This is an optimization exercise on Yosys and OpenROAD, whose aim is small area, a short achievable clock period and few clock cycles, not a production implementation. Function was checked by simulation only, so behaviour that the tests miss may differ from the original. The series may have gaps, and a smaller design here may also do less where the tests do not look.

===== run.sh =====
#!/bin/bash
# synth_recipe.tcl (not shown) runs the flow's synth.tcl, then flattens the netlist and writes it again
# the make line also repeats each setting of config.mk as NAME=value (left out here)
make -C /OpenROAD-flow-scripts/flow DESIGN_CONFIG=/design/flow/config.mk WORK_HOME=/design/flow/orfs CLKGATE_MAP_FILE= SYNTH_SCRIPT=/design/flow/synth_recipe.tcl finish

===== config.mk =====
export PLATFORM = sky130hd
export DESIGN_NAME = cpu_top
export DESIGN_NICKNAME = cpu_top
export VERILOG_FILES = /design/flow/design.v
export SDC_FILE = /design/flow/constraint.sdc
export NUM_CORES = 8
export LEC_CHECK = 0
export CAP_MARGIN = 20
export CORE_MARGIN = 2
export CORE_UTILIZATION = 40
export SETUP_SLACK_MARGIN = 5
export SLEW_MARGIN = 20

===== constraint.sdc =====
create_clock -name core_clock -period 10.0 [get_ports {clk}]
set_input_delay 2.0000 -clock core_clock [delete_from_list [all_inputs] [get_ports {clk}]]
set_output_delay 2.0000 -clock core_clock [all_outputs]
set_load 0.01 [all_outputs]

===== design.v =====
module rv32i_alu (
    input  wire [3:0]  op,
    input  wire [31:0] a,
    input  wire [31:0] b,
    output reg  [31:0] result,
    output wire [31:0] sum,       
    output wire        eq,
    output wire        lt,
    output wire        ltu,
    input  wire        sub
);
    wire [32:0] s = {1'b0, a} + {1'b0, sub ? ~b : b} + {32'd0, sub};
    assign sum = s[31:0];
    assign eq  = (a == b);
    assign ltu = ~s[32];
    assign lt  = (a[31] ^ b[31]) ? a[31] : s[31];
    wire        left = (op[2:0] == 3'b001);
    reg  [31:0] a_rev;
    integer i;
    always @(*) for (i = 0; i < 32; i = i + 1) a_rev[i] = a[31 - i];
    wire [31:0] sh_in = left ? a_rev : a;
    wire        sh_fill = op[3] & a[31];
    wire [31:0] sh_out = $signed({sh_fill, sh_in}) >>> b[4:0];
    reg  [31:0] sh_rev;
    always @(*) for (i = 0; i < 32; i = i + 1) sh_rev[i] = sh_out[31 - i];
    always @(*) begin
        case (op)
            4'b0000, 4'b1000: result = sum;
            4'b0001:          result = sh_rev;
            4'b0010:          result = {31'd0, lt};
            4'b0011:          result = {31'd0, ltu};
            4'b0100:          result = a ^ b;
            4'b0101, 4'b1101: result = sh_out;
            4'b0110:          result = a | b;
            4'b0111:          result = a & b;
            default:          result = 32'd0;
        endcase
    end
endmodule
module rv32i_register (
    input  wire        clk,
    input  wire [4:0]  rs1_addr,
    input  wire [4:0]  rs2_addr,
    output wire [31:0] rs1_data,
    output wire [31:0] rs2_data,
    input  wire [4:0]  rd_addr,
    input  wire [31:0] rd_data,
    input  wire        rd_we
);
    reg [31:0] regs [1:31];
    assign rs1_data = (rs1_addr == 5'd0) ? 32'd0 : regs[rs1_addr];
    assign rs2_data = (rs2_addr == 5'd0) ? 32'd0 : regs[rs2_addr];
    integer i;
    always @(posedge clk) begin
        for (i = 1; i < 32; i = i + 1)
            if (rd_we && rd_addr == i) regs[i] <= rd_data;
    end
endmodule
module rv32i_csr (
    input  wire        clk,
    input  wire        rst_n,
    input  wire [11:0] csr_addr,
    input  wire [2:0]  csr_op,         
    input  wire [31:0] csr_src,        
    input  wire [4:0]  csr_zimm,       
    input  wire        csr_we,         
    output reg  [31:0] csr_rdata,
    input  wire        trap,           
    input  wire [3:0]  trap_cause,
    input  wire [23:0] trap_pc,
    input  wire [31:0] trap_val,
    input  wire        mret,
    output wire [23:0] mtvec_out,
    output wire [23:0] mepc_out
);
    reg [12:0] mstatus;
    reg [1:0]  mie;         
    reg [23:0] mtvec;
    reg [31:0] mscratch;
    reg [23:0] mepc;
    reg        mcause_i;    
    reg [3:0]  mcause;
    reg [31:0] mtval;
    reg [47:0] mtime;
    assign mtvec_out = mtvec;
    assign mepc_out  = mepc;
    always @(*) begin
        case (csr_addr)
            12'h300: csr_rdata = {19'd0, mstatus};
            12'h301: csr_rdata = 32'h40000104;
            12'h304: csr_rdata = {20'd0, mie[1], 3'd0, mie[0], 7'd0};
            12'h305: csr_rdata = {8'd0, mtvec};
            12'h340: csr_rdata = mscratch;
            12'h341: csr_rdata = {8'd0, mepc};
            12'h342: csr_rdata = {mcause_i, 27'd0, mcause};
            12'h343: csr_rdata = mtval;
            12'hc00, 12'hc01, 12'hc02: csr_rdata = mtime[31:0];
            12'hc80, 12'hc81, 12'hc82: csr_rdata = {16'd0, mtime[47:32]};
            default: csr_rdata = 32'd0;
        endcase
    end
    wire [31:0] src = csr_op[2] ? {27'd0, csr_zimm} : csr_src;
    reg  [31:0] nv;
    always @(*) begin
        case (csr_op[1:0])
            2'b01:   nv = src;
            2'b10:   nv = csr_rdata | src;
            2'b11:   nv = csr_rdata & ~src;
            default: nv = csr_rdata;
        endcase
    end
    wire wr = csr_we && (csr_op[1:0] != 2'b00);
    always @(posedge clk or negedge rst_n) begin
        if (!rst_n) begin
            mstatus  <= 13'h1800;
            mie      <= 2'b00;
            mtvec    <= 24'd0;
            mscratch <= 32'd0;
            mepc     <= 24'd0;
            mcause_i <= 1'b0;
            mcause   <= 4'd0;
            mtval    <= 32'd0;
            mtime    <= 48'd0;
        end else begin
            mtime <= mtime + 48'd1;
            if (trap) begin
                mstatus  <= {2'b11, mstatus[10:8], mstatus[3], mstatus[6:4], 1'b0, mstatus[2:0]};
                mepc     <= trap_pc;
                mcause_i <= 1'b0;
                mcause   <= trap_cause;
                mtval    <= trap_val;
            end else if (mret) begin
                mstatus  <= {2'b00, mstatus[10:8], 1'b1, mstatus[6:4], mstatus[7], mstatus[2:0]};
            end
            if (wr) begin
                case (csr_addr)
                    12'h300: mstatus  <= nv[12:0];
                    12'h304: mie      <= {nv[11], nv[7]};
                    12'h305: mtvec    <= nv[23:0];
                    12'h340: mscratch <= nv;
                    12'h341: mepc     <= nv[23:0];
                    12'h342: begin mcause_i <= nv[31]; mcause <= nv[3:0]; end
                    12'h343: mtval    <= nv;
                    default: ;
                endcase
            end
        end
    end
endmodule
module rv32c_decompress (
    input wire [15:0] instr_16bit,       
    output reg [31:0] instr_32bit,       
    output reg is_valid                  
);
    localparam INSTR_INVALID = 32'hFFFFFFFF;
    wire [1:0] op = instr_16bit[1:0];
    wire [2:0] funct3 = instr_16bit[15:13];
    wire [2:0] funct3_sub1 = instr_16bit[12:10];
    wire [1:0] funct2 = instr_16bit[6:5];
    wire [4:0] cr_rs2 = instr_16bit[6:2];
    wire [4:0] cr_rs1 = instr_16bit[11:7];
    wire [4:0] cr_rd = instr_16bit[11:7];
    wire [5:0] ci_imm = {instr_16bit[12], instr_16bit[6:2]};
    wire [4:0] ci_rs1 = instr_16bit[11:7];
    wire [4:0] ci_rd = instr_16bit[11:7];
    wire [9:0] ci_nzimm = {instr_16bit[12], instr_16bit[4:3], instr_16bit[5], instr_16bit[2], instr_16bit[6], 4'b0};
    wire [4:0] ci_shamt = instr_16bit[6:2];
    wire [7:0] ci_imm8 = {instr_16bit[3:2], instr_16bit[12], instr_16bit[6:4], 2'b00};
    wire [7:0] css_imm = {instr_16bit[8:7], instr_16bit[12:9], 2'b00};
    wire [4:0] css_rs2 = instr_16bit[6:2];
    wire [9:0] ciw_nzuimm = {instr_16bit[10:7], instr_16bit[12:11], instr_16bit[5], instr_16bit[6], 2'b00};
    wire [2:0] ciw_rd = instr_16bit[4:2];
    wire [6:0] cl_imm = {instr_16bit[5], instr_16bit[12:10], instr_16bit[6], 2'b00};
    wire [2:0] cl_rd = instr_16bit[4:2];
    wire [2:0] cl_rs1 = instr_16bit[9:7];
    wire [6:0] cs_imm = {instr_16bit[5], instr_16bit[12:10], instr_16bit[6], 2'b00};
    wire [2:0] cs_rd = instr_16bit[9:7];
    wire [2:0] cs_rs2 = instr_16bit[4:2];
    wire [8:0] cb_imm = {instr_16bit[12], instr_16bit[6:5], instr_16bit[2], instr_16bit[11:10], instr_16bit[4:3], 1'b0};
    wire [2:0] cb_rs1 = instr_16bit[9:7];
    wire [4:0] cb_shamt = instr_16bit[6:2];
    wire [5:0] cb_imm6 = {instr_16bit[12], instr_16bit[6:2]};
    wire [11:0] cj_imm = {instr_16bit[12], instr_16bit[8], instr_16bit[10:9], instr_16bit[6], instr_16bit[7], instr_16bit[2], instr_16bit[11], instr_16bit[5:3], 1'b0};
    wire [1:0] _unused = {cb_imm[0], cj_imm[0]};
    always @(*) begin
        is_valid = 1'b1;
        case (op)
            2'b00: begin
                case (funct3)
                    3'b000: begin
                        if (ciw_nzuimm == 10'b0) begin
                            instr_32bit = INSTR_INVALID;
                            is_valid = 1'b0;
                        end else begin
                            instr_32bit = {
                                2'b00,                          
                                ciw_nzuimm,                     
                                5'd2,                           
                                3'b000,                         
                                {2'b01, ciw_rd},                
                                7'b0010011                      
                            };
                        end
                    end
                    3'b010: begin
                        instr_32bit = {
                            {5'b00000},                         
                            cl_imm[6:0],                        
                            {2'b01, cl_rs1},                    
                            3'b010,                             
                            {2'b01, cl_rd},                     
                            7'b0000011                          
                        };
                    end
                    3'b110: begin
                        instr_32bit = {
                            {5'b00000},                         
                            cs_imm[6:5],                        
                            {2'b01, cs_rs2},                    
                            {2'b01, cl_rs1},                    
                            3'b010,                             
                            cs_imm[4:0],                        
                            7'b0100011                          
                        };
                    end
                    default: begin
                        instr_32bit = INSTR_INVALID;
                        is_valid = 1'b0;
                    end
                endcase
            end
            2'b01: begin
                case (funct3)
                    3'b000: begin
                        if (instr_16bit[11:7] == 5'b0) begin
                            instr_32bit = 32'h00000013;  
                        end else begin
                            instr_32bit = {
                                {6{ci_imm[5]}},                  
                                ci_imm[5:0],                     
                                ci_rs1[4:0],                     
                                3'b000,                          
                                ci_rd[4:0],                      
                                7'b0010011                       
                            };
                        end
                    end
                    3'b001: begin
                        instr_32bit = {
                            {cj_imm[11]},                       
                            cj_imm[10:1],
                            cj_imm[11],                         
                            {8{cj_imm[11]}},                    
                            5'd1,                               
                            7'b1101111                          
                        };
                    end
                    3'b010: begin
                        instr_32bit = {
                            {6{ci_imm[5]}},                  
                            ci_imm[5:0],                     
                            5'd0,                            
                            3'b000,                          
                            ci_rd[4:0],                      
                            7'b0010011                       
                        };
                    end
                    3'b011: begin
                        if (ci_rd != 5'd2) begin
                            if (ci_imm == 6'b0) begin
                                instr_32bit = INSTR_INVALID;
                                is_valid = 1'b0;
                            end else begin
                                instr_32bit = {
                                    {14{ci_imm[5]}},            
                                    ci_imm[5:0],               
                                    ci_rd[4:0],                 
                                    7'b0110111                  
                                };
                            end
                        end else begin
                            if (ci_nzimm == 10'b0) begin
                                instr_32bit = INSTR_INVALID;
                                is_valid = 1'b0;
                            end else begin
                                instr_32bit = {
                                    {2{ci_nzimm[9]}},            
                                    ci_nzimm[9:0],
                                    5'd2,                        
                                    3'b000,                      
                                    5'd2,                        
                                    7'b0010011                   
                                };
                            end
                        end
                    end
                    3'b100: begin
                        case (funct3_sub1)
                            3'b000, 3'b100: begin
                                instr_32bit = {
                                    7'b0,                        
                                    cb_shamt,                    
                                    {2'b01, cb_rs1},             
                                    3'b101,                      
                                    {2'b01, cb_rs1},             
                                    7'b0010011                   
                                };
                            end
                            3'b001, 3'b101: begin
                                instr_32bit = {
                                    7'b0100000,                  
                                    cb_shamt,                    
                                    {2'b01, cb_rs1},             
                                    3'b101,                      
                                    {2'b01, cb_rs1},             
                                    7'b0010011                   
                                };
                            end
                            3'b010, 3'b110: begin
                                instr_32bit = {
                                    {6{cb_imm6[5]}},             
                                    cb_imm6,                    
                                    {2'b01, cb_rs1},             
                                    3'b111,                      
                                    {2'b01, cb_rs1},             
                                    7'b0010011                   
                                };
                            end
                            3'b011: begin
                                case (funct2)
                                    2'b00: begin
                                        instr_32bit = {
                                            7'b0100000,          
                                            {2'b01, cs_rs2},     
                                            {2'b01, cs_rd},      
                                            3'b000,              
                                            {2'b01, cs_rd},      
                                            7'b0110011           
                                        };
                                    end
                                    2'b01: begin
                                        instr_32bit = {
                                            7'b0000000,          
                                            {2'b01, cs_rs2},     
                                            {2'b01, cs_rd},      
                                            3'b100,              
                                            {2'b01, cs_rd},      
                                            7'b0110011           
                                        };
                                    end
                                    2'b10: begin
                                        instr_32bit = {
                                            7'b0000000,          
                                            {2'b01, cs_rs2},     
                                            {2'b01, cs_rd},      
                                            3'b110,              
                                            {2'b01, cs_rd},      
                                            7'b0110011           
                                        };
                                    end
                                    2'b11: begin
                                        instr_32bit = {
                                            7'b0000000,          
                                            {2'b01, cs_rs2},     
                                            {2'b01, cs_rd},      
                                            3'b111,              
                                            {2'b01, cs_rd},      
                                            7'b0110011           
                                        };
                                    end
                                    default: begin
                                        instr_32bit = INSTR_INVALID;
                                        is_valid = 1'b0;
                                    end
                                endcase
                            end
                            default: begin
                                instr_32bit = INSTR_INVALID;
                                is_valid = 1'b0;
                            end
                        endcase
                    end
                    3'b101: begin
                        instr_32bit = {
                            {cj_imm[11]},                       
                            cj_imm[10:1],
                            cj_imm[11],                         
                            {8{cj_imm[11]}},                    
                            5'd0,                               
                            7'b1101111                          
                        };
                    end
                    3'b110: begin
                        instr_32bit = {
                            {3{cb_imm[8]}},             
                            cb_imm[8:5],                
                            5'd0,                       
                            {2'b01, cb_rs1},            
                            3'b000,                     
                            {cb_imm[4:1], cb_imm[8]},   
                            7'b1100011                  
                        };
                    end
                    3'b111: begin
                        instr_32bit = {
                            {3{cb_imm[8]}},             
                            cb_imm[8:5],                
                            5'd0,                       
                            {2'b01, cb_rs1},            
                            3'b001,                     
                            {cb_imm[4:1], cb_imm[8]},   
                            7'b1100011                  
                        };
                    end
                    default: begin
                        instr_32bit = INSTR_INVALID;
                        is_valid = 1'b0;
                    end
                endcase
            end
            2'b10: begin
                case (funct3)
                    3'b000: begin
                        instr_32bit = {
                            7'b0000000,                    
                            ci_shamt[4:0],                  
                            ci_rs1[4:0],                    
                            3'b001,                         
                            ci_rd[4:0],                     
                            7'b0010011                      
                        };
                    end
                    3'b010: begin
                        if (ci_rd == 5'd0) begin
                            instr_32bit = INSTR_INVALID;
                            is_valid = 1'b0;
                        end else begin
                            instr_32bit = {
                                {4'b0000},                      
                                ci_imm8[7:0],                   
                                5'd2,                           
                                3'b010,                         
                                ci_rd[4:0],                     
                                7'b0000011                      
                            };
                        end
                    end
                    3'b100: begin
                        if (instr_16bit[12] == 1'b0) begin
                            if (cr_rs2 == 5'd0) begin
                                if (cr_rs1 == 5'd0) begin
                                    instr_32bit = INSTR_INVALID;
                                    is_valid = 1'b0;
                                end else begin
                                    instr_32bit = {
                                        12'b0,                   
                                        cr_rs1[4:0],             
                                        3'b000,                  
                                        5'd0,                    
                                        7'b1100111               
                                    };
                                end
                            end else begin
                                instr_32bit = {
                                    7'b0000000,              
                                    cr_rs2[4:0],             
                                    5'd0,                    
                                    3'b000,                  
                                    cr_rd[4:0],              
                                    7'b0110011               
                                };
                            end
                        end else begin
                            if (cr_rs2 == 5'd0) begin
                                if (cr_rs1 == 5'd0) begin
                                    instr_32bit = 32'h00100073;  
                                end else begin
                                    instr_32bit = {
                                        12'b0000000,            
                                        cr_rs1[4:0],             
                                        3'b000,                  
                                        5'd1,                    
                                        7'b1100111               
                                    };
                                end
                            end else begin
                                instr_32bit = {
                                    7'b0000000,              
                                    cr_rs2[4:0],             
                                    cr_rd[4:0],              
                                    3'b000,                  
                                    cr_rd[4:0],              
                                    7'b0110011               
                                };
                            end
                        end
                    end
                    3'b110: begin
                        instr_32bit = {
                            {4'b0000},                          
                            css_imm[7:5],                      
                            css_rs2[4:0],                       
                            5'd2,                               
                            3'b010,                             
                            css_imm[4:0],                      
                            7'b0100011                          
                        };
                    end
                    default: begin
                        instr_32bit = INSTR_INVALID;
                        is_valid = 1'b0;
                    end
                endcase
            end
            default: begin
                instr_32bit = INSTR_INVALID;
                is_valid = 1'b0;
            end
        endcase
    end
endmodule
module rv32i_core (
    input  wire        clk,
    input  wire        rst_n,
    input  wire        mem_init_done,
    output wire [23:0] f_addr,
    output wire [1:0]  f_wl,          
    input  wire        f_hit_lo,      
    input  wire        f_hit_hi,      
    input  wire [15:0] f_lo,
    input  wire [15:0] f_hi,
    output wire        f_req,         
    output wire [23:0] f_req_addr,
    output wire        d_ld,          
    output wire [24:0] d_addr,        
    input  wire        d_hit,
    input  wire [31:0] d_word,
    input  wire        st_ready,      
    output wire        st_valid,
    output wire        st_take,
    output wire [24:0] st_addr,
    output wire [31:0] st_data,
    output wire [2:0]  st_f3,
    output wire        o_error_flag
);
    localparam OP_R = 7'b0110011, OP_I = 7'b0010011, OP_L = 7'b0000011, OP_S = 7'b0100011,
               OP_B = 7'b1100011, OP_JAL = 7'b1101111, OP_JALR = 7'b1100111,
               OP_LUI = 7'b0110111, OP_AUIPC = 7'b0010111, OP_SYS = 7'b1110011,
               OP_FENCE = 7'b0001111;
    reg  [5:0] clr_cnt;
    wire       clearing = ~clr_cnt[5];
    wire       run = ~clearing & mem_init_done;
    reg [23:0] fpc;
    reg [1:0]  fwl;           
    reg        hb_valid;      
    reg [15:0] hb;
    reg [31:0] ir_raw;
    reg [4:0]  ir_ra1, ir_ra2;
    reg [23:0] ir_pc;
    reg        ir_valid;
    reg        ex_valid;
    reg [31:0] ex_ir;
    reg [23:0] ex_pc;
    reg [31:0] ex_a, ex_b, ex_rs2, ex_tgt;
    reg [24:0] ex_link;
    reg [3:0]  ex_alu_op;
    reg        ex_sub, ex_pred, ex_we;
    reg        ex_isR, ex_isI, ex_isL, ex_isS, ex_isB, ex_isJAL, ex_isJALR, ex_isLUI, ex_isAUIPC;
    reg        ex_csr, ex_ill, ex_ecall, ex_ebreak, ex_mret, ex_misal, ex_ctl;
    reg        e_ld;          
    reg        e_ldw;         
    reg [31:0] ld_word;
    reg [24:0] ld_addr;
    reg [2:0]  ld_f3;
    reg [4:0]  ld_rd;
    reg        ld_is_real;
    reg        ld_ones;       
    reg        error_flag_reg;
    wire [31:0] dec_instr;
    wire        dec_valid;
    rv32c_decompress decomp (.instr_16bit(ir_raw[15:0]), .instr_32bit(dec_instr), .is_valid(dec_valid));
    wire        ir_is16 = ir_raw[1:0] != 2'b11;
    wire        ir_c = ir_is16 & dec_valid;
    wire [31:0] ir = ir_is16 ? (dec_valid ? dec_instr : {16'd0, ir_raw[15:0]}) : ir_raw;
    wire [6:0] opc = ir[6:0];
    wire [2:0] f3  = ir[14:12];
    wire is_R = opc == OP_R, is_I = opc == OP_I, is_L = opc == OP_L, is_S = opc == OP_S,
         is_B = opc == OP_B, is_JAL = opc == OP_JAL, is_JALR = opc == OP_JALR,
         is_LUI = opc == OP_LUI, is_AUIPC = opc == OP_AUIPC, is_SYS = opc == OP_SYS,
         is_FENCE = opc == OP_FENCE;
    wire valid_op = is_R | is_I | is_L | is_S | is_B | is_JAL | is_JALR | is_LUI |
                    is_AUIPC | is_SYS | is_FENCE;
    wire [31:0] imm_i = {{20{ir[31]}}, ir[31:20]};
    wire [31:0] imm_s = {{20{ir[31]}}, ir[31:25], ir[11:7]};
    wire [31:0] imm_b = {{20{ir[31]}}, ir[7], ir[30:25], ir[11:8], 1'b0};
    wire [31:0] imm_u = {ir[31:12], 12'd0};
    wire [31:0] imm_j = {{12{ir[31]}}, ir[19:12], ir[20], ir[30:21], 1'b0};
    wire [31:0] rf1, rf2;
    wire [31:0] wb_data;
    wire        wb_we;
    wire [4:0]  wb_rd;
    wire [1:0] rq  = ir_raw[1:0];
    wire [2:0] rf3 = ir_raw[15:13];
    wire [4:0] ra1 = ir_ra1, ra2 = ir_ra2;
    wire r_cj  = ir_is16 & (rq == 2'b01) & (rf3[1:0] == 2'b01);
    wire r_cb  = ir_is16 & (rq == 2'b01) & (rf3[2:1] == 2'b11);
    wire r_jal = ~ir_is16 & (ir_raw[6:0] == OP_JAL);
    wire r_b   = ~ir_is16 & (ir_raw[6:0] == OP_B);
    wire [31:0] r_imm_cj = {{21{ir_raw[12]}}, ir_raw[8], ir_raw[10:9], ir_raw[6], ir_raw[7], ir_raw[2], ir_raw[11], ir_raw[5:3], 1'b0};
    wire [31:0] r_imm_cb = {{24{ir_raw[12]}}, ir_raw[6:5], ir_raw[2], ir_raw[11:10], ir_raw[4:3], 1'b0};
    wire [31:0] r_imm_j  = {{12{ir_raw[31]}}, ir_raw[19:12], ir_raw[20], ir_raw[30:21], 1'b0};
    wire [31:0] r_imm_b  = {{20{ir_raw[31]}}, ir_raw[7], ir_raw[30:25], ir_raw[11:8], 1'b0};
    wire [31:0] r_imm = ir_is16 ? (rf3[2] & rf3[1] ? r_imm_cb : r_imm_cj) : (ir_raw[2] ? r_imm_j : r_imm_b);
    rv32i_register regfile (
        .clk(clk), .rs1_addr(ra1), .rs2_addr(ra2),
        .rs1_data(rf1), .rs2_data(rf2),
        .rd_addr(wb_rd), .rd_data(wb_data), .rd_we(wb_we)
    );
    wire [4:0]  byp_rd;
    wire        byp_en;
    wire byp1 = byp_en & (byp_rd == ra1) & (ra1 != 5'd0);
    wire byp2 = byp_en & (byp_rd == ra2) & (ra2 != 5'd0);
    wire [31:0] rs1 = byp1 ? wb_data : rf1;
    wire [31:0] rs2 = byp2 ? wb_data : rf2;
    wire [31:0] pc32 = {8'd0, ir_pc};
    wire [31:0] d_a = is_AUIPC ? pc32 : is_LUI ? 32'd0 : rs1;
    wire [31:0] d_b = (is_R | is_B) ? rs2 : is_S ? imm_s : (is_AUIPC | is_LUI) ? imm_u : imm_i;
    wire [3:0]  d_alu_op = is_R ? {ir[30], f3} :
                           is_I ? {(f3 == 3'b101) & ir[30], f3} : 4'b0000;
    wire        d_sub = is_B | ((is_R | is_I) & (f3 == 3'b010 || f3 == 3'b011)) |
                        (is_R & ir[30] & (f3 == 3'b000));
    wire [31:0] d_tgt = pc32 + r_imm;
    wire [24:0] d_link = {1'b0, ir_pc} + (ir_is16 ? 25'd2 : 25'd4);
    wire        d_sys0 = is_SYS & (f3 == 3'b000);
    wire        d_pred = (r_jal | r_cj | (r_b & ir_raw[31]) | (r_cb & ir_raw[12])) & ~ir_pc[0];
    wire        d_ctl  = is_B | is_JAL | is_JALR | d_sys0;
    wire        d_csr  = is_SYS & (f3 != 3'b000);
    wire        d_we   = is_R | is_I | is_LUI | is_AUIPC | is_JAL | is_JALR |
                         (d_csr & (ir[11:7] != 5'd0));
    wire [31:0] alu_res, alu_sum;
    wire        alu_eq, alu_lt, alu_ltu;
    rv32i_alu alu (
        .op(ex_alu_op), .a(ex_a), .b(ex_b), .result(alu_res), .sum(alu_sum),
        .eq(alu_eq), .lt(alu_lt), .ltu(alu_ltu), .sub(ex_sub)
    );
    wire [2:0] e_f3 = ex_ir[14:12];
    reg br_taken;
    always @(*) begin
        case (e_f3)
            3'b000: br_taken = alu_eq;
            3'b001: br_taken = ~alu_eq;
            3'b100: br_taken = alu_lt;
            3'b101: br_taken = ~alu_lt;
            3'b110: br_taken = alu_ltu;
            3'b111: br_taken = ~alu_ltu;
            default: br_taken = 1'b0;
        endcase
    end
    wire [31:0] mem_addr = alu_sum;
    wire ld_misal = ex_isL & (((e_f3 == 3'b010) & (mem_addr[1:0] != 2'b00)) |
                              (((e_f3 == 3'b001) | (e_f3 == 3'b101)) & mem_addr[0]));
    wire st_misal = ex_isS & (((e_f3 == 3'b010) & (mem_addr[1:0] != 2'b00)) |
                              ((e_f3 == 3'b001) & mem_addr[0]));
    wire exc = ex_misal | ld_misal | st_misal | ex_ill | ex_ecall | ex_ebreak;
    wire [3:0] exc_cause = ex_misal ? 4'd0 : ld_misal ? 4'd4 : st_misal ? 4'd6 :
                           ex_ill ? 4'd2 : ex_ecall ? 4'd11 : 4'd3;
    wire [31:0] exc_val = ex_misal ? ((ex_isB & ~br_taken) ? {7'd0, ex_link} : ex_tgt) :
                          ex_ill ? ex_ir : (ld_misal | st_misal) ? mem_addr :
                          ex_ebreak ? {8'd0, ex_pc} : 32'd0;
    wire e_first = ex_valid & ~e_ld & ~e_ldw;
    wire a_flash = mem_addr[31:24] == 8'h00;
    wire a_psram = mem_addr[31:24] == 8'h01;
    wire a_periph = (mem_addr[31:12] >= 20'h40000) & (mem_addr[31:12] <= 20'h40005) & (mem_addr[11:8] == 4'h0);
    wire ld_real = (e_f3 == 3'b000) | (e_f3 == 3'b001) | (e_f3 == 3'b010) | (e_f3 == 3'b100) | (e_f3 == 3'b101);
    wire st_real = ld_real;
    wire st_wait = ex_isS & ~st_ready;
    assign st_valid = e_first & ex_isS & ~exc & st_ready & st_real & a_psram;
    assign st_take  = e_first & ex_isS & st_ready;      
    assign st_addr  = {a_psram, mem_addr[23:0]};
    assign st_data  = ex_rs2;
    assign st_f3    = e_f3;
    wire ld_go   = e_first & ex_isL & ~exc;
    wire trap    = e_first & exc;
    wire do_mret = e_first & ex_mret;
    wire br_fix  = e_first & ~exc & ex_isB & (br_taken != ex_pred);
    wire do_jalr = e_first & ~exc & ex_isJALR;
    wire exc_fast = ex_misal | ex_ill | ex_ecall | ex_ebreak;
    wire e_base_redir = trap | do_mret | do_jalr;
    wire e_isbr = e_first & ~exc_fast & ex_isB;
    wire redir_T = e_base_redir | (e_isbr & ~ex_pred);
    wire redir_N = e_base_redir | (e_isbr & ex_pred);
    wire ld_need = e_ld & ld_is_real;
    assign d_ld   = ld_need;
    assign d_addr = ld_addr;
    wire ld_look = e_ld & (~ld_need | d_hit);
    wire ld_done = e_ldw;
    wire [31:0] wsh = ld_word >> {ld_addr[1:0], 3'b000};
    reg  [31:0] ld_val;
    always @(*) begin
        case (ld_f3)
            3'b000: ld_val = {{24{wsh[7]}}, wsh[7:0]};
            3'b001: ld_val = {{16{wsh[15]}}, wsh[15:0]};
            3'b010: ld_val = wsh;
            3'b100: ld_val = {24'd0, wsh[7:0]};
            3'b101: ld_val = {16'd0, wsh[15:0]};
            default: ld_val = 32'd0;
        endcase
    end
    wire e_done = (e_first & ~exc & ~ex_isL & ~st_wait) | trap | ld_done;
    wire [31:0] csr_rdata;
    wire [23:0] mtvec, mepc;
    rv32i_csr csr_file (
        .clk(clk), .rst_n(rst_n),
        .csr_addr(ex_ir[31:20]), .csr_op(e_f3), .csr_src(ex_a), .csr_zimm(ex_ir[19:15]),
        .csr_we(e_first & ex_csr), .csr_rdata(csr_rdata),
        .trap(trap), .trap_cause(exc_cause), .trap_pc(ex_pc), .trap_val(exc_val),
        .mret(do_mret), .mtvec_out(mtvec), .mepc_out(mepc)
    );
    wire [31:0] e_res = (ex_isR | ex_isI) ? alu_res :
                        (ex_isLUI | ex_isAUIPC) ? alu_sum :
                        (ex_isJAL | ex_isJALR) ? {7'd0, ex_link} : csr_rdata;
    wire e_we = e_first & ~ex_misal & ex_we;       
    assign wb_we   = clearing | e_ldw | e_we;
    assign wb_rd   = clearing ? clr_cnt[4:0] : e_ldw ? ld_rd : ex_ir[11:7];
    assign wb_data = clearing ? 32'd0 : e_ldw ? ld_val : e_res;
    assign byp_rd  = e_ldw ? ld_rd : ex_ir[11:7];
    assign byp_en  = e_ldw | (e_first & ex_we);
    wire [23:0] tgt_base = trap ? mtvec : do_mret ? mepc : {alu_sum[23:1], 1'b0};
    wire [23:0] tgt_T = e_base_redir ? tgt_base : ex_tgt[23:0];
    wire [23:0] tgt_N = e_base_redir ? tgt_base : ex_link[23:0];
    wire ex_free = ~ex_valid | e_done;
    wire d_go    = run & ir_valid & ex_free;
    wire f_is32  = f_lo[1:0] == 2'b11;
    wire f_cross = ~fpc[0] & fpc[1] & (fpc[3:2] == 2'b11);
    wire [15:0] f_first  = hb_valid ? hb : f_lo;
    wire [15:0] f_second = hb_valid ? f_lo : f_hi;
    wire        f16 = f_first[1:0] != 2'b11;
    wire [2:0]  ff3 = f_first[15:13];
    reg  [4:0]  f_ra1, f_ra2;
    always @(*) begin
        if (!f16) begin
            f_ra1 = {f_second[3:0], f_first[15]};
            f_ra2 = f_second[8:4];
        end else begin
            case (f_first[1:0])
                2'b00: f_ra1 = (ff3 == 3'b000) ? 5'd2 : {2'b01, f_first[9:7]};
                2'b01: f_ra1 = (ff3 == 3'b000) ? f_first[11:7] : (ff3 == 3'b010) ? 5'd0 :
                               (ff3 == 3'b011) ? 5'd2 : {2'b01, f_first[9:7]};
                default: f_ra1 = ((ff3 == 3'b010) || (ff3 == 3'b110)) ? 5'd2 :
                                 ((ff3 == 3'b100) && !f_first[12] && (f_first[6:2] != 5'd0)) ? 5'd0 : f_first[11:7];
            endcase
            case (f_first[1:0])
                2'b00: f_ra2 = {2'b01, f_first[4:2]};
                2'b01: f_ra2 = (ff3[2:1] == 2'b11) ? 5'd0 : {2'b01, f_first[4:2]};
                default: f_ra2 = f_first[6:2];
            endcase
        end
    end
    reg         f_ok;
    reg         f_hb_load;
    reg  [31:0] f_instr;
    reg  [1:0]  f_adv;       
    always @(*) begin
        f_ok = 1'b0; f_hb_load = 1'b0; f_adv = 2'd1;
        f_instr = {f_hi, f_lo};
        if (hb_valid) begin
            f_ok = f_hit_lo;
            f_instr = {f_lo, hb};
        end else if (!f_is32) begin
            f_ok = f_hit_lo;
        end else if (f_cross) begin
            f_hb_load = f_hit_lo;
        end else begin
            f_ok = f_hit_lo & f_hit_hi;
            f_adv = 2'd2;
        end
    end
    wire [23:0] fpc_p2 = fpc + 24'd2;
    wire [23:0] fpc_p4 = fpc + 24'd4;
    wire [1:0]  wl_p2 = fpc_p2[3:2] + {1'b0, fpc_p2[1]};
    wire [1:0]  wl_p4 = fpc_p4[3:2] + {1'b0, fpc_p4[1]};
    reg [23:0] nfpc [0:1];
    reg [1:0]  nwl [0:1];
    reg        nirv [0:1], nhbv [0:1], nexv [0:1];
    reg        x_redir, x_dadv, x_dred, x_fload;
    reg [23:0] x_tgt;
    integer x;
    always @(*) begin
        for (x = 0; x < 2; x = x + 1) begin
            x_redir = x ? redir_T : redir_N;
            x_tgt   = x ? tgt_T : tgt_N;
            x_dadv  = d_go & ~x_redir;
            x_dred  = x_dadv & d_pred;
            x_fload = run & f_ok & (~ir_valid | x_dadv) & ~x_redir & ~x_dred;
            nexv[x] = x_redir ? 1'b0 : x_dadv ? 1'b1 : e_done ? 1'b0 : ex_valid;
            if (x_redir) begin
                nfpc[x] = x_tgt; nhbv[x] = 1'b0; nirv[x] = 1'b0;
                nwl[x] = x_tgt[3:2] + {1'b0, x_tgt[1]};
            end else if (x_dred) begin
                nfpc[x] = d_tgt[23:0]; nhbv[x] = 1'b0; nirv[x] = 1'b0;
                nwl[x] = d_tgt[3:2] + {1'b0, d_tgt[1]};
            end else if (x_fload) begin
                nfpc[x] = f_adv[1] ? fpc_p4 : fpc_p2; nhbv[x] = 1'b0; nirv[x] = 1'b1;
                nwl[x] = f_adv[1] ? wl_p4 : wl_p2;
            end else begin
                nirv[x] = x_dadv ? 1'b0 : ir_valid;
                if (f_hb_load & run) begin
                    nfpc[x] = fpc_p2; nhbv[x] = 1'b1; nwl[x] = wl_p2;
                end else begin
                    nfpc[x] = fpc; nhbv[x] = hb_valid; nwl[x] = fwl;
                end
            end
        end
    end
    wire bt = br_taken;
    assign f_addr = fpc;
    assign f_wl = fwl;
    assign f_req  = run & ~f_ok & ~f_hb_load & ~(ex_valid & ex_ctl) & ~(ir_valid & d_ctl);
    assign f_req_addr = (f_hit_lo & ~hb_valid) ? {fpc[23:4], fpc[3:2] + 2'd1, 2'b00} : fpc;
    always @(posedge clk or negedge rst_n) begin
        if (!rst_n) begin
            clr_cnt <= 6'd1;
            fpc <= 24'd0;
            fwl <= 2'd0;
            hb_valid <= 1'b0;
            ir_valid <= 1'b0;
            ex_valid <= 1'b0;
            e_ld <= 1'b0;
            e_ldw <= 1'b0;
            error_flag_reg <= 1'b0;
        end else begin
            if (clearing) clr_cnt <= clr_cnt + 6'd1;
            if (e_first & ex_ill) error_flag_reg <= 1'b1;
            if (ld_go) e_ld <= 1'b1;
            else if (ld_look) e_ld <= 1'b0;
            e_ldw <= ld_look;
            ex_valid <= bt ? nexv[1] : nexv[0];
            fpc      <= bt ? nfpc[1] : nfpc[0];
            fwl      <= bt ? nwl[1] : nwl[0];
            hb_valid <= bt ? nhbv[1] : nhbv[0];
            ir_valid <= bt ? nirv[1] : nirv[0];
        end
    end
    always @(posedge clk) begin
        if (f_ok & (~ir_valid | d_go)) begin
            ir_raw <= f_instr;
            ir_ra1 <= f_ra1;
            ir_ra2 <= f_ra2;
            ir_pc <= hb_valid ? fpc - 24'd2 : fpc;
        end
        if (f_hb_load) hb <= f_lo;
        if (d_go) begin
            ex_ir <= ir;
            ex_pc <= ir_pc;
            ex_a <= d_a;
            ex_b <= d_b;
            ex_rs2 <= rs2;
            ex_tgt <= d_tgt;
            ex_link <= d_link;
            ex_alu_op <= d_alu_op;
            ex_sub <= d_sub;
            ex_pred <= d_pred;
            ex_we <= d_we;
            ex_isR <= is_R; ex_isI <= is_I; ex_isL <= is_L; ex_isS <= is_S; ex_isB <= is_B;
            ex_isJAL <= is_JAL; ex_isJALR <= is_JALR; ex_isLUI <= is_LUI; ex_isAUIPC <= is_AUIPC;
            ex_csr <= d_csr;
            ex_ctl <= is_B | is_JALR | d_sys0;
            ex_ill <= ~valid_op;
            ex_ecall <= d_sys0 & (ir[31:20] == 12'h000);
            ex_ebreak <= d_sys0 & (ir[31:20] == 12'h001);
            ex_mret <= d_sys0 & (ir[31:20] == 12'h302);
            ex_misal <= (is_B | is_JAL) & ir_pc[0];
        end
        if (ld_look) ld_word <= ld_need ? d_word : {32{ld_ones}};
        if (ld_go) begin
            ld_addr <= {a_psram, mem_addr[23:0]};
            ld_f3 <= e_f3;
            ld_rd <= ex_ir[11:7];
            ld_is_real <= ld_real & (a_flash | a_psram);
            ld_ones <= ~a_periph;
        end
    end
    assign o_error_flag = error_flag_reg;
endmodule
module qspi_master (
    input  wire        clk,
    input  wire        rst_n,
    input  wire [1:0]  boot_mode,
    output reg         init_done,
    input  wire        start,         
    input  wire [1:0]  kind,          
    input  wire [23:0] addr,
    input  wire [2:0]  nwords,        
    input  wire [4:0]  wbytes_m1,     
    output reg  [4:0]  wnib_idx,      
    input  wire [3:0]  wnib,          
    output wire        idle,
    output reg         rd_valid,      
    output wire [31:0] rd_word,       
    output reg  [1:0]  rd_idx,        
    output reg         sck,
    output reg         cs_f,
    output reg         cs_r,
    output reg  [3:0]  io_out,
    output reg  [3:0]  io_oe,
    input  wire [3:0]  io_in
);
    localparam S_RST = 4'd0, S_INITF = 4'd1, S_GAP = 4'd2, S_INITR = 4'd3, S_IDLE = 4'd4,
               S_CMD = 4'd5, S_ADDR = 4'd6, S_DUMMY = 4'd7, S_WR = 4'd8, S_RD = 4'd9,
               S_END = 4'd10;
    reg [3:0]  state;
    reg [4:0]  cnt;
    reg [31:0] osr;
    reg [7:0]  bsr;           
    reg [1:0]  bm;
    reg        flash_cont;
    reg        is_write;
    reg        is_flash;
    reg [31:0] isr;
    reg [2:0]  ncap;          
    reg        s1, s2, s3;
    reg [2:0]  nw;
    reg [4:0]  nb;
    assign idle = (state == S_IDLE);
    wire strobe = (state == S_RD) & ~sck;
    wire cap = (bm == 2'd0) ? strobe : (bm == 2'd1) ? s1 : (bm == 2'd2) ? s2 : s3;
    assign rd_word = {isr[7:0], isr[15:8], isr[23:16], isr[31:24]};
    wire [31:0] seq = (kind == 2'd0) ? {addr, 8'hA0} : {(kind == 2'd2) ? 8'h38 : 8'hEB, addr};
    always @(posedge clk or negedge rst_n) begin
        if (!rst_n) begin
            state <= S_RST;
            init_done <= 1'b0;
            cnt <= 5'd0;
            osr <= 32'd0;
            bsr <= 8'd0;
            bm <= 2'd0;
            flash_cont <= 1'b0;
            is_write <= 1'b0;
            is_flash <= 1'b0;
            isr <= 32'd0;
            ncap <= 3'd0;
            s1 <= 1'b0; s2 <= 1'b0; s3 <= 1'b0;
            nw <= 3'd0;
            nb <= 5'd0;
            wnib_idx <= 5'd0;
            rd_valid <= 1'b0;
            rd_idx <= 2'd0;
            sck <= 1'b0;
            cs_f <= 1'b1;
            cs_r <= 1'b1;
            io_out <= 4'd0;
            io_oe <= 4'd0;
        end else begin
            s1 <= strobe; s2 <= s1; s3 <= s2;
            rd_valid <= 1'b0;
            if (cap) begin
                isr <= {isr[27:0], io_in};
                ncap <= ncap + 3'd1;
                if (ncap == 3'd7) rd_valid <= 1'b1;
            end
            if (rd_valid) rd_idx <= rd_idx + 2'd1;
            case (state)
                S_RST: begin
                    bm <= boot_mode;
                    cs_f <= 1'b0; sck <= 1'b1; io_out <= 4'h0; io_oe <= 4'hf;
                    cnt <= 5'd7;
                    state <= S_INITF;
                end
                S_INITF, S_INITR: begin
                    sck <= ~sck;
                    if (sck) begin
                        if (cnt == 5'd0) begin
                            cs_f <= 1'b1; cs_r <= 1'b1; io_oe <= 4'h0;
                            state <= (state == S_INITF) ? S_GAP : S_END;
                            cnt <= 5'd0;
                        end else begin
                            cnt <= cnt - 5'd1;
                            io_out <= {4{bsr[7]}};
                            bsr <= {bsr[6:0], 1'b0};
                        end
                    end
                end
                S_GAP: begin
                    cs_r <= 1'b0; sck <= 1'b1; io_out <= 4'h0; io_oe <= 4'hf;    
                    bsr <= 8'h6a;                                              
                    cnt <= 5'd7;
                    state <= S_INITR;
                end
                S_IDLE: begin
                    init_done <= 1'b1;
                    if (start) begin
                        is_write <= (kind == 2'd2);
                        is_flash <= (kind == 2'd0);
                        nw <= nwords;
                        nb <= wbytes_m1;
                        wnib_idx <= 5'd0;
                        sck <= 1'b1;
                        io_oe <= 4'hf;
                        ncap <= 3'd0;
                        rd_idx <= 2'd0;
                        cnt <= 5'd7;
                        if (kind == 2'd0) cs_f <= 1'b0; else cs_r <= 1'b0;
                        if (kind == 2'd0 && !flash_cont) begin
                            io_out <= 4'h1;             
                            bsr <= 8'hd6;               
                            osr <= seq;
                            state <= S_CMD;
                        end else begin
                            io_out <= seq[31:28];
                            osr <= {seq[27:0], 4'h0};
                            state <= S_ADDR;
                        end
                    end
                end
                S_CMD: begin
                    sck <= ~sck;
                    if (sck) begin
                        if (cnt == 5'd0) begin
                            io_out <= osr[31:28];
                            osr <= {osr[27:0], 4'h0};
                            cnt <= 5'd7;
                            state <= S_ADDR;
                        end else begin
                            cnt <= cnt - 5'd1;
                            io_out <= {3'b000, bsr[7]};
                            bsr <= {bsr[6:0], 1'b0};
                        end
                    end
                end
                S_ADDR: begin
                    sck <= ~sck;
                    if (sck) begin
                        if (cnt == 5'd0) begin
                            if (is_write) begin
                                io_out <= wnib;
                                wnib_idx <= wnib_idx + 5'd1;
                                cnt <= {nb[3:0], 1'b1};
                                state <= S_WR;
                            end else begin
                                io_oe <= 4'h0;
                                if (is_flash) flash_cont <= 1'b1;
                                cnt <= is_flash ? 5'd3 : 5'd5;
                                state <= S_DUMMY;
                            end
                        end else begin
                            cnt <= cnt - 5'd1;
                            io_out <= osr[31:28];
                            osr <= {osr[27:0], 4'h0};
                        end
                    end
                end
                S_DUMMY: begin
                    sck <= ~sck;
                    if (sck) begin
                        if (cnt == 5'd0) begin
                            cnt <= {nw, 3'b000} - 5'd1;
                            state <= S_RD;
                        end else begin
                            cnt <= cnt - 5'd1;
                        end
                    end
                end
                S_WR: begin
                    sck <= ~sck;
                    if (sck) begin
                        if (cnt == 5'd0) begin
                            cs_r <= 1'b1; io_oe <= 4'h0;
                            cnt <= 5'd0;
                            state <= S_END;
                        end else begin
                            cnt <= cnt - 5'd1;
                            io_out <= wnib;
                            wnib_idx <= wnib_idx + 5'd1;
                        end
                    end
                end
                S_RD: begin
                    sck <= ~sck;
                    if (!sck) begin
                        if (cnt == 5'd0) begin
                            cs_f <= 1'b1; cs_r <= 1'b1;
                            sck <= 1'b0;
                            cnt <= {3'd0, bm};
                            state <= S_END;
                        end else begin
                            cnt <= cnt - 5'd1;
                        end
                    end
                end
                S_END: begin
                    sck <= 1'b0;
                    if (cnt == 5'd0) state <= S_IDLE;
                    else cnt <= cnt - 5'd1;
                end
                default: state <= S_IDLE;
            endcase
        end
    end
endmodule
module mem_ctl #(
    parameter IC_SETS = 1,
    parameter IC_WAYS = 8,
    parameter DC_SETS = 1,
    parameter DC_WAYS = 8
) (
    input  wire        clk,
    input  wire        rst_n,
    input  wire [1:0]  boot_mode,
    output wire        init_done,
    input  wire [23:0] f_addr,
    input  wire [1:0]  f_wl,
    output wire        f_hit_lo,
    output wire        f_hit_hi,
    output wire [15:0] f_lo,
    output wire [15:0] f_hi,
    input  wire        f_req,
    input  wire [23:0] f_req_addr,
    input  wire        d_ld,
    input  wire [24:0] d_addr,
    output wire        d_hit,
    output wire [31:0] d_word,
    output wire        st_ready,
    input  wire        st_valid,
    input  wire        st_take,
    input  wire [24:0] st_addr,
    input  wire [31:0] st_data,
    input  wire [2:0]  st_f3,
    output wire        flash_cs_n,
    output wire        ram_cs_n,
    output wire        spi_sclk,
    input  wire [3:0]  spi_io_in,
    output wire [3:0]  spi_io_out,
    output wire [3:0]  spi_io_oe
);
    function integer lg2(input integer v);
        integer t;
        begin
            lg2 = 0;
            for (t = 1; t < v; t = t * 2) lg2 = lg2 + 1;
        end
    endfunction
    localparam ISB = (IC_SETS > 1) ? lg2(IC_SETS) : 1;
    localparam DSB = (DC_SETS > 1) ? lg2(DC_SETS) : 1;
    localparam ISL = lg2(IC_SETS);    
    localparam DSL = lg2(DC_SETS);
    localparam IWB = (IC_WAYS > 1) ? lg2(IC_WAYS) : 1;
    localparam DWB = (DC_WAYS > 1) ? lg2(DC_WAYS) : 1;
    localparam ITW = 20 - ISL;           
    localparam DTW = 21 - DSL;           
    localparam IL = IC_SETS * IC_WAYS;
    localparam DL = DC_SETS * DC_WAYS;
    wire        q_idle, q_rd_valid;
    wire        q_fsel;                  
    wire [31:0] q_rd_word;
    wire [1:0]  q_rd_idx;
    reg         q_start;
    reg  [1:0]  q_kind;
    reg  [23:0] q_addr;
    reg  [2:0]  q_nwords;
    reg         wb_valid;
    reg  [24:0] wb_addr;
    reg  [31:0] wb_data;
    reg  [2:0]  wb_f3;
    reg  [1:0]   bv, bc;              
    reg  [19:0]  bl [0:1];
    reg  [3:0]   blo [0:1];
    reg  [3:0]   bhi [0:1];
    reg  [127:0] bd [0:1];
    reg          bo;                  
    reg          bf;                  
    wire [4:0]   q_wnib_idx;
    wire [4:0]   fl_pos = {1'b0, blo[bf]} + {1'b0, q_wnib_idx[4:1]};
    wire [7:0]   fl_byte = bd[bf][fl_pos[3:0]*8 +: 8];
    wire [3:0]   q_wnib = q_wnib_idx[0] ? fl_byte[3:0] : fl_byte[7:4];
    qspi_master bus (
        .clk(clk), .rst_n(rst_n), .boot_mode(boot_mode), .init_done(init_done),
        .start(q_start), .kind(q_kind), .addr(q_addr), .nwords(q_nwords),
        .wbytes_m1({1'b0, bhi[q_fsel]} - {1'b0, blo[q_fsel]}), .wnib_idx(q_wnib_idx), .wnib(q_wnib),
        .idle(q_idle), .rd_valid(q_rd_valid), .rd_word(q_rd_word),
        .rd_idx(q_rd_idx),
        .sck(spi_sclk), .cs_f(flash_cs_n), .cs_r(ram_cs_n), .io_out(spi_io_out),
        .io_oe(spi_io_oe), .io_in(spi_io_in)
    );
    localparam O_NONE = 2'd0, O_WB = 2'd1, O_D = 2'd2, O_I = 2'd3;
    reg  [1:0]  owner;
    reg         owner_u;                  
    wire i_busy = ~q_idle & (owner == O_I);
    wire d_busy = ~q_idle & (owner == O_D);
    reg  i_req_q, d_req_q;
    reg [31:0]    ic_data [0:IL*4-1];
    reg [ITW-1:0] ic_tag  [0:IL-1];
    reg [3:0]     ic_vw   [0:IL-1];
    reg [IWB-1:0] ic_rr   [0:IC_SETS-1];
    wire [ISB-1:0] fi_set = (IC_SETS > 1) ? f_addr[4+ISB-1:4] : {ISB{1'b0}};
    wire [1:0]     fi_w   = f_addr[3:2];
    wire [ITW-1:0] fi_tag = f_addr[23:4+ISL];
    reg  [IC_WAYS-1:0] fi_tm;
    reg  [3:0]  fi_vw;
    reg  [15:0] fi_H, fi_L;
    reg  [IWB-1:0] fi_way;
    reg  [15:0] lsel;
    integer a;
    always @(*) begin
        fi_vw = 4'd0; fi_H = 16'd0; fi_L = 16'd0; fi_way = {IWB{1'b0}};
        for (a = 0; a < IC_WAYS; a = a + 1) begin
            fi_tm[a] = (ic_tag[fi_set * IC_WAYS + a] == fi_tag) && (ic_vw[fi_set * IC_WAYS + a] != 4'd0);
            lsel = ic_data[(fi_set * IC_WAYS + a) * 4 + f_wl][15:0];
            if (fi_tm[a]) begin
                fi_vw = fi_vw | ic_vw[fi_set * IC_WAYS + a];
                fi_H  = fi_H | ic_data[(fi_set * IC_WAYS + a) * 4 + fi_w][31:16];
                fi_L  = fi_L | lsel;
                fi_way = fi_way | a[IWB-1:0];
            end
        end
    end
    wire fi_any = |fi_tm;
    reg  [31:0] u_word;
    reg  [23:0] u_addr;
    reg         u_valid;
    wire        u_hit = u_valid & (u_addr == f_addr);
    assign f_hit_lo = f_addr[0] ? u_hit : fi_vw[fi_w];
    assign f_hit_hi = f_addr[0] ? u_hit :
                      (f_addr[1] ? ((fi_w != 2'd3) & fi_vw[f_wl]) : fi_vw[fi_w]);
    assign f_lo = f_addr[0] ? u_word[15:0]  : f_addr[1] ? fi_H : fi_L;
    assign f_hi = f_addr[0] ? u_word[31:16] : f_addr[1] ? fi_L : fi_H;
    reg [31:0]    dc_data [0:DL*4-1];
    reg [DTW-1:0] dc_tag  [0:DL-1];
    reg [3:0]     dc_vw   [0:DL-1];
    reg [DWB-1:0] dc_rr   [0:DC_SETS-1];
    wire [DSB-1:0] dp_set = (DC_SETS > 1) ? d_addr[4+DSB-1:4] : {DSB{1'b0}};
    wire [1:0]     dp_w   = d_addr[3:2];
    wire [DTW-1:0] dp_tag = d_addr[24:4+DSL];
    reg  [DC_WAYS-1:0] dp_tm;
    reg  [3:0]  dp_vw;
    reg  [31:0] dp_word;
    reg  [DWB-1:0] dp_way;
    always @(*) begin
        dp_vw = 4'd0; dp_word = 32'd0; dp_way = {DWB{1'b0}};
        for (a = 0; a < DC_WAYS; a = a + 1) begin
            dp_tm[a] = (dc_tag[dp_set * DC_WAYS + a] == dp_tag) && (dc_vw[dp_set * DC_WAYS + a] != 4'd0);
            if (dp_tm[a]) begin
                dp_vw = dp_vw | dc_vw[dp_set * DC_WAYS + a];
                dp_word = dp_word | dc_data[(dp_set * DC_WAYS + a) * 4 + dp_w];
                dp_way = dp_way | a[DWB-1:0];
            end
        end
    end
    wire dp_any = |dp_tm;
    reg    su_valid;          
    assign d_hit  = dp_vw[dp_w] & ~su_valid;
    assign d_word = dp_word;
    reg            st_upd;
    wire [DSB-1:0] ws_set = (DC_SETS > 1) ? wb_addr[4+DSB-1:4] : {DSB{1'b0}};
    wire [1:0]     ws_w   = wb_addr[3:2];
    wire [DTW-1:0] ws_tag = wb_addr[24:4+DSL];
    reg  [DC_WAYS-1:0] ws_tm;
    reg  [3:0]  ws_vw;
    reg  [DWB-1:0] ws_way;
    always @(*) begin
        ws_vw = 4'd0; ws_way = {DWB{1'b0}};
        for (a = 0; a < DC_WAYS; a = a + 1) begin
            ws_tm[a] = (dc_tag[ws_set * DC_WAYS + a] == ws_tag) && (dc_vw[ws_set * DC_WAYS + a] != 4'd0);
            if (ws_tm[a]) begin
                ws_vw = ws_vw | dc_vw[ws_set * DC_WAYS + a];
                ws_way = ws_way | a[DWB-1:0];
            end
        end
    end
    wire        ws_any   = |ws_tm;
    wire        ws_sw    = (wb_f3[1:0] == 2'b10);
    wire        ws_odd_h = (wb_f3 == 3'b101) & wb_addr[0];
    reg  [3:0]  ws_be;
    always @(*) begin
        case (wb_f3[1:0])
            2'b00:   ws_be = 4'b0001 << wb_addr[1:0];
            2'b01:   ws_be = wb_addr[1] ? 4'b1100 : 4'b0011;
            default: ws_be = 4'b1111;
        endcase
    end
    wire [31:0] ws_lanes = (wb_f3[1:0] == 2'b00) ? {4{wb_data[7:0]}} :
                           (wb_f3[1:0] == 2'b01) ? {2{wb_data[15:0]}} : wb_data;
    wire ws_write = ~ws_odd_h & ws_any & (ws_vw[ws_w] | ws_sw);
    reg            su_write, su_setvw, su_inval;
    reg  [DWB-1:0] su_way;
    assign st_ready = ~wb_valid & ~st_upd & ~su_valid & ~d_busy & ~d_req_q;
    wire [3:0]  s_lo = wb_addr[3:0];
    wire [4:0]  s_hi5 = {1'b0, wb_addr[3:0]} + ((wb_f3[1:0] == 2'b00) ? 5'd0 : (wb_f3[1:0] == 2'b01) ? 5'd1 : 5'd3);
    reg         s_cross;                                   
    reg  [3:0]  s_hi;
    reg  [15:0] s_be;
    wire        m_ok = bv[bo] & ~bc[bo] & (bl[bo] == wb_addr[23:4]) & ~s_cross &
                       ({1'b0, s_lo} <= {1'b0, bhi[bo]} + 5'd1) & ({1'b0, s_hi} + 5'd1 >= {1'b0, blo[bo]});
    wire        o_free = ~bv[bo];
    wire        x_free = ~bv[~bo];
    wire        s_go   = wb_valid & ~st_upd & ~s_cross & (m_ok | o_free | x_free) & ~(q_start & q_is_wr & (q_fsel == bo) & ~o_free);
    wire        s_goc  = wb_valid & ~st_upd & s_cross & ~bv[0] & ~bv[1];
    wire [31:0] s_lanes = (wb_f3[1:0] == 2'b10) ? wb_data :
                          (wb_f3[1:0] == 2'b00) ? {4{wb_data[7:0]}} :
                          wb_addr[0] ? {wb_data[7:0], wb_data[15:8], wb_data[7:0], wb_data[15:8]} :
                                       {2{wb_data[15:0]}};
    wire        s_tb = (m_ok | o_free) ? bo : ~bo;           
    integer j;
    wire d_miss = d_ld & ~dp_vw[dp_w] & ~su_valid;
    wire [2:0] d_nw = 3'd4 - {1'b0, d_addr[3:2]};
    wire [2:0] i_nw = f_req_addr[0] ? 3'd1 : 3'd4 - {1'b0, f_req_addr[3:2]};
    reg  wr_act;                                              
    wire wr_done = wr_act & q_idle;
    wire [1:0] bve = bv & ~({1'b0, wr_done} << bf);           
    wire b_old  = bve[~bo];                                   
    wire b_now  = bve[bo] & (bc[bo] | d_req_q | ~i_req_q);    
    wire st_pend = wb_valid | bv[0] | bv[1];
    wire q_is_wr = b_old | b_now;
    assign q_fsel = b_old ? ~bo : bo;
    always @(*) begin
        q_start = 1'b0; q_kind = 2'd0; q_nwords = i_nw;
        q_addr = f_req_addr[0] ? f_req_addr : {f_req_addr[23:2], 2'b00};
        if (q_is_wr) begin
            q_kind = 2'd2; q_addr = {bl[q_fsel], blo[q_fsel]};
        end else if (d_req_q) begin
            q_kind = d_addr[24] ? 2'd1 : 2'd0; q_addr = {d_addr[23:2], 2'b00}; q_nwords = d_nw;
        end
        if (q_idle & init_done & (q_is_wr | (d_req_q & ~st_pend) | (i_req_q & ~d_req_q))) q_start = 1'b1;
    end
    wire start_d = q_start & ~q_is_wr & d_req_q;
    wire start_i = q_start & ~q_is_wr & ~d_req_q;
    wire [IWB-1:0] i_alloc = fi_any ? fi_way : ic_rr[fi_set];
    wire [DWB-1:0] d_alloc = dp_any ? dp_way : dc_rr[dp_set];
    reg  [lg2(IL)-1:0] ifill_l;
    reg  [lg2(DL)-1:0] dfill_l;
    reg  [1:0] ifill_w, dfill_w;
    integer k;
    always @(posedge clk or negedge rst_n) begin
        if (!rst_n) begin
            owner <= O_NONE;
            owner_u <= 1'b0;
            i_req_q <= 1'b0;
            d_req_q <= 1'b0;
            wb_valid <= 1'b0;
            bv <= 2'b00;
            bc <= 2'b00;
            bo <= 1'b0;
            bf <= 1'b0;
            wr_act <= 1'b0;
            st_upd <= 1'b0;
            su_valid <= 1'b0;
            su_write <= 1'b0;
            su_setvw <= 1'b0;
            su_inval <= 1'b0;
            su_way <= {DWB{1'b0}};
            u_valid <= 1'b0;
            for (k = 0; k < IL; k = k + 1) ic_vw[k] <= 4'd0;
            for (k = 0; k < DL; k = k + 1) dc_vw[k] <= 4'd0;
            for (k = 0; k < IC_SETS; k = k + 1) ic_rr[k] <= {IWB{1'b0}};
            for (k = 0; k < DC_SETS; k = k + 1) dc_rr[k] <= {DWB{1'b0}};
        end else begin
            i_req_q <= f_req & ~i_busy;
            d_req_q <= d_miss & ~d_busy;
            st_upd <= st_valid;
            su_valid <= st_upd;
            if (st_upd) begin
                su_write <= ws_write;
                su_setvw <= ~ws_odd_h & ws_any & ws_sw;
                su_inval <= ws_odd_h;
                su_way <= ws_way;
            end
            if (wr_done) begin
                bv[bf] <= 1'b0; bc[bf] <= 1'b0; wr_act <= 1'b0;
            end
            if (q_start) begin
                if (q_is_wr) begin
                    owner <= O_WB;
                    bf <= q_fsel;
                    bc[q_fsel] <= 1'b1;
                    wr_act <= 1'b1;
                end
                else if (d_req_q) owner <= O_D;
                else begin owner <= O_I; owner_u <= f_req_addr[0]; end
            end
            if (start_d) begin
                d_req_q <= 1'b0;
                if (!dp_any) begin
                    dc_vw[dp_set * DC_WAYS + d_alloc] <= 4'd0;
                    dc_rr[dp_set] <= (dc_rr[dp_set] == DC_WAYS - 1) ? {DWB{1'b0}} : dc_rr[dp_set] + 1'b1;
                end
            end
            if (start_i) begin
                i_req_q <= 1'b0;
                if (f_req_addr[0]) u_valid <= 1'b0;
                else if (!fi_any) begin
                    ic_vw[fi_set * IC_WAYS + i_alloc] <= 4'd0;
                    ic_rr[fi_set] <= (ic_rr[fi_set] == IC_WAYS - 1) ? {IWB{1'b0}} : ic_rr[fi_set] + 1'b1;
                end
            end
            if (st_valid) wb_valid <= 1'b1;
            if (s_go) begin
                wb_valid <= 1'b0;
                if (m_ok) ;
                else if (o_free) bv[bo] <= 1'b1;
                else begin
                    bc[bo] <= 1'b1; bv[~bo] <= 1'b1; bo <= ~bo;
                end
            end
            if (s_goc) begin
                wb_valid <= 1'b0;
                bv <= 2'b11; bc <= 2'b11; bo <= 1'b1;    
            end
            if (q_start && q_is_wr && q_fsel == bo) bo <= ~bo;
            if (q_rd_valid && owner == O_I) begin
                if (owner_u) u_valid <= 1'b1;
                else ic_vw[ifill_l][ifill_w] <= 1'b1;
            end
            if (q_rd_valid && owner == O_D)
                dc_vw[dfill_l][dfill_w] <= 1'b1;
            if (su_valid) begin
                if (su_inval) begin
                    for (k = 0; k < DL; k = k + 1) dc_vw[k] <= 4'd0;
                end else if (su_setvw) begin
                    dc_vw[ws_set * DC_WAYS + su_way][ws_w] <= 1'b1;
                end
            end
        end
    end
    integer b;
    always @(posedge clk) begin
        if (st_upd) begin
            s_cross <= s_hi5[4];
            s_hi <= s_hi5[3:0];
            for (j = 0; j < 16; j = j + 1)
                s_be[j] <= (j[3:0] >= s_lo) && (j[4:0] <= s_hi5);
        end
        if (st_take) begin
            wb_addr <= st_addr;
            wb_data <= st_data;
            wb_f3 <= st_f3;
        end
        if (s_go) begin
            if (m_ok) begin
                if (s_lo < blo[bo]) blo[bo] <= s_lo;
                if (s_hi > bhi[bo]) bhi[bo] <= s_hi;
            end else begin
                bl[s_tb] <= wb_addr[23:4];
                blo[s_tb] <= s_lo;
                bhi[s_tb] <= s_hi;
            end
            for (j = 0; j < 16; j = j + 1)
                if (s_be[j]) bd[s_tb][j*8 +: 8] <= s_lanes[(j % 4)*8 +: 8];
        end
        if (s_goc) begin
            bl[0] <= wb_addr[23:4]; blo[0] <= 4'd15; bhi[0] <= 4'd15;
            bd[0] <= {wb_data[7:0], 120'd0};
            bl[1] <= wb_addr[23:4] + 20'd1; blo[1] <= 4'd0; bhi[1] <= 4'd0;
            bd[1] <= {120'd0, wb_data[15:8]};
        end
        if (start_d) begin
            dfill_l <= dp_set * DC_WAYS + d_alloc;
            dfill_w <= d_addr[3:2];
            dc_tag[dp_set * DC_WAYS + d_alloc] <= dp_tag;
        end
        if (start_i) begin
            ifill_l <= fi_set * IC_WAYS + i_alloc;
            ifill_w <= f_req_addr[3:2];
            if (!f_req_addr[0]) ic_tag[fi_set * IC_WAYS + i_alloc] <= fi_tag;
            u_addr <= f_req_addr;
        end
        if (q_rd_valid && owner == O_I) begin
            if (owner_u) u_word <= q_rd_word;
            else begin
                ic_data[ifill_l * 4 + ifill_w] <= q_rd_word;
                ifill_w <= ifill_w + 2'd1;
            end
        end
        if (q_rd_valid && owner == O_D) begin
            dc_data[dfill_l * 4 + dfill_w] <= q_rd_word;
            dfill_w <= dfill_w + 2'd1;
        end
        if (su_valid && su_write) begin
            for (b = 0; b < 4; b = b + 1)
                if (ws_be[b]) dc_data[(ws_set * DC_WAYS + su_way) * 4 + ws_w][b*8 +: 8] <= ws_lanes[b*8 +: 8];
        end
    end
endmodule
module cpu_top (
    input  wire       clk,
    input  wire       rst_n,
    input  wire [1:0] boot_mode,
    output wire       flash_cs_n,
    output wire       ram_cs_n,
    output wire       qspi_sck,
    input  wire [3:0] qspi_io_in,
    output wire [3:0] qspi_io_out,
    output wire [3:0] qspi_io_oe,
    output wire       error_flag
);
    wire        init_done;
    wire [23:0] f_addr, f_req_addr;
    wire [1:0]  f_wl;
    wire        f_hit_lo, f_hit_hi, f_req;
    wire [15:0] f_lo, f_hi;
    wire        d_ld, d_hit, st_ready, st_valid, st_take;
    wire [24:0] d_addr, st_addr;
    wire [31:0] d_word, st_data;
    wire [2:0]  st_f3;
    rv32i_core cpu_core (
        .clk(clk), .rst_n(rst_n), .mem_init_done(init_done),
        .f_addr(f_addr), .f_wl(f_wl), .f_hit_lo(f_hit_lo), .f_hit_hi(f_hit_hi), .f_lo(f_lo), .f_hi(f_hi),
        .f_req(f_req), .f_req_addr(f_req_addr),
        .d_ld(d_ld), .d_addr(d_addr), .d_hit(d_hit), .d_word(d_word),
        .st_ready(st_ready), .st_valid(st_valid), .st_take(st_take), .st_addr(st_addr), .st_data(st_data),
        .st_f3(st_f3),
        .o_error_flag(error_flag)
    );
    mem_ctl mem_ctrl (
        .clk(clk), .rst_n(rst_n), .boot_mode(boot_mode), .init_done(init_done),
        .f_addr(f_addr), .f_wl(f_wl), .f_hit_lo(f_hit_lo), .f_hit_hi(f_hit_hi), .f_lo(f_lo), .f_hi(f_hi),
        .f_req(f_req), .f_req_addr(f_req_addr),
        .d_ld(d_ld), .d_addr(d_addr), .d_hit(d_hit), .d_word(d_word),
        .st_ready(st_ready), .st_valid(st_valid), .st_take(st_take), .st_addr(st_addr), .st_data(st_data),
        .st_f3(st_f3),
        .flash_cs_n(flash_cs_n), .ram_cs_n(ram_cs_n), .spi_sclk(qspi_sck),
        .spi_io_in(qspi_io_in), .spi_io_out(qspi_io_out), .spi_io_oe(qspi_io_oe)
    );
endmodule

==> results.py, run 1 <==
metrics = {
    "outcome": {
        "status": "timing/DRC/antenna clean",
    },
    "logic_synthesis": {
        "synth_xor_area_frac": 0.0316,
        "synthAdderAreaFrac": 0.0109,
        "synth_most_common_cell": "edfxtp_1",
        "synth_top_family_by_area": "compound AO/OA/AOI/OAI gates",
        "netlist.area_leader.share": 0.535,
        "synth-compound-area-share": 0.137,
        "synthCells": 17445,
        "synth_cell_types": 116,
        "async_flop_share": 0.0911,
        "synthMuxAreaShare": 0.0979,
        "ys_warn_count": 49,
        "ys_seq_area_frac": 0.606,
        "synth_edf_count": 3948,
        "synth_top_cell_by_area": "edfxtp_1",
        "syn_avg_cell_area_um2": 12.7,
    },
    "sta": {
        "tns_ns": 0,
        "rsz0062_at_grt": "yes",
        "tightest_slew_ns": 1.36,
        "min_period_over_period": 0.515,
    },
    "die": {
        "die_h_um": 749,
        "coreArea_um2": 552000,
        "start_util": 0.401,
        "ios": 20,
    },
    "clock_tree": {
        "htree_levels": 5,
        "cts-root-buf": "clkbuf_16",
        "cts_tree": "yes",
        "worstSkewPairLatency_ns": 1.14,
        "cts_buffer_depth": 4,
    },
    "routing": {
        "dr.pass1.iters": 11,
        "remaining_drc_errors": 0,
        "ant_nets": 0,
    },
    "grt": {
        "gr-total-overflow": 0,
        "grt_max_degree": 145,
        "antenna_found_initial": 83,
    },
    "flow_run": {
        "cap_violations": 0,
    },
    "placed_design": {
        "placement.cell_area_um2": 232000,
        "pre_cts_ws_ns": 3.75,
        "dp_hpwl_mm": 583,
        "gp_congestion": 1.03,
    },
    "final_layout": {
        "syn2layout_area_growth_pct": 13.5,
    },
    "worst_setup_path": {
        "endpoint_kind": "flop",
    },
}
Testbench counts for the RTL of run 1, summed over its fixed seeds: cycles 1,004,204.
run 1: final cells by class:
| cell class | instances | area (µm²) |
|---|---|---|
| fillers | 49032 | 301000 |
| clock buffers | 609 | 13000 |
| flip-flops and latches | 4630 | 134000 |
| multi-input cells | 11241 | 83900 |
| inverters | 242 | 932 |
| clock inverters | 301 | 3400 |
| well taps | 7287 | 9120 |
| repair buffers | 792 | 6740 |
| diodes | 57 | 143 |
| repair inverters | 2 | 15.0 |
run 1: stage by stage:
step / hold WS [ns] / instances
finish: 0.375 / 25161
CTS: 0.377 / 25017
global route: 0.396 / 25112
floorplan: 0.349 / 17445
detailed placement: 0.364 / 24058
global placement: 0.350 / 24057
run 1: worst max-delay path, cell delays in order (launching register included):
cell	delay [ns]
dfrtp_1	0.32
buf_4	0.51
mux2i_1	0.90
xnor2_1	0.15
nor3_1	0.53
and2_2	0.26
buf_4	0.70
or3_1	0.63
o41ai_1	0.18
buf_4	0.22
o21a_1	0.24
run 1: routing by layer:
metal / share of wire / routed length [µm] / track usage / up-vias
li1: - / - / - / 67743
met1: 0.38 / 348000 / 0.428 / 83610
met2: 0.42 / 386000 / 0.458 / 13283
met3: 0.14 / 126000 / 0.0987 / 2934
met4: 0.066 / 61200 / 0.162 / 64
met5: 0.00079 / 728 / 0.00399 / -
run 1: cell usage in the layout, fill, tap and decap left out, types with 53 or more instances in the layout:
cell	n
xor2_1	363
a22o_1	352
diode_2	57
nand3_1	291
a211oi_1	281
nor4_1	108
inv_1	225
a21o_1	74
nand2_1	1608
mux2_2	377
and2_1	56
mux2i_1	334
o21a_1	55
dfrtp_1	361
a31oi_1	96
o211ai_1	73
mux4_2	618
o22ai_1	64
clkinv_2	106
nor2_4	112
a21oi_1	911
clkbuf_1	89
a22oi_1	485
clkinv_1	84
o21ai_0	1131
edfxtp_1	3948
dfxtp_1	258
a222oi_1	134
nor3_1	187
nand2b_1	54
ha_1	181
nand4_1	295
nor2_1	1131
nor2_2	71
bufinv_16	53
xnor2_1	416
clkbuf_16	494
a221oi_1	388
buf_4	692
and3_1	85
run 1: final timing paths:
check	start	endpoint	slack (ns)	cells after the start
max	cpu_core.e_ldw	cpu_core.ex_b[15]	4.85	10
min	mem_ctrl.bus.s2	mem_ctrl.bus.s3	0.37	0
max reg2reg	cpu_core.e_ldw	cpu_core.ex_b[15]	4.85	10
min reg2reg	mem_ctrl.bus.s2	mem_ctrl.bus.s3	0.37	0
max in group asynchronous	rst_n	cpu_core.csr_file.mscratch[26]	6.68	3
min in group asynchronous	rst_n	mem_ctrl.bus.isr[1]	0.81	1
run 1: repair_timing:
action                     in CTS  in global routing
cloned                          6                  9
setup endpoints to repair    1109               1325
resized for setup             155                160
pin swaps                      22                 24
hold buffers                    0                  0
setup buffers                  43                 64
run 1: cells by family after synthesis:
kind of cell	count (synthesis)
xor gates and xnor gates	798
and+or+nand+nor	4371
buffers and inverters	1582
muxes	1349
AOI/OAI and AO/OA	4526
adders and majority gates	189
DFF	4630
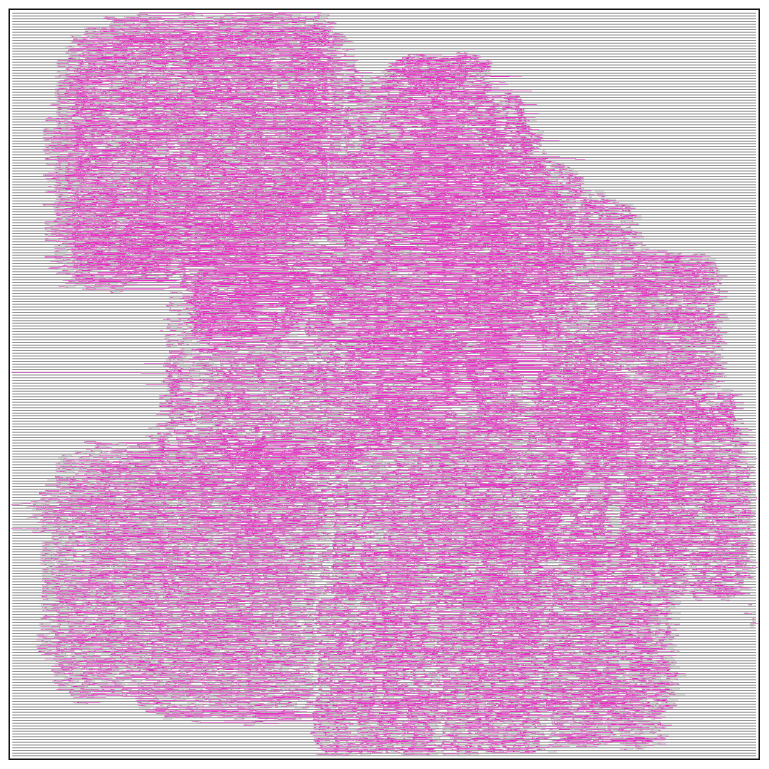
**Above:** run 1 (M1 wires).
Scale: 1 px per µm. Supply wires on this layer in gray. Cells faint in the background.
share of all routed wire: 38%
main direction: horizontal
nets with wire on the layer: 16,971
wire length on this layer: 348 mm

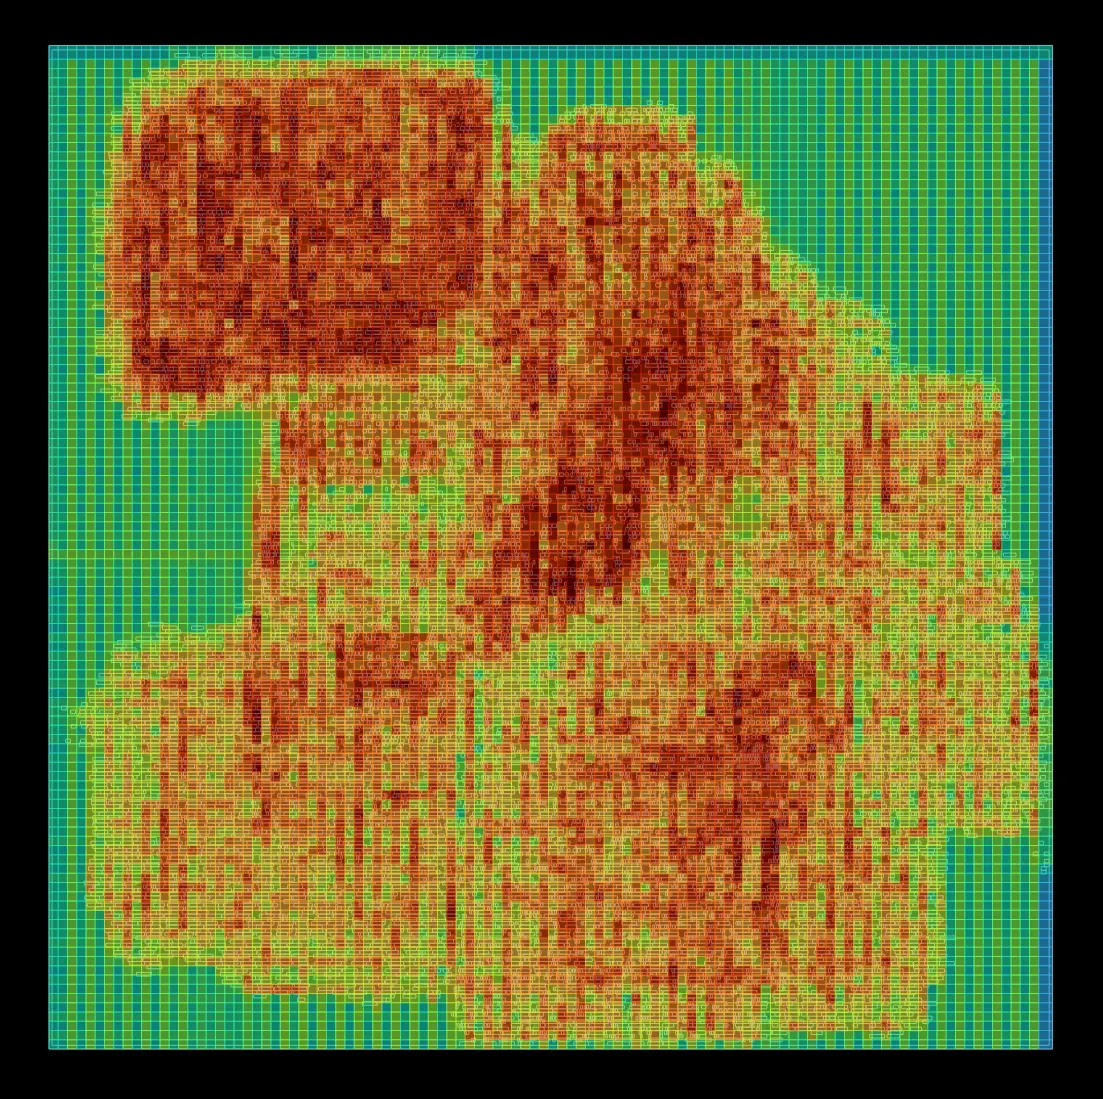
**Above:** run 1 (routing congestion).
met2 Track Usage GR: 0.458
busiest layer in global routing: met2
Wirelength per Cell: 36.7 µm
final core occ: 0.456

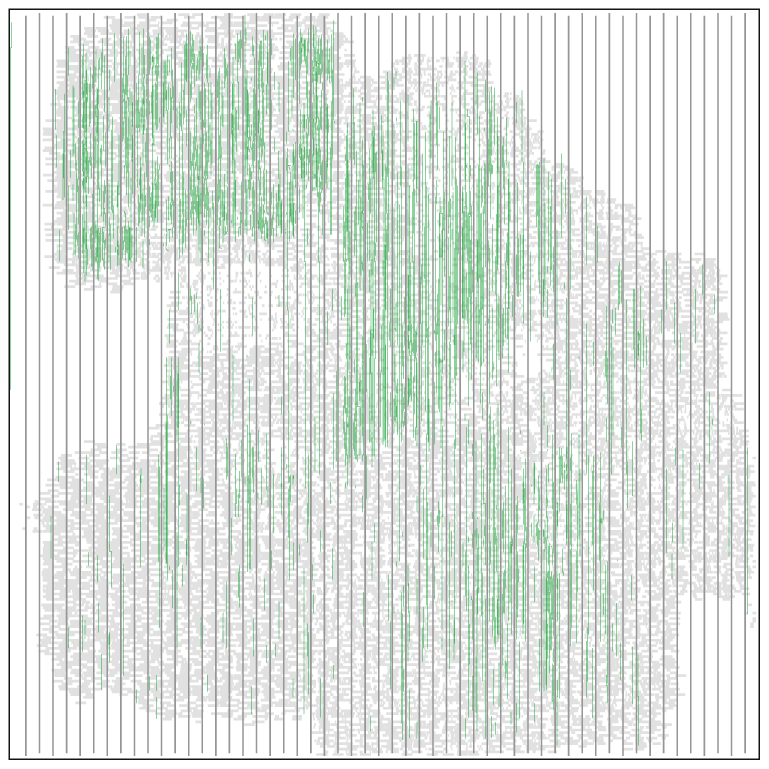
**Above:** run 1 (signal wires on met4).
Scale: 1 px per µm. Supply wires on this layer in gray. Cells faint in the background.
share of all routed wire: 6.6%
nets with wire on the layer: 671
final WL: 922 mm
DR vias: 167,634

**Run 1: met3 routing**

Scale: 1 px per µm.
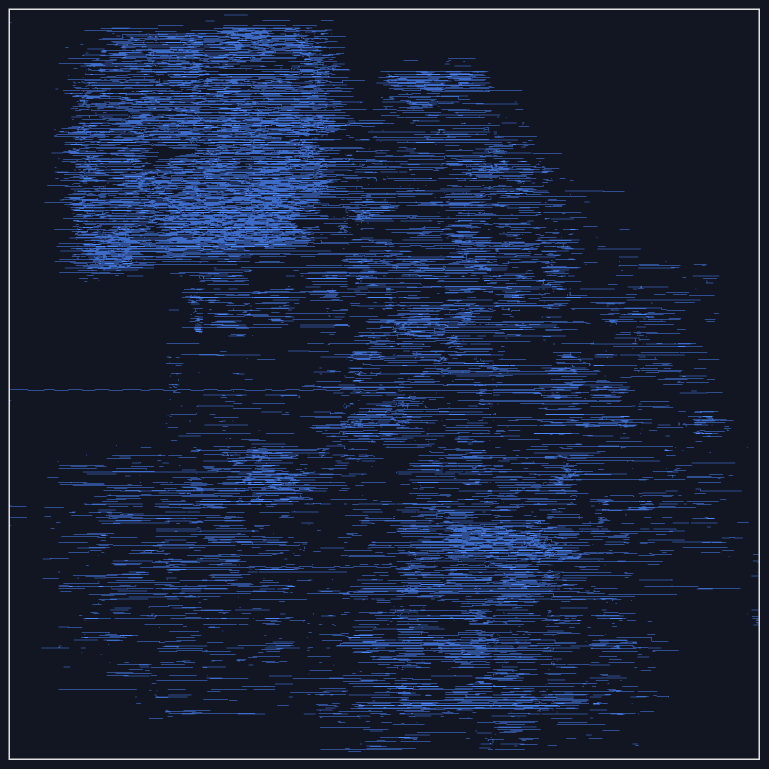

## Run 2: what changed since run 1
--- a/design.v
+++ b/design.v
@@ -568,8 +568,6 @@
     reg        ex_isR, ex_isI, ex_isL, ex_isS, ex_isB, ex_isJAL, ex_isJALR, ex_isLUI, ex_isAUIPC;
     reg        ex_csr, ex_ill, ex_ecall, ex_ebreak, ex_mret, ex_misal, ex_ctl;
     reg        e_ld;          
-    reg        e_ldw;         
-    reg [31:0] ld_word;
     reg [24:0] ld_addr;
     reg [2:0]  ld_f3;
     reg [4:0]  ld_rd;
@@ -667,7 +665,7 @@
     wire [31:0] exc_val = ex_misal ? ((ex_isB & ~br_taken) ? {7'd0, ex_link} : ex_tgt) :
                           ex_ill ? ex_ir : (ld_misal | st_misal) ? mem_addr :
                           ex_ebreak ? {8'd0, ex_pc} : 32'd0;
-    wire e_first = ex_valid & ~e_ld & ~e_ldw;
+    wire e_first = ex_valid & ~e_ld;
     wire a_flash = mem_addr[31:24] == 8'h00;
     wire a_psram = mem_addr[31:24] == 8'h01;
     wire a_periph = (mem_addr[31:12] >= 20'h40000) & (mem_addr[31:12] <= 20'h40005) & (mem_addr[11:8] == 4'h0);
@@ -693,7 +691,8 @@
     assign d_ld   = ld_need;
     assign d_addr = ld_addr;
     wire ld_look = e_ld & (~ld_need | d_hit);
-    wire ld_done = e_ldw;
+    wire ld_done = ld_look;
+    wire [31:0] ld_word = ld_need ? d_word : {32{ld_ones}};
     wire [31:0] wsh = ld_word >> {ld_addr[1:0], 3'b000};
     reg  [31:0] ld_val;
     always @(*) begin
@@ -720,11 +719,11 @@
                         (ex_isLUI | ex_isAUIPC) ? alu_sum :
                         (ex_isJAL | ex_isJALR) ? {7'd0, ex_link} : csr_rdata;
     wire e_we = e_first & ~ex_misal & ex_we;       
-    assign wb_we   = clearing | e_ldw | e_we;
-    assign wb_rd   = clearing ? clr_cnt[4:0] : e_ldw ? ld_rd : ex_ir[11:7];
-    assign wb_data = clearing ? 32'd0 : e_ldw ? ld_val : e_res;
-    assign byp_rd  = e_ldw ? ld_rd : ex_ir[11:7];
-    assign byp_en  = e_ldw | (e_first & ex_we);
+    assign wb_we   = clearing | ld_done | e_we;
+    assign wb_rd   = clearing ? clr_cnt[4:0] : e_ld ? ld_rd : ex_ir[11:7];
+    assign wb_data = clearing ? 32'd0 : e_ld ? ld_val : e_res;
+    assign byp_rd  = e_ld ? ld_rd : ex_ir[11:7];
+    assign byp_en  = e_ld | (e_first & ex_we);
     wire [23:0] tgt_base = trap ? mtvec : do_mret ? mepc : {alu_sum[23:1], 1'b0};
     wire [23:0] tgt_T = e_base_redir ? tgt_base : ex_tgt[23:0];
     wire [23:0] tgt_N = e_base_redir ? tgt_base : ex_link[23:0];
@@ -826,14 +825,12 @@
             ir_valid <= 1'b0;
             ex_valid <= 1'b0;
             e_ld <= 1'b0;
-            e_ldw <= 1'b0;
             error_flag_reg <= 1'b0;
         end else begin
             if (clearing) clr_cnt <= clr_cnt + 6'd1;
             if (e_first & ex_ill) error_flag_reg <= 1'b1;
             if (ld_go) e_ld <= 1'b1;
             else if (ld_look) e_ld <= 1'b0;
-            e_ldw <= ld_look;
             ex_valid <= bt ? nexv[1] : nexv[0];
             fpc      <= bt ? nfpc[1] : nfpc[0];
             fwl      <= bt ? nwl[1] : nwl[0];
@@ -871,7 +868,6 @@
             ex_mret <= d_sys0 & (ir[31:20] == 12'h302);
             ex_misal <= (is_B | is_JAL) & ir_pc[0];
         end
-        if (ld_look) ld_word <= ld_need ? d_word : {32{ld_ones}};
         if (ld_go) begin
             ld_addr <= {a_psram, mem_addr[23:0]};
             ld_f3 <= e_f3;
@@ -1308,21 +1304,24 @@
     wire [1:0] bve = bv & ~({1'b0, wr_done} << bf);           
     wire b_old  = bve[~bo];                                   
     wire b_now  = bve[bo] & (bc[bo] | d_req_q | ~i_req_q);    
-    wire st_pend = wb_valid | bv[0] | bv[1];
-    wire q_is_wr = b_old | b_now;
+    wire d_conf = wb_valid | (bv[0] & (bl[0] == d_addr[23:4]) & d_addr[24]) |
+                             (bv[1] & (bl[1] == d_addr[23:4]) & d_addr[24]);
+    wire d_go   = d_req_q & ~d_conf;
+    wire i_go   = i_req_q & ~d_req_q;
+    wire q_is_wr = ~d_go & ~i_go & (b_old | b_now);
     assign q_fsel = b_old ? ~bo : bo;
     always @(*) begin
         q_start = 1'b0; q_kind = 2'd0; q_nwords = i_nw;
         q_addr = f_req_addr[0] ? f_req_addr : {f_req_addr[23:2], 2'b00};
-        if (q_is_wr) begin
-            q_kind = 2'd2; q_addr = {bl[q_fsel], blo[q_fsel]};
-        end else if (d_req_q) begin
+        if (d_go) begin
             q_kind = d_addr[24] ? 2'd1 : 2'd0; q_addr = {d_addr[23:2], 2'b00}; q_nwords = d_nw;
+        end else if (q_is_wr) begin
+            q_kind = 2'd2; q_addr = {bl[q_fsel], blo[q_fsel]};
         end
-        if (q_idle & init_done & (q_is_wr | (d_req_q & ~st_pend) | (i_req_q & ~d_req_q))) q_start = 1'b1;
+        if (q_idle & init_done & (q_is_wr | d_go | i_go)) q_start = 1'b1;
     end
-    wire start_d = q_start & ~q_is_wr & d_req_q;
-    wire start_i = q_start & ~q_is_wr & ~d_req_q;
+    wire start_d = q_start & d_go;
+    wire start_i = q_start & i_go;
     wire [IWB-1:0] i_alloc = fi_any ? fi_way : ic_rr[fi_set];
     wire [DWB-1:0] d_alloc = dp_any ? dp_way : dc_rr[dp_set];
     reg  [lg2(IL)-1:0] ifill_l;
--- a/config.mk
+++ b/config.mk
@@ -8,5 +8,7 @@
 export CAP_MARGIN = 20
 export CORE_MARGIN = 2
 export CORE_UTILIZATION = 40
+export CTS_CLUSTER_DIAMETER = 80
+export CTS_CLUSTER_SIZE = 25
 export SETUP_SLACK_MARGIN = 5
 export SLEW_MARGIN = 20
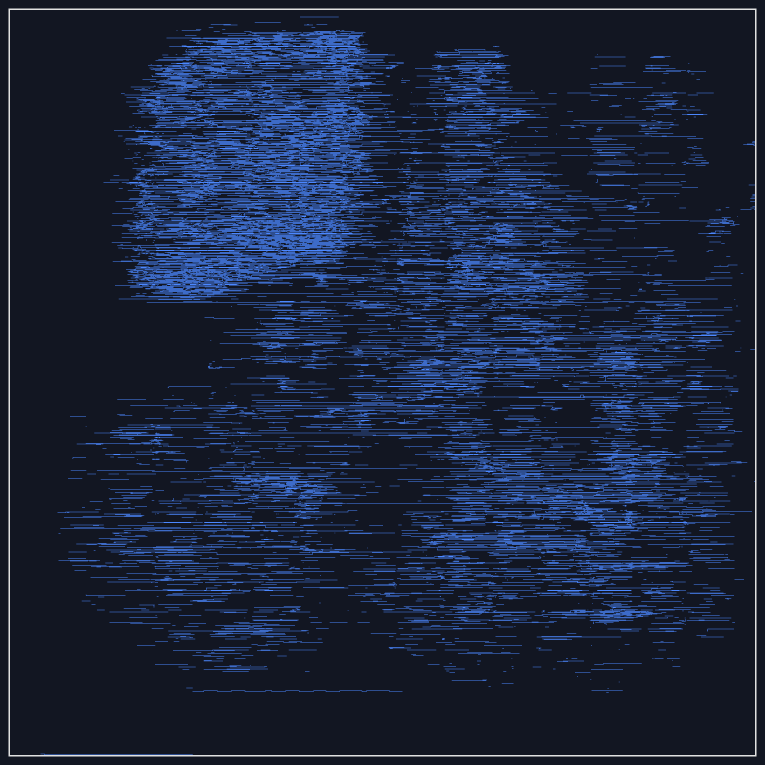
**Above:** run 2 (met3 routing).
Scale: 1 px per µm.
share of all routed wire: 14%
nets with wire on the layer: 2,869

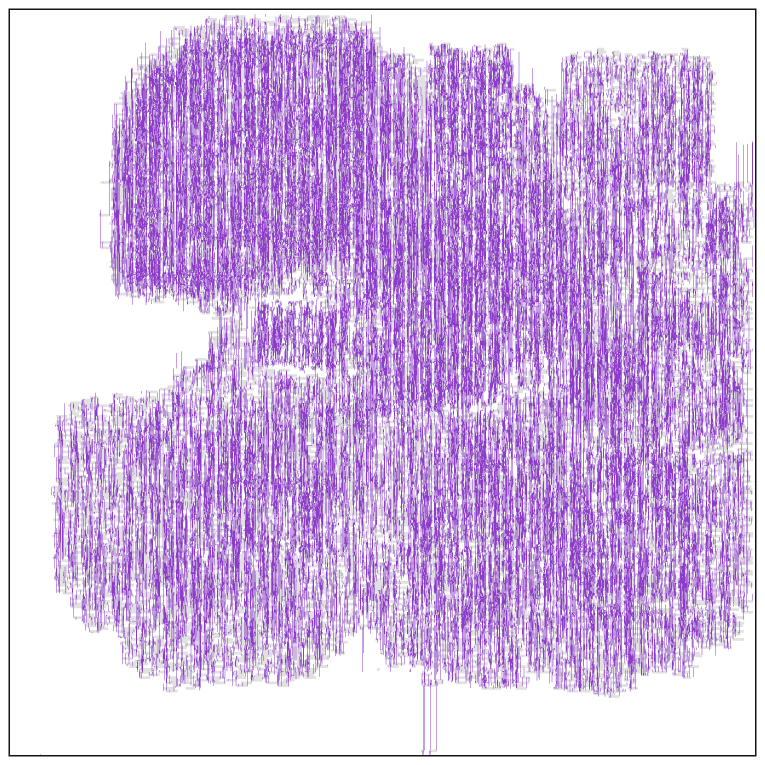
**Above:** run 2 (met2 routing).
Scale: 1 px per µm. Cells faint in the background.
main direction: vertical
nets with wire on the layer: 14,432
share of all routed wire: 42%
wire length on this layer: 382 mm
longest straight run: 148 µm
final WL: 913 mm
met2 Track Usage GR: 0.456
DR vias: 167,443

==> results.py, run 2 <==
metrics = {
    "final_layout": {
        "layout_common_cells": "3,916 x edfxtp_1, 1,582 x nand2_1, 1,165 x nor2_1, 1,053 x o21ai_0, 879 x a21oi_1",
        "final_common_cell": "edfxtp_1",
        "reg_top3": "mem_ctrl.dc_data x1024, mem_ctrl.ic_data x1024, cpu_core.regfile.regs x992",
        "syn2layout_area_growth_pct": 12.4,
        "layout.nets": 17525,
        "drive_above_1_share": 0.184,
    },
    "grt": {
        "track_usage": 0.315,
        "grt_first_pass_wirelength_mm": 1240,
        "antenna_found_initial": 54,
        "grt_max_degree": 167,
        "grt_pass1_vias": 153074,
        "gr-total-overflow": 0,
    },
    "outcome": {
        "status": "timing/DRC/antenna clean",
    },
    "logic_synthesis": {
        "synth_fp_nets": 17531,
        "async_flop_share": 0.0916,
        "synth_xor_area_frac": 0.0330,
        "synth_cell_types": 105,
        "synth_most_common_cell": "edfxtp_1",
        "synthAdderAreaFrac": 0.0109,
        "yosys.area_share.simple": 0.0953,
        "synth_area_um2": 220000,
        "synth_top_cell_by_area": "edfxtp_1",
        "synth-compound-area-share": 0.131,
        "synthCells": 17335,
        "ys_seq_area_frac": 0.607,
        "synth_top_family_by_area": "compound AO/OA/AOI/OAI gates",
        "synthTopCellsByArea": "edfxtp_1 54%, mux4_2 6.4%, dfrtp_1 4.7%",
        "synth_edf_count": 3916,
        "syn_avg_cell_area_um2": 12.7,
        "netlist.area_leader.share": 0.535,
        "synthMuxAreaShare": 0.0953,
        "synth_commonest_cells": "3,916 x edfxtp_1, 1,613 x nand2_1, 1,320 x nor2_1",
        "ys_warn_count": 49,
        "ys_seq_elements": 4597,
        "synthFlopType": "edfxtp_1",
    },
    "worst_setup_path": {
        "reg2reg_to": "cpu_core.fpc[3]",
        "path_class": "reg -> reg",
        "startpoint_type": "flop",
        "critPathArrivalTime_ns": 6.12,
        "rrSetupSlack_ns": 4.79,
        "endpoint_kind": "flop",
        "cp.required_ns": 10.91,
        "r2r_cells": 18,
        "rr_startpoint": "cpu_core.fpc[8]",
        "worstPathMaxFanout": 26,
    },
    "clock_tree": {
        "cts_sinks": 4597,
        "cts-root-buf": "clkbuf_16",
        "hold_buffers": 0,
        "clk_pin_slew_ns": 0.11,
        "cts_tree": "yes",
        "worstSkewPairLatency_ns": 1.06,
        "htree_levels": 4,
        "cts_buffer_depth": 4,
        "cts_made_buffers": 237,
    },
    "worst_hold_path": {
        "whs_path_depth": 0,
        "hp-class": "reg -> reg",
        "hp-start": "mem_ctrl.bus.s1",
        "worstHoldEndpoint": "mem_ctrl.bus.s2",
    },
    "routing": {
        "drt_iter0_drc": 31646,
        "avgViaCountPerCell": 6.75,
        "ant_nets": 0,
        "remaining_drc_errors": 0,
        "routedWlPerCell_um": 36.8,
        "dr.pass1.iters": 13,
    },
    "sta": {
        "maxSlewHeadroom": 0.103,
        "worst_clock_skew_ns": 0.0656,
        "fmax_ghz": 0.192,
        "tns_ns": 0,
        "hold_viol_final": 0,
        "whs_ns": 0.372,
        "slew_viol_final": 0,
        "period_needed_ns": 5.21,
        "setup_viol": 0,
        "rsz0062_at_grt": "yes",
        "tightest_slew_ns": 1.33,
        "min_period_over_period": 0.521,
    },
    "placed_design": {
        "io_buffers": 19,
        "dp_hpwl_mm": 568,
        "gp_congestion": 1.04,
    },
    "die": {
        "die_h_um": 745,
        "die_w_um": 745,
        "start_util": 0.401,
        "dieArea_um2": 555000,
        "std_cell_rows": 272,
        "ios": 20,
        "coreArea_um2": 548000,
    },
    "flow_run": {
        "cap_violations": 0,
    },
}
Testbench counts for the RTL of run 2, summed over its fixed seeds: cycles 975,465.
## run 2: cell types whose count changed in the layout (fill, tap and decap cells not counted), moves of 63 or more
cell,previous run,this run
a22oi_1,485,607
clkbuf_16,494,263
a211oi_1,281,218
xor2_1,363,493
nand3_1,291,393
a221oi_1,388,270
a22o_1,352,273
o21ai_0,1131,1053
clkinv_2,106,11
buf_4,692,806
buf_12,21,113
clkinv_1,84,14
xnor2_1,416,303
mux2i_1,334,207
## run 2: metal layers
metal	GRT usage	routed length (µm)
met1	0.418	334000
met2	0.456	382000
met3	0.0991	132000
met4	0.175	65300
met5	0.00649	839
## run 2: layout make-up
class,instances,area [µm²]
timing repair buffer,1076,10800
timing repair inverter,1,7.51
sequential,4597,133000
tap,7261,9080
multi-input combinational,11212,85000
fill,48993,301000
antenna,49,123
clock inverter,106,1360
inverter,204,791
clock buffer,286,6250
## run 2: cell families (layout without fill, tap and decap cells)
kind of cell / count (synthesis) / after routing
flip-flops: 4597 / 4597
AND/OR/NAND/NOR: 4593 / 4609
AO/OA/AOI/OAI: 4325 / 4328
buffers and inverters: 1545 / 1673
multiplexers: 1259 / 1259
XOR/XNOR: 828 / 828
adder cells (fa/ha/maj): 188 / 188
other: 0 / 49
## run 2: timing repair
| action | 4_1_cts | 5_1_grt |
|---|---|---|
| endpoints found under the setup margin | 2975 | 2216 |
| pin swaps | 104 | 131 |
| buffers inserted | 212 | 125 |
| gates resized for setup | 513 | 409 |
| cloned | 33 | 24 |
## run 2: through the flow
stage	setup slack, ns	cells	utilization	instance area [µm²]
6_report	4.79	24792	0.451	247000
3_5_place_dp	3.05	23953	0.421	231000
5_1_grt	4.75	24748	0.450	247000
2_1_floorplan	2.42	17335	-	220000
4_1_cts	4.95	24590	0.444	243000
3_3_place_gp	3.02	23948	0.421	231000
## run 2: worst max path at each step
stage               depth (start not counted)                             to                 start
finish                                     18                cpu_core.fpc[3]       cpu_core.fpc[8]
global placement                           15  cpu_core.regfile.regs[19][16]  cpu_core.ld_addr[10]
floorplan                                  15               cpu_core.fpc[18]  cpu_core.ld_addr[18]
detailed placement                         15   cpu_core.regfile.regs[2][16]  cpu_core.ld_addr[10]
CTS                                        17  cpu_core.regfile.regs[19][14]  cpu_core.ld_addr[10]
global route                               20     cpu_core.csr_file.mtval[6]      cpu_core.ex_b[3]
## run 2: worst max-delay path, stage by stage, from the launching register on
cell and delay [ns]:
dfrtp_1 0.35, buf_6 0.29, xor2_1 0.17, nor3_4 0.42
buf_4 0.25, nand2_1 0.23, nor3_1 0.58, a21o_1 0.20
or4_1 0.10, mux4_2 0.35, buf_4 0.15, o311ai_4 0.11
a221oi_4 0.43, buf_6 0.22, a21o_1 0.09, a21oi_1 0.06
o41a_1 0.47, mux2_2 0.28, o21ai_1 0.27
**Run 2: M1 wires**

Scale: 1 px per µm. Supply wires on this layer in gray. Cells faint in the background.
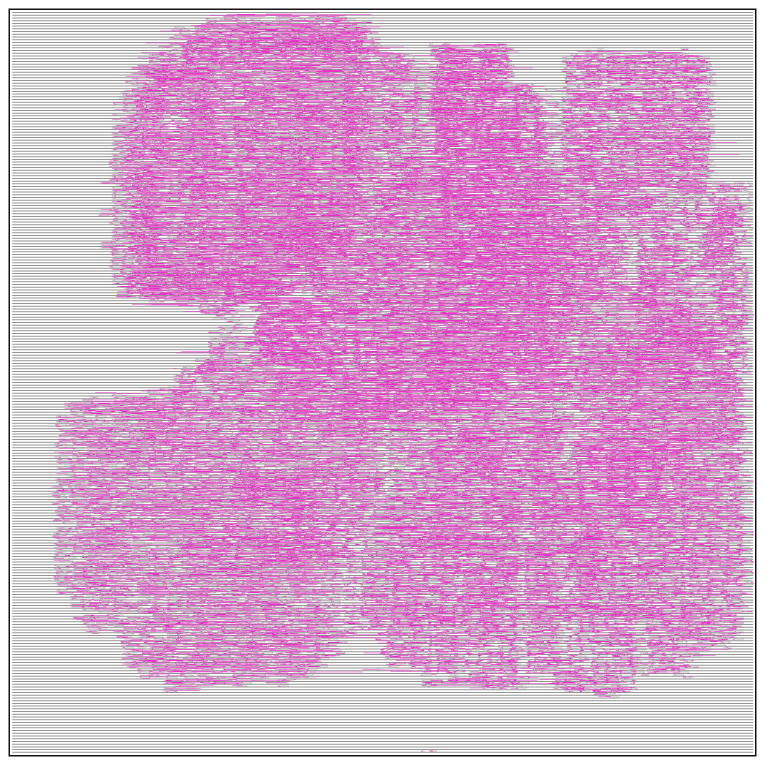

## Run 3: what changed since run 2
--- a/design.v
+++ b/design.v
@@ -1095,9 +1095,9 @@
 endmodule
 module mem_ctl #(
     parameter IC_SETS = 1,
-    parameter IC_WAYS = 8,
+    parameter IC_WAYS = 7,
     parameter DC_SETS = 1,
-    parameter DC_WAYS = 8
+    parameter DC_WAYS = 10
 ) (
     input  wire        clk,
     input  wire        rst_n,
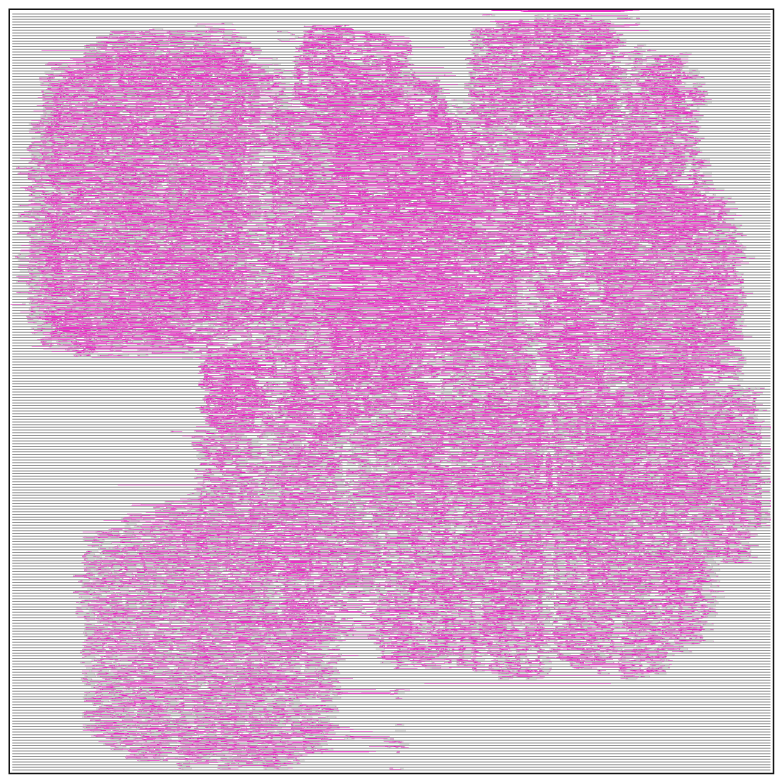
**Above:** run 3 (M1 wires).
Scale: 1 px per µm. Supply wires on this layer in gray. Cells faint in the background.
share of all routed wire: 36%
nets with wire on the layer: 17,923
main direction: horizontal
wire length on this layer: 354 mm
longest straight run: 187 µm

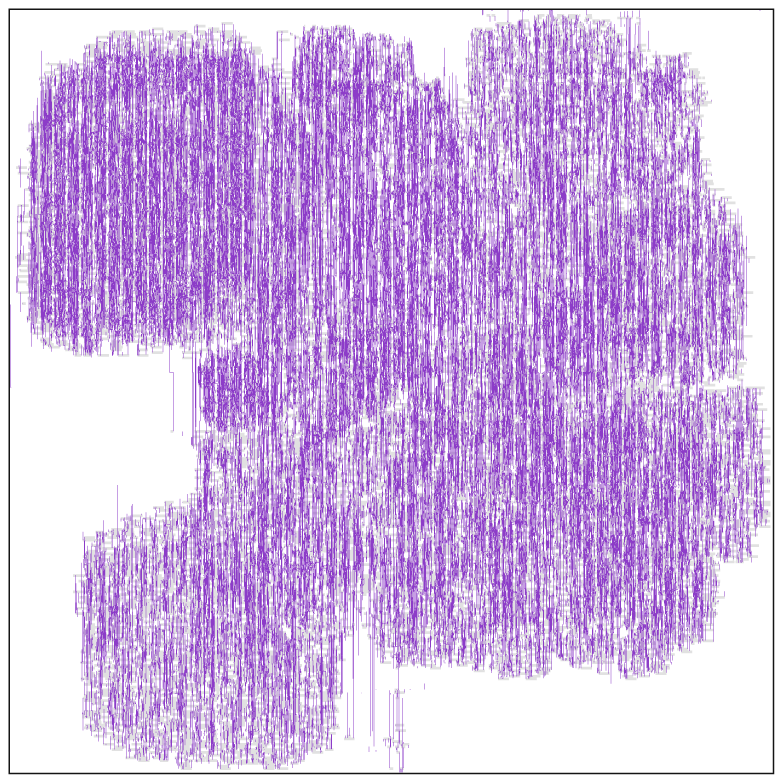
**Above:** run 3 (met2 routing).
Scale: 1 px per µm. Cells faint in the background.
share of all routed wire: 42%
longest straight run: 185 µm
wire length on this layer: 416 mm
met2 Track Usage GR: 0.476
DR vias: 175,859
final WL: 983 mm

==> results.py, run 3 <==
metrics = {
    "die": {
        "std_cell_rows": 278,
        "coreArea_um2": 573000,
        "die_h_um": 763,
        "start_util": 0.402,
        "dieArea_um2": 582000,
        "ios": 20,
    },
    "final_layout": {
        "final_common_cell": "edfxtp_1",
        "drive_above_1_share": 0.185,
        "instances_no_fill": 26282,
        "final_core_utilization": 0.454,
        "fillCellCount": 51299,
        "syn2layout_area_growth_pct": 12.9,
    },
    "clock_tree": {
        "cts_made_buffers": 296,
        "cts_sinks": 4754,
        "cts_tree": "yes",
        "htree_levels": 5,
        "cts-root-buf": "clkbuf_16",
        "cts_buffer_depth": 4,
    },
    "routing": {
        "avgViaCountPerCell": 6.69,
        "drt_iter0_drc": 31410,
    },
    "sta": {
        "rsz0062_at_grt": "yes",
        "period_needed_ns": 5.18,
        "setup_viol": 0,
        "tightest_slew_ns": 1.41,
        "min_period_over_period": 0.518,
        "hold_viol_final": 0,
        "slew_viol_final": 0,
    },
    "grt": {
        "track_usage": 0.323,
        "grt_pass1_vias": 162225,
        "grt_max_degree": 95,
    },
    "worst_setup_path": {
        "endpoint_kind": "flop",
        "reg2reg_to": "cpu_core.ex_b[19]",
        "critPathArrivalTime_ns": 5.89,
        "startpoint_type": "flop",
        "cp.required_ns": 10.71,
        "path_class": "reg -> reg",
        "r2r_cells": 16,
    },
    "flow_run": {
        "cap_violations": 0,
    },
    "worst_hold_path": {
        "worstHoldEndpoint": "mem_ctrl.bus.s3",
        "hp-class": "reg -> reg",
        "hp-start": "mem_ctrl.bus.s2",
        "whs_path_depth": 0,
    },
    "logic_synthesis": {
        "synthMuxAreaShare": 0.101,
        "syn_avg_cell_area_um2": 12.5,
        "synth_most_common_cell": "edfxtp_1",
        "ys_seq_area_frac": 0.599,
        "synth_area_um2": 230000,
        "synth_xor_area_frac": 0.0340,
        "yosys.area_share.simple": 0.0979,
        "synth_top_cell_by_area": "edfxtp_1",
        "async_flop_share": 0.0898,
        "synth_edf_count": 4067,
        "synthTopCellsByArea": "edfxtp_1 53%, mux4_2 6.3%, dfrtp_1 4.6%",
        "synth_top_family_by_area": "compound AO/OA/AOI/OAI gates",
        "synth-compound-area-share": 0.129,
        "synth_fp_nets": 18677,
        "synthAdderAreaFrac": 0.00997,
        "ys_warn_count": 49,
        "netlist.area_leader.share": 0.530,
    },
    "placed_design": {
        "placedCellCount": 25312,
        "io_buffers": 19,
        "gp_congestion": 1.04,
    },
    "outcome": {
        "status": "timing/DRC/antenna clean",
    },
}
Testbench counts for the RTL of run 3, summed over its fixed seeds: cycles 870,103.
[run 3: changes by cell type in the layout (fill, tap and decap cells not counted), sizes merged, moves of 31 or more]
| cell | previous run | this run |
|---|---|---|
| mux2 | 373 | 447 |
| a22oi | 607 | 646 |
| o21ai | 1131 | 1270 |
| a21oi | 922 | 962 |
| nand3 | 402 | 309 |
| xnor2 | 314 | 392 |
| buf | 1022 | 1081 |
| nor2 | 1324 | 1446 |
| edfxtp | 3916 | 4067 |
| inv | 237 | 288 |
| nand4 | 241 | 272 |
| mux2i | 257 | 368 |
| clkbuf | 310 | 358 |
| nand2 | 1613 | 1908 |
[run 3: final cells by class]
class	count	area, µm²	area share
antenna	40	100	0.000385
sequential	4754	138000	0.531
inverter	231	937	0.00360
timing repair buffer	1134	11600	0.0448
clock inverter	168	2260	0.00871
tap	7560	9460	0.0364
multi-input combinational	12045	89800	0.345
clock buffer	339	7750	0.0298
timing repair inverter	11	77.6	0.000298
[run 3: worst max-delay path, stage by stage (launching register included)]
cell and delay, ns:
edfxtp_1 0.41, buf_4 0.16, buf_4 0.18, xor2_1 0.19
nor4_2 0.36, nand3b_1 0.23, buf_4 0.26, o41ai_2 0.43
a211oi_1 0.16, and3_1 0.27, nand2_8 0.22, nor2_1 0.06
or3_4 0.42, nor2_4 0.23, or3_1 0.16, o211ai_1 0.20
o211ai_1 0.88
[run 3: cells by family after synthesis]
group / after synthesis
AND/OR/NAND/NOR: 4988
multiplexers: 1457
buffers and inverters: 1704
flip-flops: 4754
XOR/XNOR: 892
adder cells (fa/ha/maj): 180
AO/OA/AOI/OAI: 4514
[run 3: what timing repair did]
item,4_1_cts,5_1_grt
gates cloned,41,22
endpoints found under the setup margin,3222,2366
gates resized for setup,584,316
pin swaps,101,110
setup buffers,235,123
[run 3: worst max path at each step]
| stage | start | endpoint | depth (start not counted) |
|---|---|---|---|
| 2_1_floorplan | cpu_core.ld_addr[18] | cpu_core.ex_b[8] | 15 |
| 3_3_place_gp | cpu_core.ld_addr[17] | cpu_core.regfile.regs[14][8] | 17 |
| 3_5_place_dp | cpu_core.ld_addr[17] | cpu_core.regfile.regs[14][14] | 17 |
| 4_1_cts | cpu_core.ex_sub | cpu_core.regfile.regs[29][13] | 18 |
| 5_1_grt | cpu_core.ld_addr[8] | cpu_core.regfile.regs[29][24] | 23 |
| 6_report | cpu_core.ld_addr[8] | cpu_core.ex_b[19] | 16 |
[run 3: stage by stage]
stage          cell area, µm²
2_1_floorplan          230000
3_3_place_gp           241000
3_5_place_dp           241000
4_1_cts                257000
5_1_grt                260000
6_report               260000
[run 3: metal layers]
layer  up-vias  share of wire  global-route usage
met2     13735           0.42               0.476
met3      3274           0.14               0.103
met4        66          0.076               0.186
met1     87809           0.36               0.421
li1      70975              -                   -
met5         -        0.00077             0.00270
**Run 3: met3 routing**

Scale: 1 px per µm.
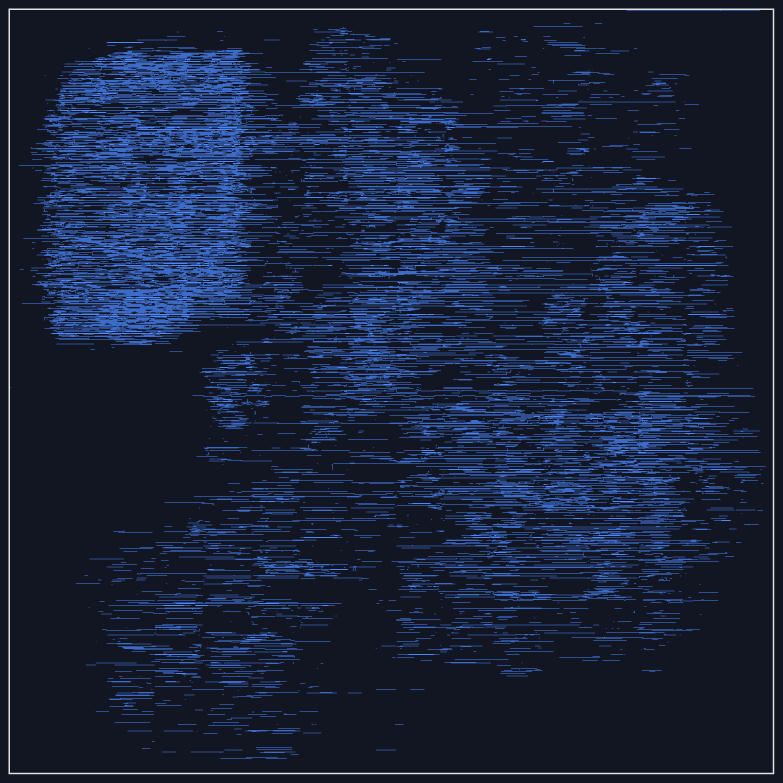

## Run 4: what changed since run 3
--- a/design.v
+++ b/design.v
@@ -525,6 +525,7 @@
     input  wire        mem_init_done,
     output wire [23:0] f_addr,
     output wire [1:0]  f_wl,          
+    output wire        f_move,        
     input  wire        f_hit_lo,      
     input  wire        f_hit_hi,      
     input  wire [15:0] f_lo,
@@ -555,6 +556,8 @@
     reg        hb_valid;      
     reg [15:0] hb;
     reg [31:0] ir_raw;
+    reg        ir_btb;        
+    reg        ir_nobtb;      
     reg [4:0]  ir_ra1, ir_ra2;
     reg [23:0] ir_pc;
     reg        ir_valid;
@@ -778,9 +781,28 @@
     wire [23:0] fpc_p4 = fpc + 24'd4;
     wire [1:0]  wl_p2 = fpc_p2[3:2] + {1'b0, fpc_p2[1]};
     wire [1:0]  wl_p4 = fpc_p4[3:2] + {1'b0, fpc_p4[1]};
+    localparam NB = 2;
+    reg [NB-1:0] bt_v;
+    reg [22:0]   bt_pc [0:NB-1];
+    reg [22:0]   bt_tg [0:NB-1];
+    reg [1:0]    bt_w  [0:NB-1];
+    reg          bt_rr;
+    reg          bt_hit;
+    reg [22:0]   bt_t;
+    reg [1:0]    bt_tw;
+    integer bi;
+    always @(*) begin
+        bt_hit = 1'b0; bt_t = 23'd0; bt_tw = 2'd0;
+        for (bi = 0; bi < NB; bi = bi + 1)
+            if (bt_v[bi] && bt_pc[bi] == fpc[23:1]) begin
+                bt_hit = 1'b1; bt_t = bt_t | bt_tg[bi]; bt_tw = bt_tw | bt_w[bi];
+            end
+    end
+    wire f_pred = bt_hit & ~hb_valid & ~fpc[0];
+    wire bt_ins = d_go & d_pred & ~ir_btb & ~ir_nobtb;
     reg [23:0] nfpc [0:1];
     reg [1:0]  nwl [0:1];
-    reg        nirv [0:1], nhbv [0:1], nexv [0:1];
+    reg        nirv [0:1], nhbv [0:1], nexv [0:1], nmove [0:1];
     reg        x_redir, x_dadv, x_dred, x_fload;
     reg [23:0] x_tgt;
     integer x;
@@ -789,9 +811,10 @@
             x_redir = x ? redir_T : redir_N;
             x_tgt   = x ? tgt_T : tgt_N;
             x_dadv  = d_go & ~x_redir;
-            x_dred  = x_dadv & d_pred;
+            x_dred  = x_dadv & d_pred & ~ir_btb;
             x_fload = run & f_ok & (~ir_valid | x_dadv) & ~x_redir & ~x_dred;
             nexv[x] = x_redir ? 1'b0 : x_dadv ? 1'b1 : e_done ? 1'b0 : ex_valid;
+            nmove[x] = x_redir | x_dred | x_fload | (f_hb_load & run);
             if (x_redir) begin
                 nfpc[x] = x_tgt; nhbv[x] = 1'b0; nirv[x] = 1'b0;
                 nwl[x] = x_tgt[3:2] + {1'b0, x_tgt[1]};
@@ -799,8 +822,8 @@
                 nfpc[x] = d_tgt[23:0]; nhbv[x] = 1'b0; nirv[x] = 1'b0;
                 nwl[x] = d_tgt[3:2] + {1'b0, d_tgt[1]};
             end else if (x_fload) begin
-                nfpc[x] = f_adv[1] ? fpc_p4 : fpc_p2; nhbv[x] = 1'b0; nirv[x] = 1'b1;
-                nwl[x] = f_adv[1] ? wl_p4 : wl_p2;
+                nfpc[x] = f_pred ? {bt_t, 1'b0} : f_adv[1] ? fpc_p4 : fpc_p2; nhbv[x] = 1'b0; nirv[x] = 1'b1;
+                nwl[x] = f_pred ? bt_tw : f_adv[1] ? wl_p4 : wl_p2;
             end else begin
                 nirv[x] = x_dadv ? 1'b0 : ir_valid;
                 if (f_hb_load & run) begin
@@ -814,6 +837,7 @@
     wire bt = br_taken;
     assign f_addr = fpc;
     assign f_wl = fwl;
+    assign f_move = bt ? nmove[1] : nmove[0];
     assign f_req  = run & ~f_ok & ~f_hb_load & ~(ex_valid & ex_ctl) & ~(ir_valid & d_ctl);
     assign f_req_addr = (f_hit_lo & ~hb_valid) ? {fpc[23:4], fpc[3:2] + 2'd1, 2'b00} : fpc;
     always @(posedge clk or negedge rst_n) begin
@@ -826,7 +850,13 @@
             ex_valid <= 1'b0;
             e_ld <= 1'b0;
             error_flag_reg <= 1'b0;
+            bt_v <= {NB{1'b0}};
+            bt_rr <= 1'b0;
         end else begin
+            if (bt_ins) begin
+                bt_v[bt_rr] <= 1'b1;
+                bt_rr <= ~bt_rr;
+            end
             if (clearing) clr_cnt <= clr_cnt + 6'd1;
             if (e_first & ex_ill) error_flag_reg <= 1'b1;
             if (ld_go) e_ld <= 1'b1;
@@ -841,11 +871,18 @@
     always @(posedge clk) begin
         if (f_ok & (~ir_valid | d_go)) begin
             ir_raw <= f_instr;
+            ir_btb <= f_pred;
+            ir_nobtb <= hb_valid | fpc[0];
             ir_ra1 <= f_ra1;
             ir_ra2 <= f_ra2;
             ir_pc <= hb_valid ? fpc - 24'd2 : fpc;
         end
         if (f_hb_load) hb <= f_lo;
+        if (bt_ins) begin
+            bt_pc[bt_rr] <= ir_pc[23:1];
+            bt_tg[bt_rr] <= d_tgt[23:1];
+            bt_w[bt_rr]  <= d_tgt[3:2] + {1'b0, d_tgt[1]};
+        end
         if (d_go) begin
             ex_ir <= ir;
             ex_pc <= ir_pc;
@@ -917,7 +954,8 @@
     reg        s1, s2, s3;
     reg [2:0]  nw;
     reg [4:0]  nb;
-    assign idle = (state == S_IDLE);
+    wire can_start = (state == S_IDLE) | ((state == S_END) & (cnt == 5'd0) & init_done);
+    assign idle = can_start;
     wire strobe = (state == S_RD) & ~sck;
     wire cap = (bm == 2'd0) ? strobe : (bm == 2'd1) ? s1 : (bm == 2'd2) ? s2 : s3;
     assign rd_word = {isr[7:0], isr[15:8], isr[23:16], isr[31:24]};
@@ -955,6 +993,29 @@
                 if (ncap == 3'd7) rd_valid <= 1'b1;
             end
             if (rd_valid) rd_idx <= rd_idx + 2'd1;
+            if (can_start && start) begin
+                        is_write <= (kind == 2'd2);
+                        is_flash <= (kind == 2'd0);
+                        nw <= nwords;
+                        nb <= wbytes_m1;
+                        wnib_idx <= 5'd0;
+                        sck <= 1'b1;
+                        io_oe <= 4'hf;
+                        ncap <= 3'd0;
+                        rd_idx <= 2'd0;
+                        cnt <= 5'd7;
+                        if (kind == 2'd0) cs_f <= 1'b0; else cs_r <= 1'b0;
+                        if (kind == 2'd0 && !flash_cont) begin
+                            io_out <= 4'h1;             
+                            bsr <= 8'hd6;               
+                            osr <= seq;
+                            state <= S_CMD;
+                        end else begin
+                            io_out <= seq[31:28];
+                            osr <= {seq[27:0], 4'h0};
+                            state <= S_ADDR;
+                        end
+            end else
             case (state)
                 S_RST: begin
                     bm <= boot_mode;
@@ -984,29 +1045,6 @@
                 end
                 S_IDLE: begin
                     init_done <= 1'b1;
-                    if (start) begin
-                        is_write <= (kind == 2'd2);
-                        is_flash <= (kind == 2'd0);
-                        nw <= nwords;
-                        nb <= wbytes_m1;
-                        wnib_idx <= 5'd0;
-                        sck <= 1'b1;
-                        io_oe <= 4'hf;
-                        ncap <= 3'd0;
-                        rd_idx <= 2'd0;
-                        cnt <= 5'd7;
-                        if (kind == 2'd0) cs_f <= 1'b0; else cs_r <= 1'b0;
-                        if (kind == 2'd0 && !flash_cont) begin
-                            io_out <= 4'h1;             
-                            bsr <= 8'hd6;               
-                            osr <= seq;
-                            state <= S_CMD;
-                        end else begin
-                            io_out <= seq[31:28];
-                            osr <= {seq[27:0], 4'h0};
-                            state <= S_ADDR;
-                        end
-                    end
                 end
                 S_CMD: begin
                     sck <= ~sck;
@@ -1105,6 +1143,7 @@
     output wire        init_done,
     input  wire [23:0] f_addr,
     input  wire [1:0]  f_wl,
+    input  wire        f_move,        
     output wire        f_hit_lo,
     output wire        f_hit_hi,
     output wire [15:0] f_lo,
@@ -1180,8 +1219,8 @@
     localparam O_NONE = 2'd0, O_WB = 2'd1, O_D = 2'd2, O_I = 2'd3;
     reg  [1:0]  owner;
     reg         owner_u;                  
-    wire i_busy = ~q_idle & (owner == O_I);
-    wire d_busy = ~q_idle & (owner == O_D);
+    wire i_busy = (~q_idle | q_rd_valid) & (owner == O_I);
+    wire d_busy = (~q_idle | q_rd_valid) & (owner == O_D);
     reg  i_req_q, d_req_q;
     reg [31:0]    ic_data [0:IL*4-1];
     reg [ITW-1:0] ic_tag  [0:IL-1];
@@ -1211,9 +1250,9 @@
     end
     wire fi_any = |fi_tm;
     reg  [31:0] u_word;
-    reg  [23:0] u_addr;
-    reg         u_valid;
-    wire        u_hit = u_valid & (u_addr == f_addr);
+    reg         u_valid;           
+    reg         u_live;            
+    wire        u_hit = u_valid;
     assign f_hit_lo = f_addr[0] ? u_hit : fi_vw[fi_w];
     assign f_hit_hi = f_addr[0] ? u_hit :
                       (f_addr[1] ? ((fi_w != 2'd3) & fi_vw[f_wl]) : fi_vw[fi_w]);
@@ -1347,6 +1386,7 @@
             su_inval <= 1'b0;
             su_way <= {DWB{1'b0}};
             u_valid <= 1'b0;
+            u_live <= 1'b0;
             for (k = 0; k < IL; k = k + 1) ic_vw[k] <= 4'd0;
             for (k = 0; k < DL; k = k + 1) dc_vw[k] <= 4'd0;
             for (k = 0; k < IC_SETS; k = k + 1) ic_rr[k] <= {IWB{1'b0}};
@@ -1384,13 +1424,14 @@
             end
             if (start_i) begin
                 i_req_q <= 1'b0;
-                if (f_req_addr[0]) u_valid <= 1'b0;
+                if (f_req_addr[0]) begin u_valid <= 1'b0; u_live <= 1'b1; end
                 else if (!fi_any) begin
                     ic_vw[fi_set * IC_WAYS + i_alloc] <= 4'd0;
                     ic_rr[fi_set] <= (ic_rr[fi_set] == IC_WAYS - 1) ? {IWB{1'b0}} : ic_rr[fi_set] + 1'b1;
                 end
             end
             if (st_valid) wb_valid <= 1'b1;
+            if (f_move) begin u_valid <= 1'b0; u_live <= 1'b0; end
             if (s_go) begin
                 wb_valid <= 1'b0;
                 if (m_ok) ;
@@ -1405,7 +1446,7 @@
             end
             if (q_start && q_is_wr && q_fsel == bo) bo <= ~bo;
             if (q_rd_valid && owner == O_I) begin
-                if (owner_u) u_valid <= 1'b1;
+                if (owner_u) u_valid <= u_live & ~f_move;
                 else ic_vw[ifill_l][ifill_w] <= 1'b1;
             end
             if (q_rd_valid && owner == O_D)
@@ -1459,7 +1500,6 @@
             ifill_l <= fi_set * IC_WAYS + i_alloc;
             ifill_w <= f_req_addr[3:2];
             if (!f_req_addr[0]) ic_tag[fi_set * IC_WAYS + i_alloc] <= fi_tag;
-            u_addr <= f_req_addr;
         end
         if (q_rd_valid && owner == O_I) begin
             if (owner_u) u_word <= q_rd_word;
@@ -1493,6 +1533,7 @@
     wire        init_done;
     wire [23:0] f_addr, f_req_addr;
     wire [1:0]  f_wl;
+    wire        f_move;
     wire        f_hit_lo, f_hit_hi, f_req;
     wire [15:0] f_lo, f_hi;
     wire        d_ld, d_hit, st_ready, st_valid, st_take;
@@ -1501,7 +1542,7 @@
     wire [2:0]  st_f3;
     rv32i_core cpu_core (
         .clk(clk), .rst_n(rst_n), .mem_init_done(init_done),
-        .f_addr(f_addr), .f_wl(f_wl), .f_hit_lo(f_hit_lo), .f_hit_hi(f_hit_hi), .f_lo(f_lo), .f_hi(f_hi),
+        .f_addr(f_addr), .f_wl(f_wl), .f_move(f_move), .f_hit_lo(f_hit_lo), .f_hit_hi(f_hit_hi), .f_lo(f_lo), .f_hi(f_hi),
         .f_req(f_req), .f_req_addr(f_req_addr),
         .d_ld(d_ld), .d_addr(d_addr), .d_hit(d_hit), .d_word(d_word),
         .st_ready(st_ready), .st_valid(st_valid), .st_take(st_take), .st_addr(st_addr), .st_data(st_data),
@@ -1510,7 +1551,7 @@
     );
     mem_ctl mem_ctrl (
         .clk(clk), .rst_n(rst_n), .boot_mode(boot_mode), .init_done(init_done),
-        .f_addr(f_addr), .f_wl(f_wl), .f_hit_lo(f_hit_lo), .f_hit_hi(f_hit_hi), .f_lo(f_lo), .f_hi(f_hi),
+        .f_addr(f_addr), .f_wl(f_wl), .f_move(f_move), .f_hit_lo(f_hit_lo), .f_hit_hi(f_hit_hi), .f_lo(f_lo), .f_hi(f_hi),
         .f_req(f_req), .f_req_addr(f_req_addr),
         .d_ld(d_ld), .d_addr(d_addr), .d_hit(d_hit), .d_word(d_word),
         .st_ready(st_ready), .st_valid(st_valid), .st_take(st_take), .st_addr(st_addr), .st_data(st_data),
--- a/config.mk
+++ b/config.mk
@@ -8,7 +8,7 @@
 export CAP_MARGIN = 20
 export CORE_MARGIN = 2
 export CORE_UTILIZATION = 40
-export CTS_CLUSTER_DIAMETER = 80
-export CTS_CLUSTER_SIZE = 25
+export CTS_CLUSTER_DIAMETER = 70
+export CTS_CLUSTER_SIZE = 20
 export SETUP_SLACK_MARGIN = 5
 export SLEW_MARGIN = 20
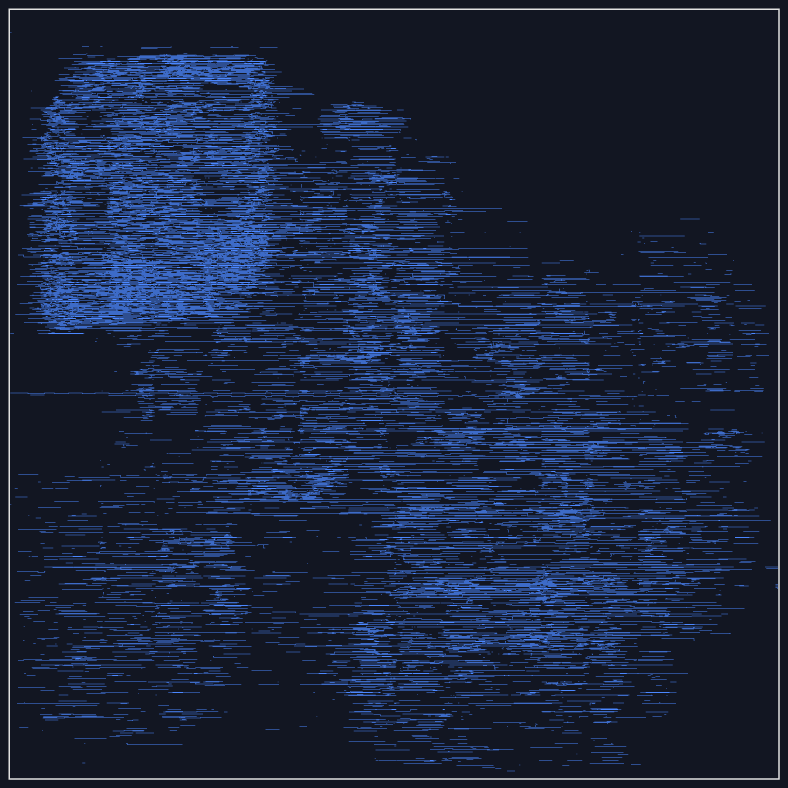
**Above:** run 4 (met3 routing).
Scale: 1 px per µm.
nets with wire on the layer: 3,119
wire length on this layer: 145 mm

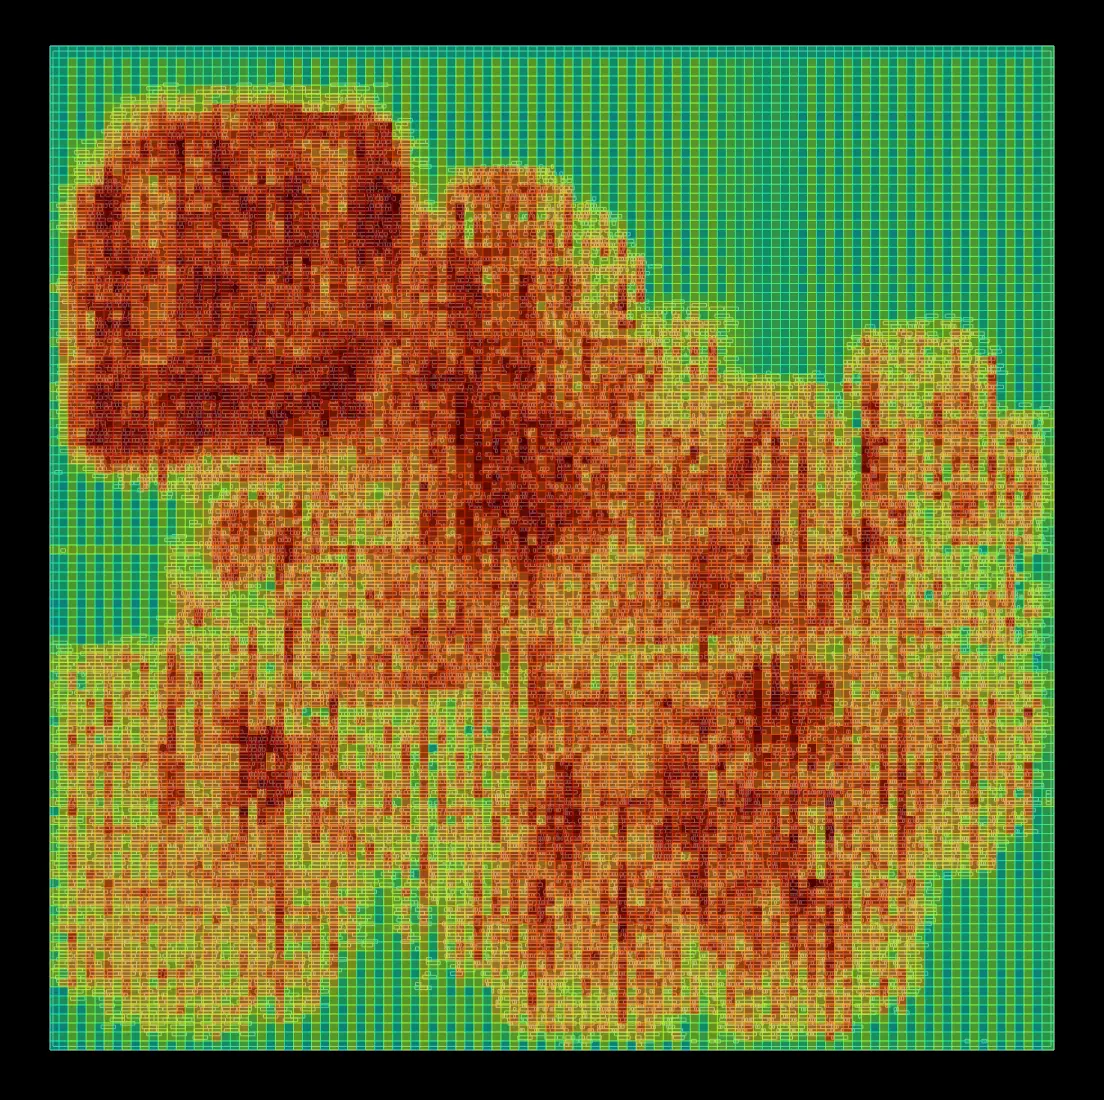
**Above:** run 4 (routing congestion).
All-Layer GR Usage: 0.329
met2 Track Usage GR: 0.472
Wirelength per Cell: 38.0 µm
met1 usage: 0.432

==> results.py, run 4 <==
metrics = {
    "logic_synthesis": {
        "synth_top_family_by_area": "compound AO/OA/AOI/OAI gates",
    },
    "worst_setup_path": {
        "cp_num_buf_inv": 5,
    },
    "final_layout": {
        "multi_input_area_share": 0.341,
        "layout.nets": 18851,
        "insertedDiodeCount": 50,
        "n_all_buffers": 1089,
    },
    "routing": {
        "highest_layer": "met5",
    },
    "sta": {
        "fmax_ghz": 0.190,
        "min_period_over_period": 0.526,
        "slew_viol_final": 0,
    },
    "clock_tree": {
        "clk_pin_slew_ns": 0.09,
        "cts_tree": "yes",
    },
    "grt": {
        "grt_pass1_vias": 164769,
    },
    "outcome": {
        "status": "timing/DRC/antenna clean",
    },
}
Testbench counts for the RTL of run 4, summed over its fixed seeds: cycles 834,486.
-- run 4: timing repair --
action / 4_1_cts / 5_1_grt
gates cloned: 38 / 26
endpoints found under the setup margin: 3407 / 2141
endpoints found under the hold margin: 0 / 0
resized for setup: 541 / 308
buffers inserted: 197 / 126
pin swaps: 98 / 113
-- run 4: worst paths after layout --
| path | startpoint | endpoint | slack, ns | cells past startpoint |
|---|---|---|---|---|
| max | mem_ctrl.dc_vw[3][0] | cpu_core.ex_b[20] | 4.74 | 18 |
| min | mem_ctrl.bus.s1 | mem_ctrl.bus.s2 | 0.38 | 0 |
| min in group asynchronous | rst_n | cpu_core.clr_cnt[2] | 0.82 | 1 |
| max reg2reg | mem_ctrl.dc_vw[3][0] | cpu_core.ex_b[20] | 4.74 | 18 |
| min reg2reg | mem_ctrl.bus.s1 | mem_ctrl.bus.s2 | 0.38 | 0 |
| max in group asynchronous | rst_n | cpu_core.csr_file.mtime[9] | 6.99 | 3 |

==> notes/layouts.md <==
Pictures saved along the way, in no particular order.

Signal wires on met4.
Scale: 1 px per µm. Supply wires on this layer in gray. Cells faint in the background.
panel A
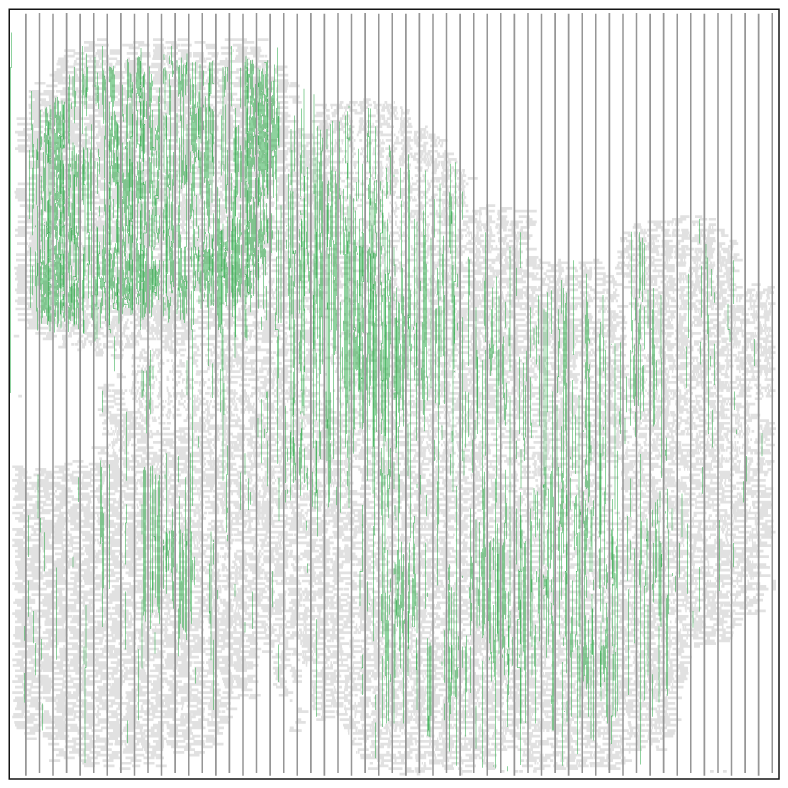
panel B
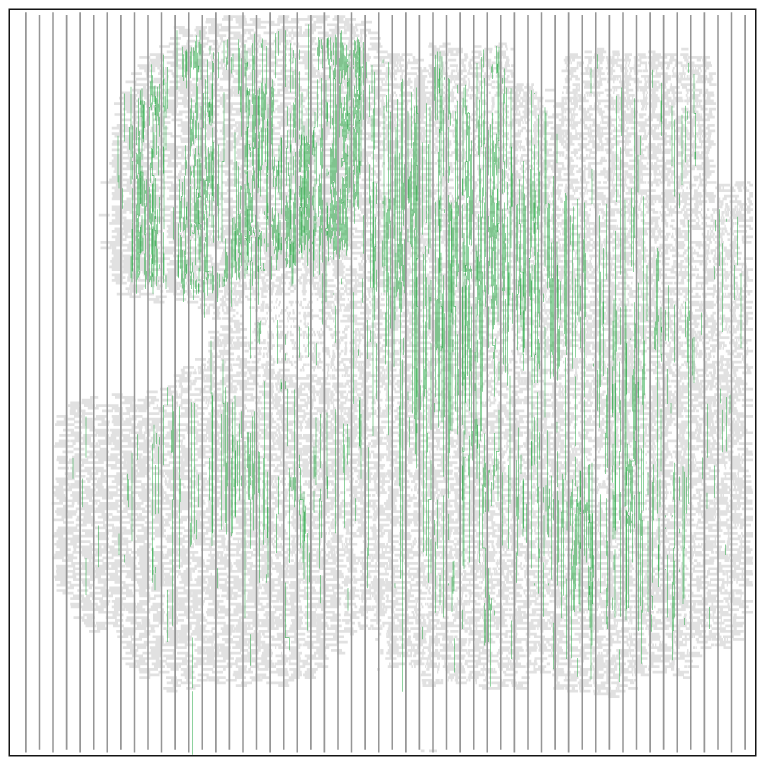
panel C
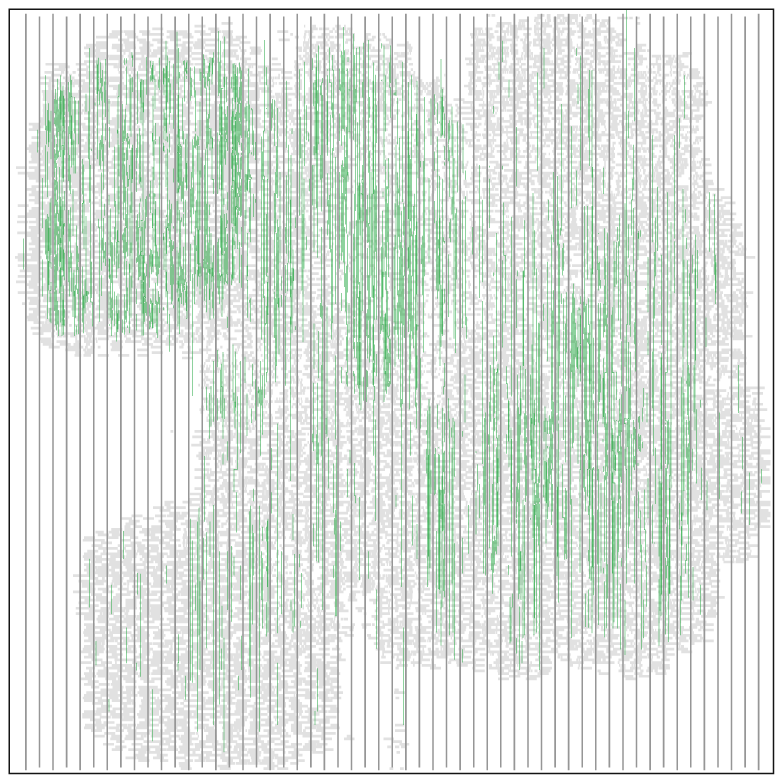
run 2: panel B
run 4: panel A
run 3: panel C

==> re-timing with driven ports <==
The results above use ideal ports. As a check the final layouts listed here were re-extracted and re-timed, cells and wires unchanged.
Step 1 assumes that a clkbuf_16 drives the clock port and a buf_2 every other input.
Step 2 also shifts input and output timing later by t, the mid clock arrival at the registers, as if the neighbouring blocks saw the same clock.
a / b / c = ideal ports / drivers / drivers and shift; a / b = the first two.
| run | t (ns) | setup slack, ns | pins driven straight from the clock port |
|---|---|---|---|
| run 1 | 1.172 | 4.846 / 4.846 / 4.846 | 1 |
| run 2 | 1.153 | 4.791 / 4.791 / 4.791 | 1 |
| run 3 | 1.188 | 4.824 / 4.824 / 4.824 | 1 |
| run 4 | 1.185 | 4.745 / 4.745 / 4.745 | 1 |
After both steps every run listed still meets setup and hold.
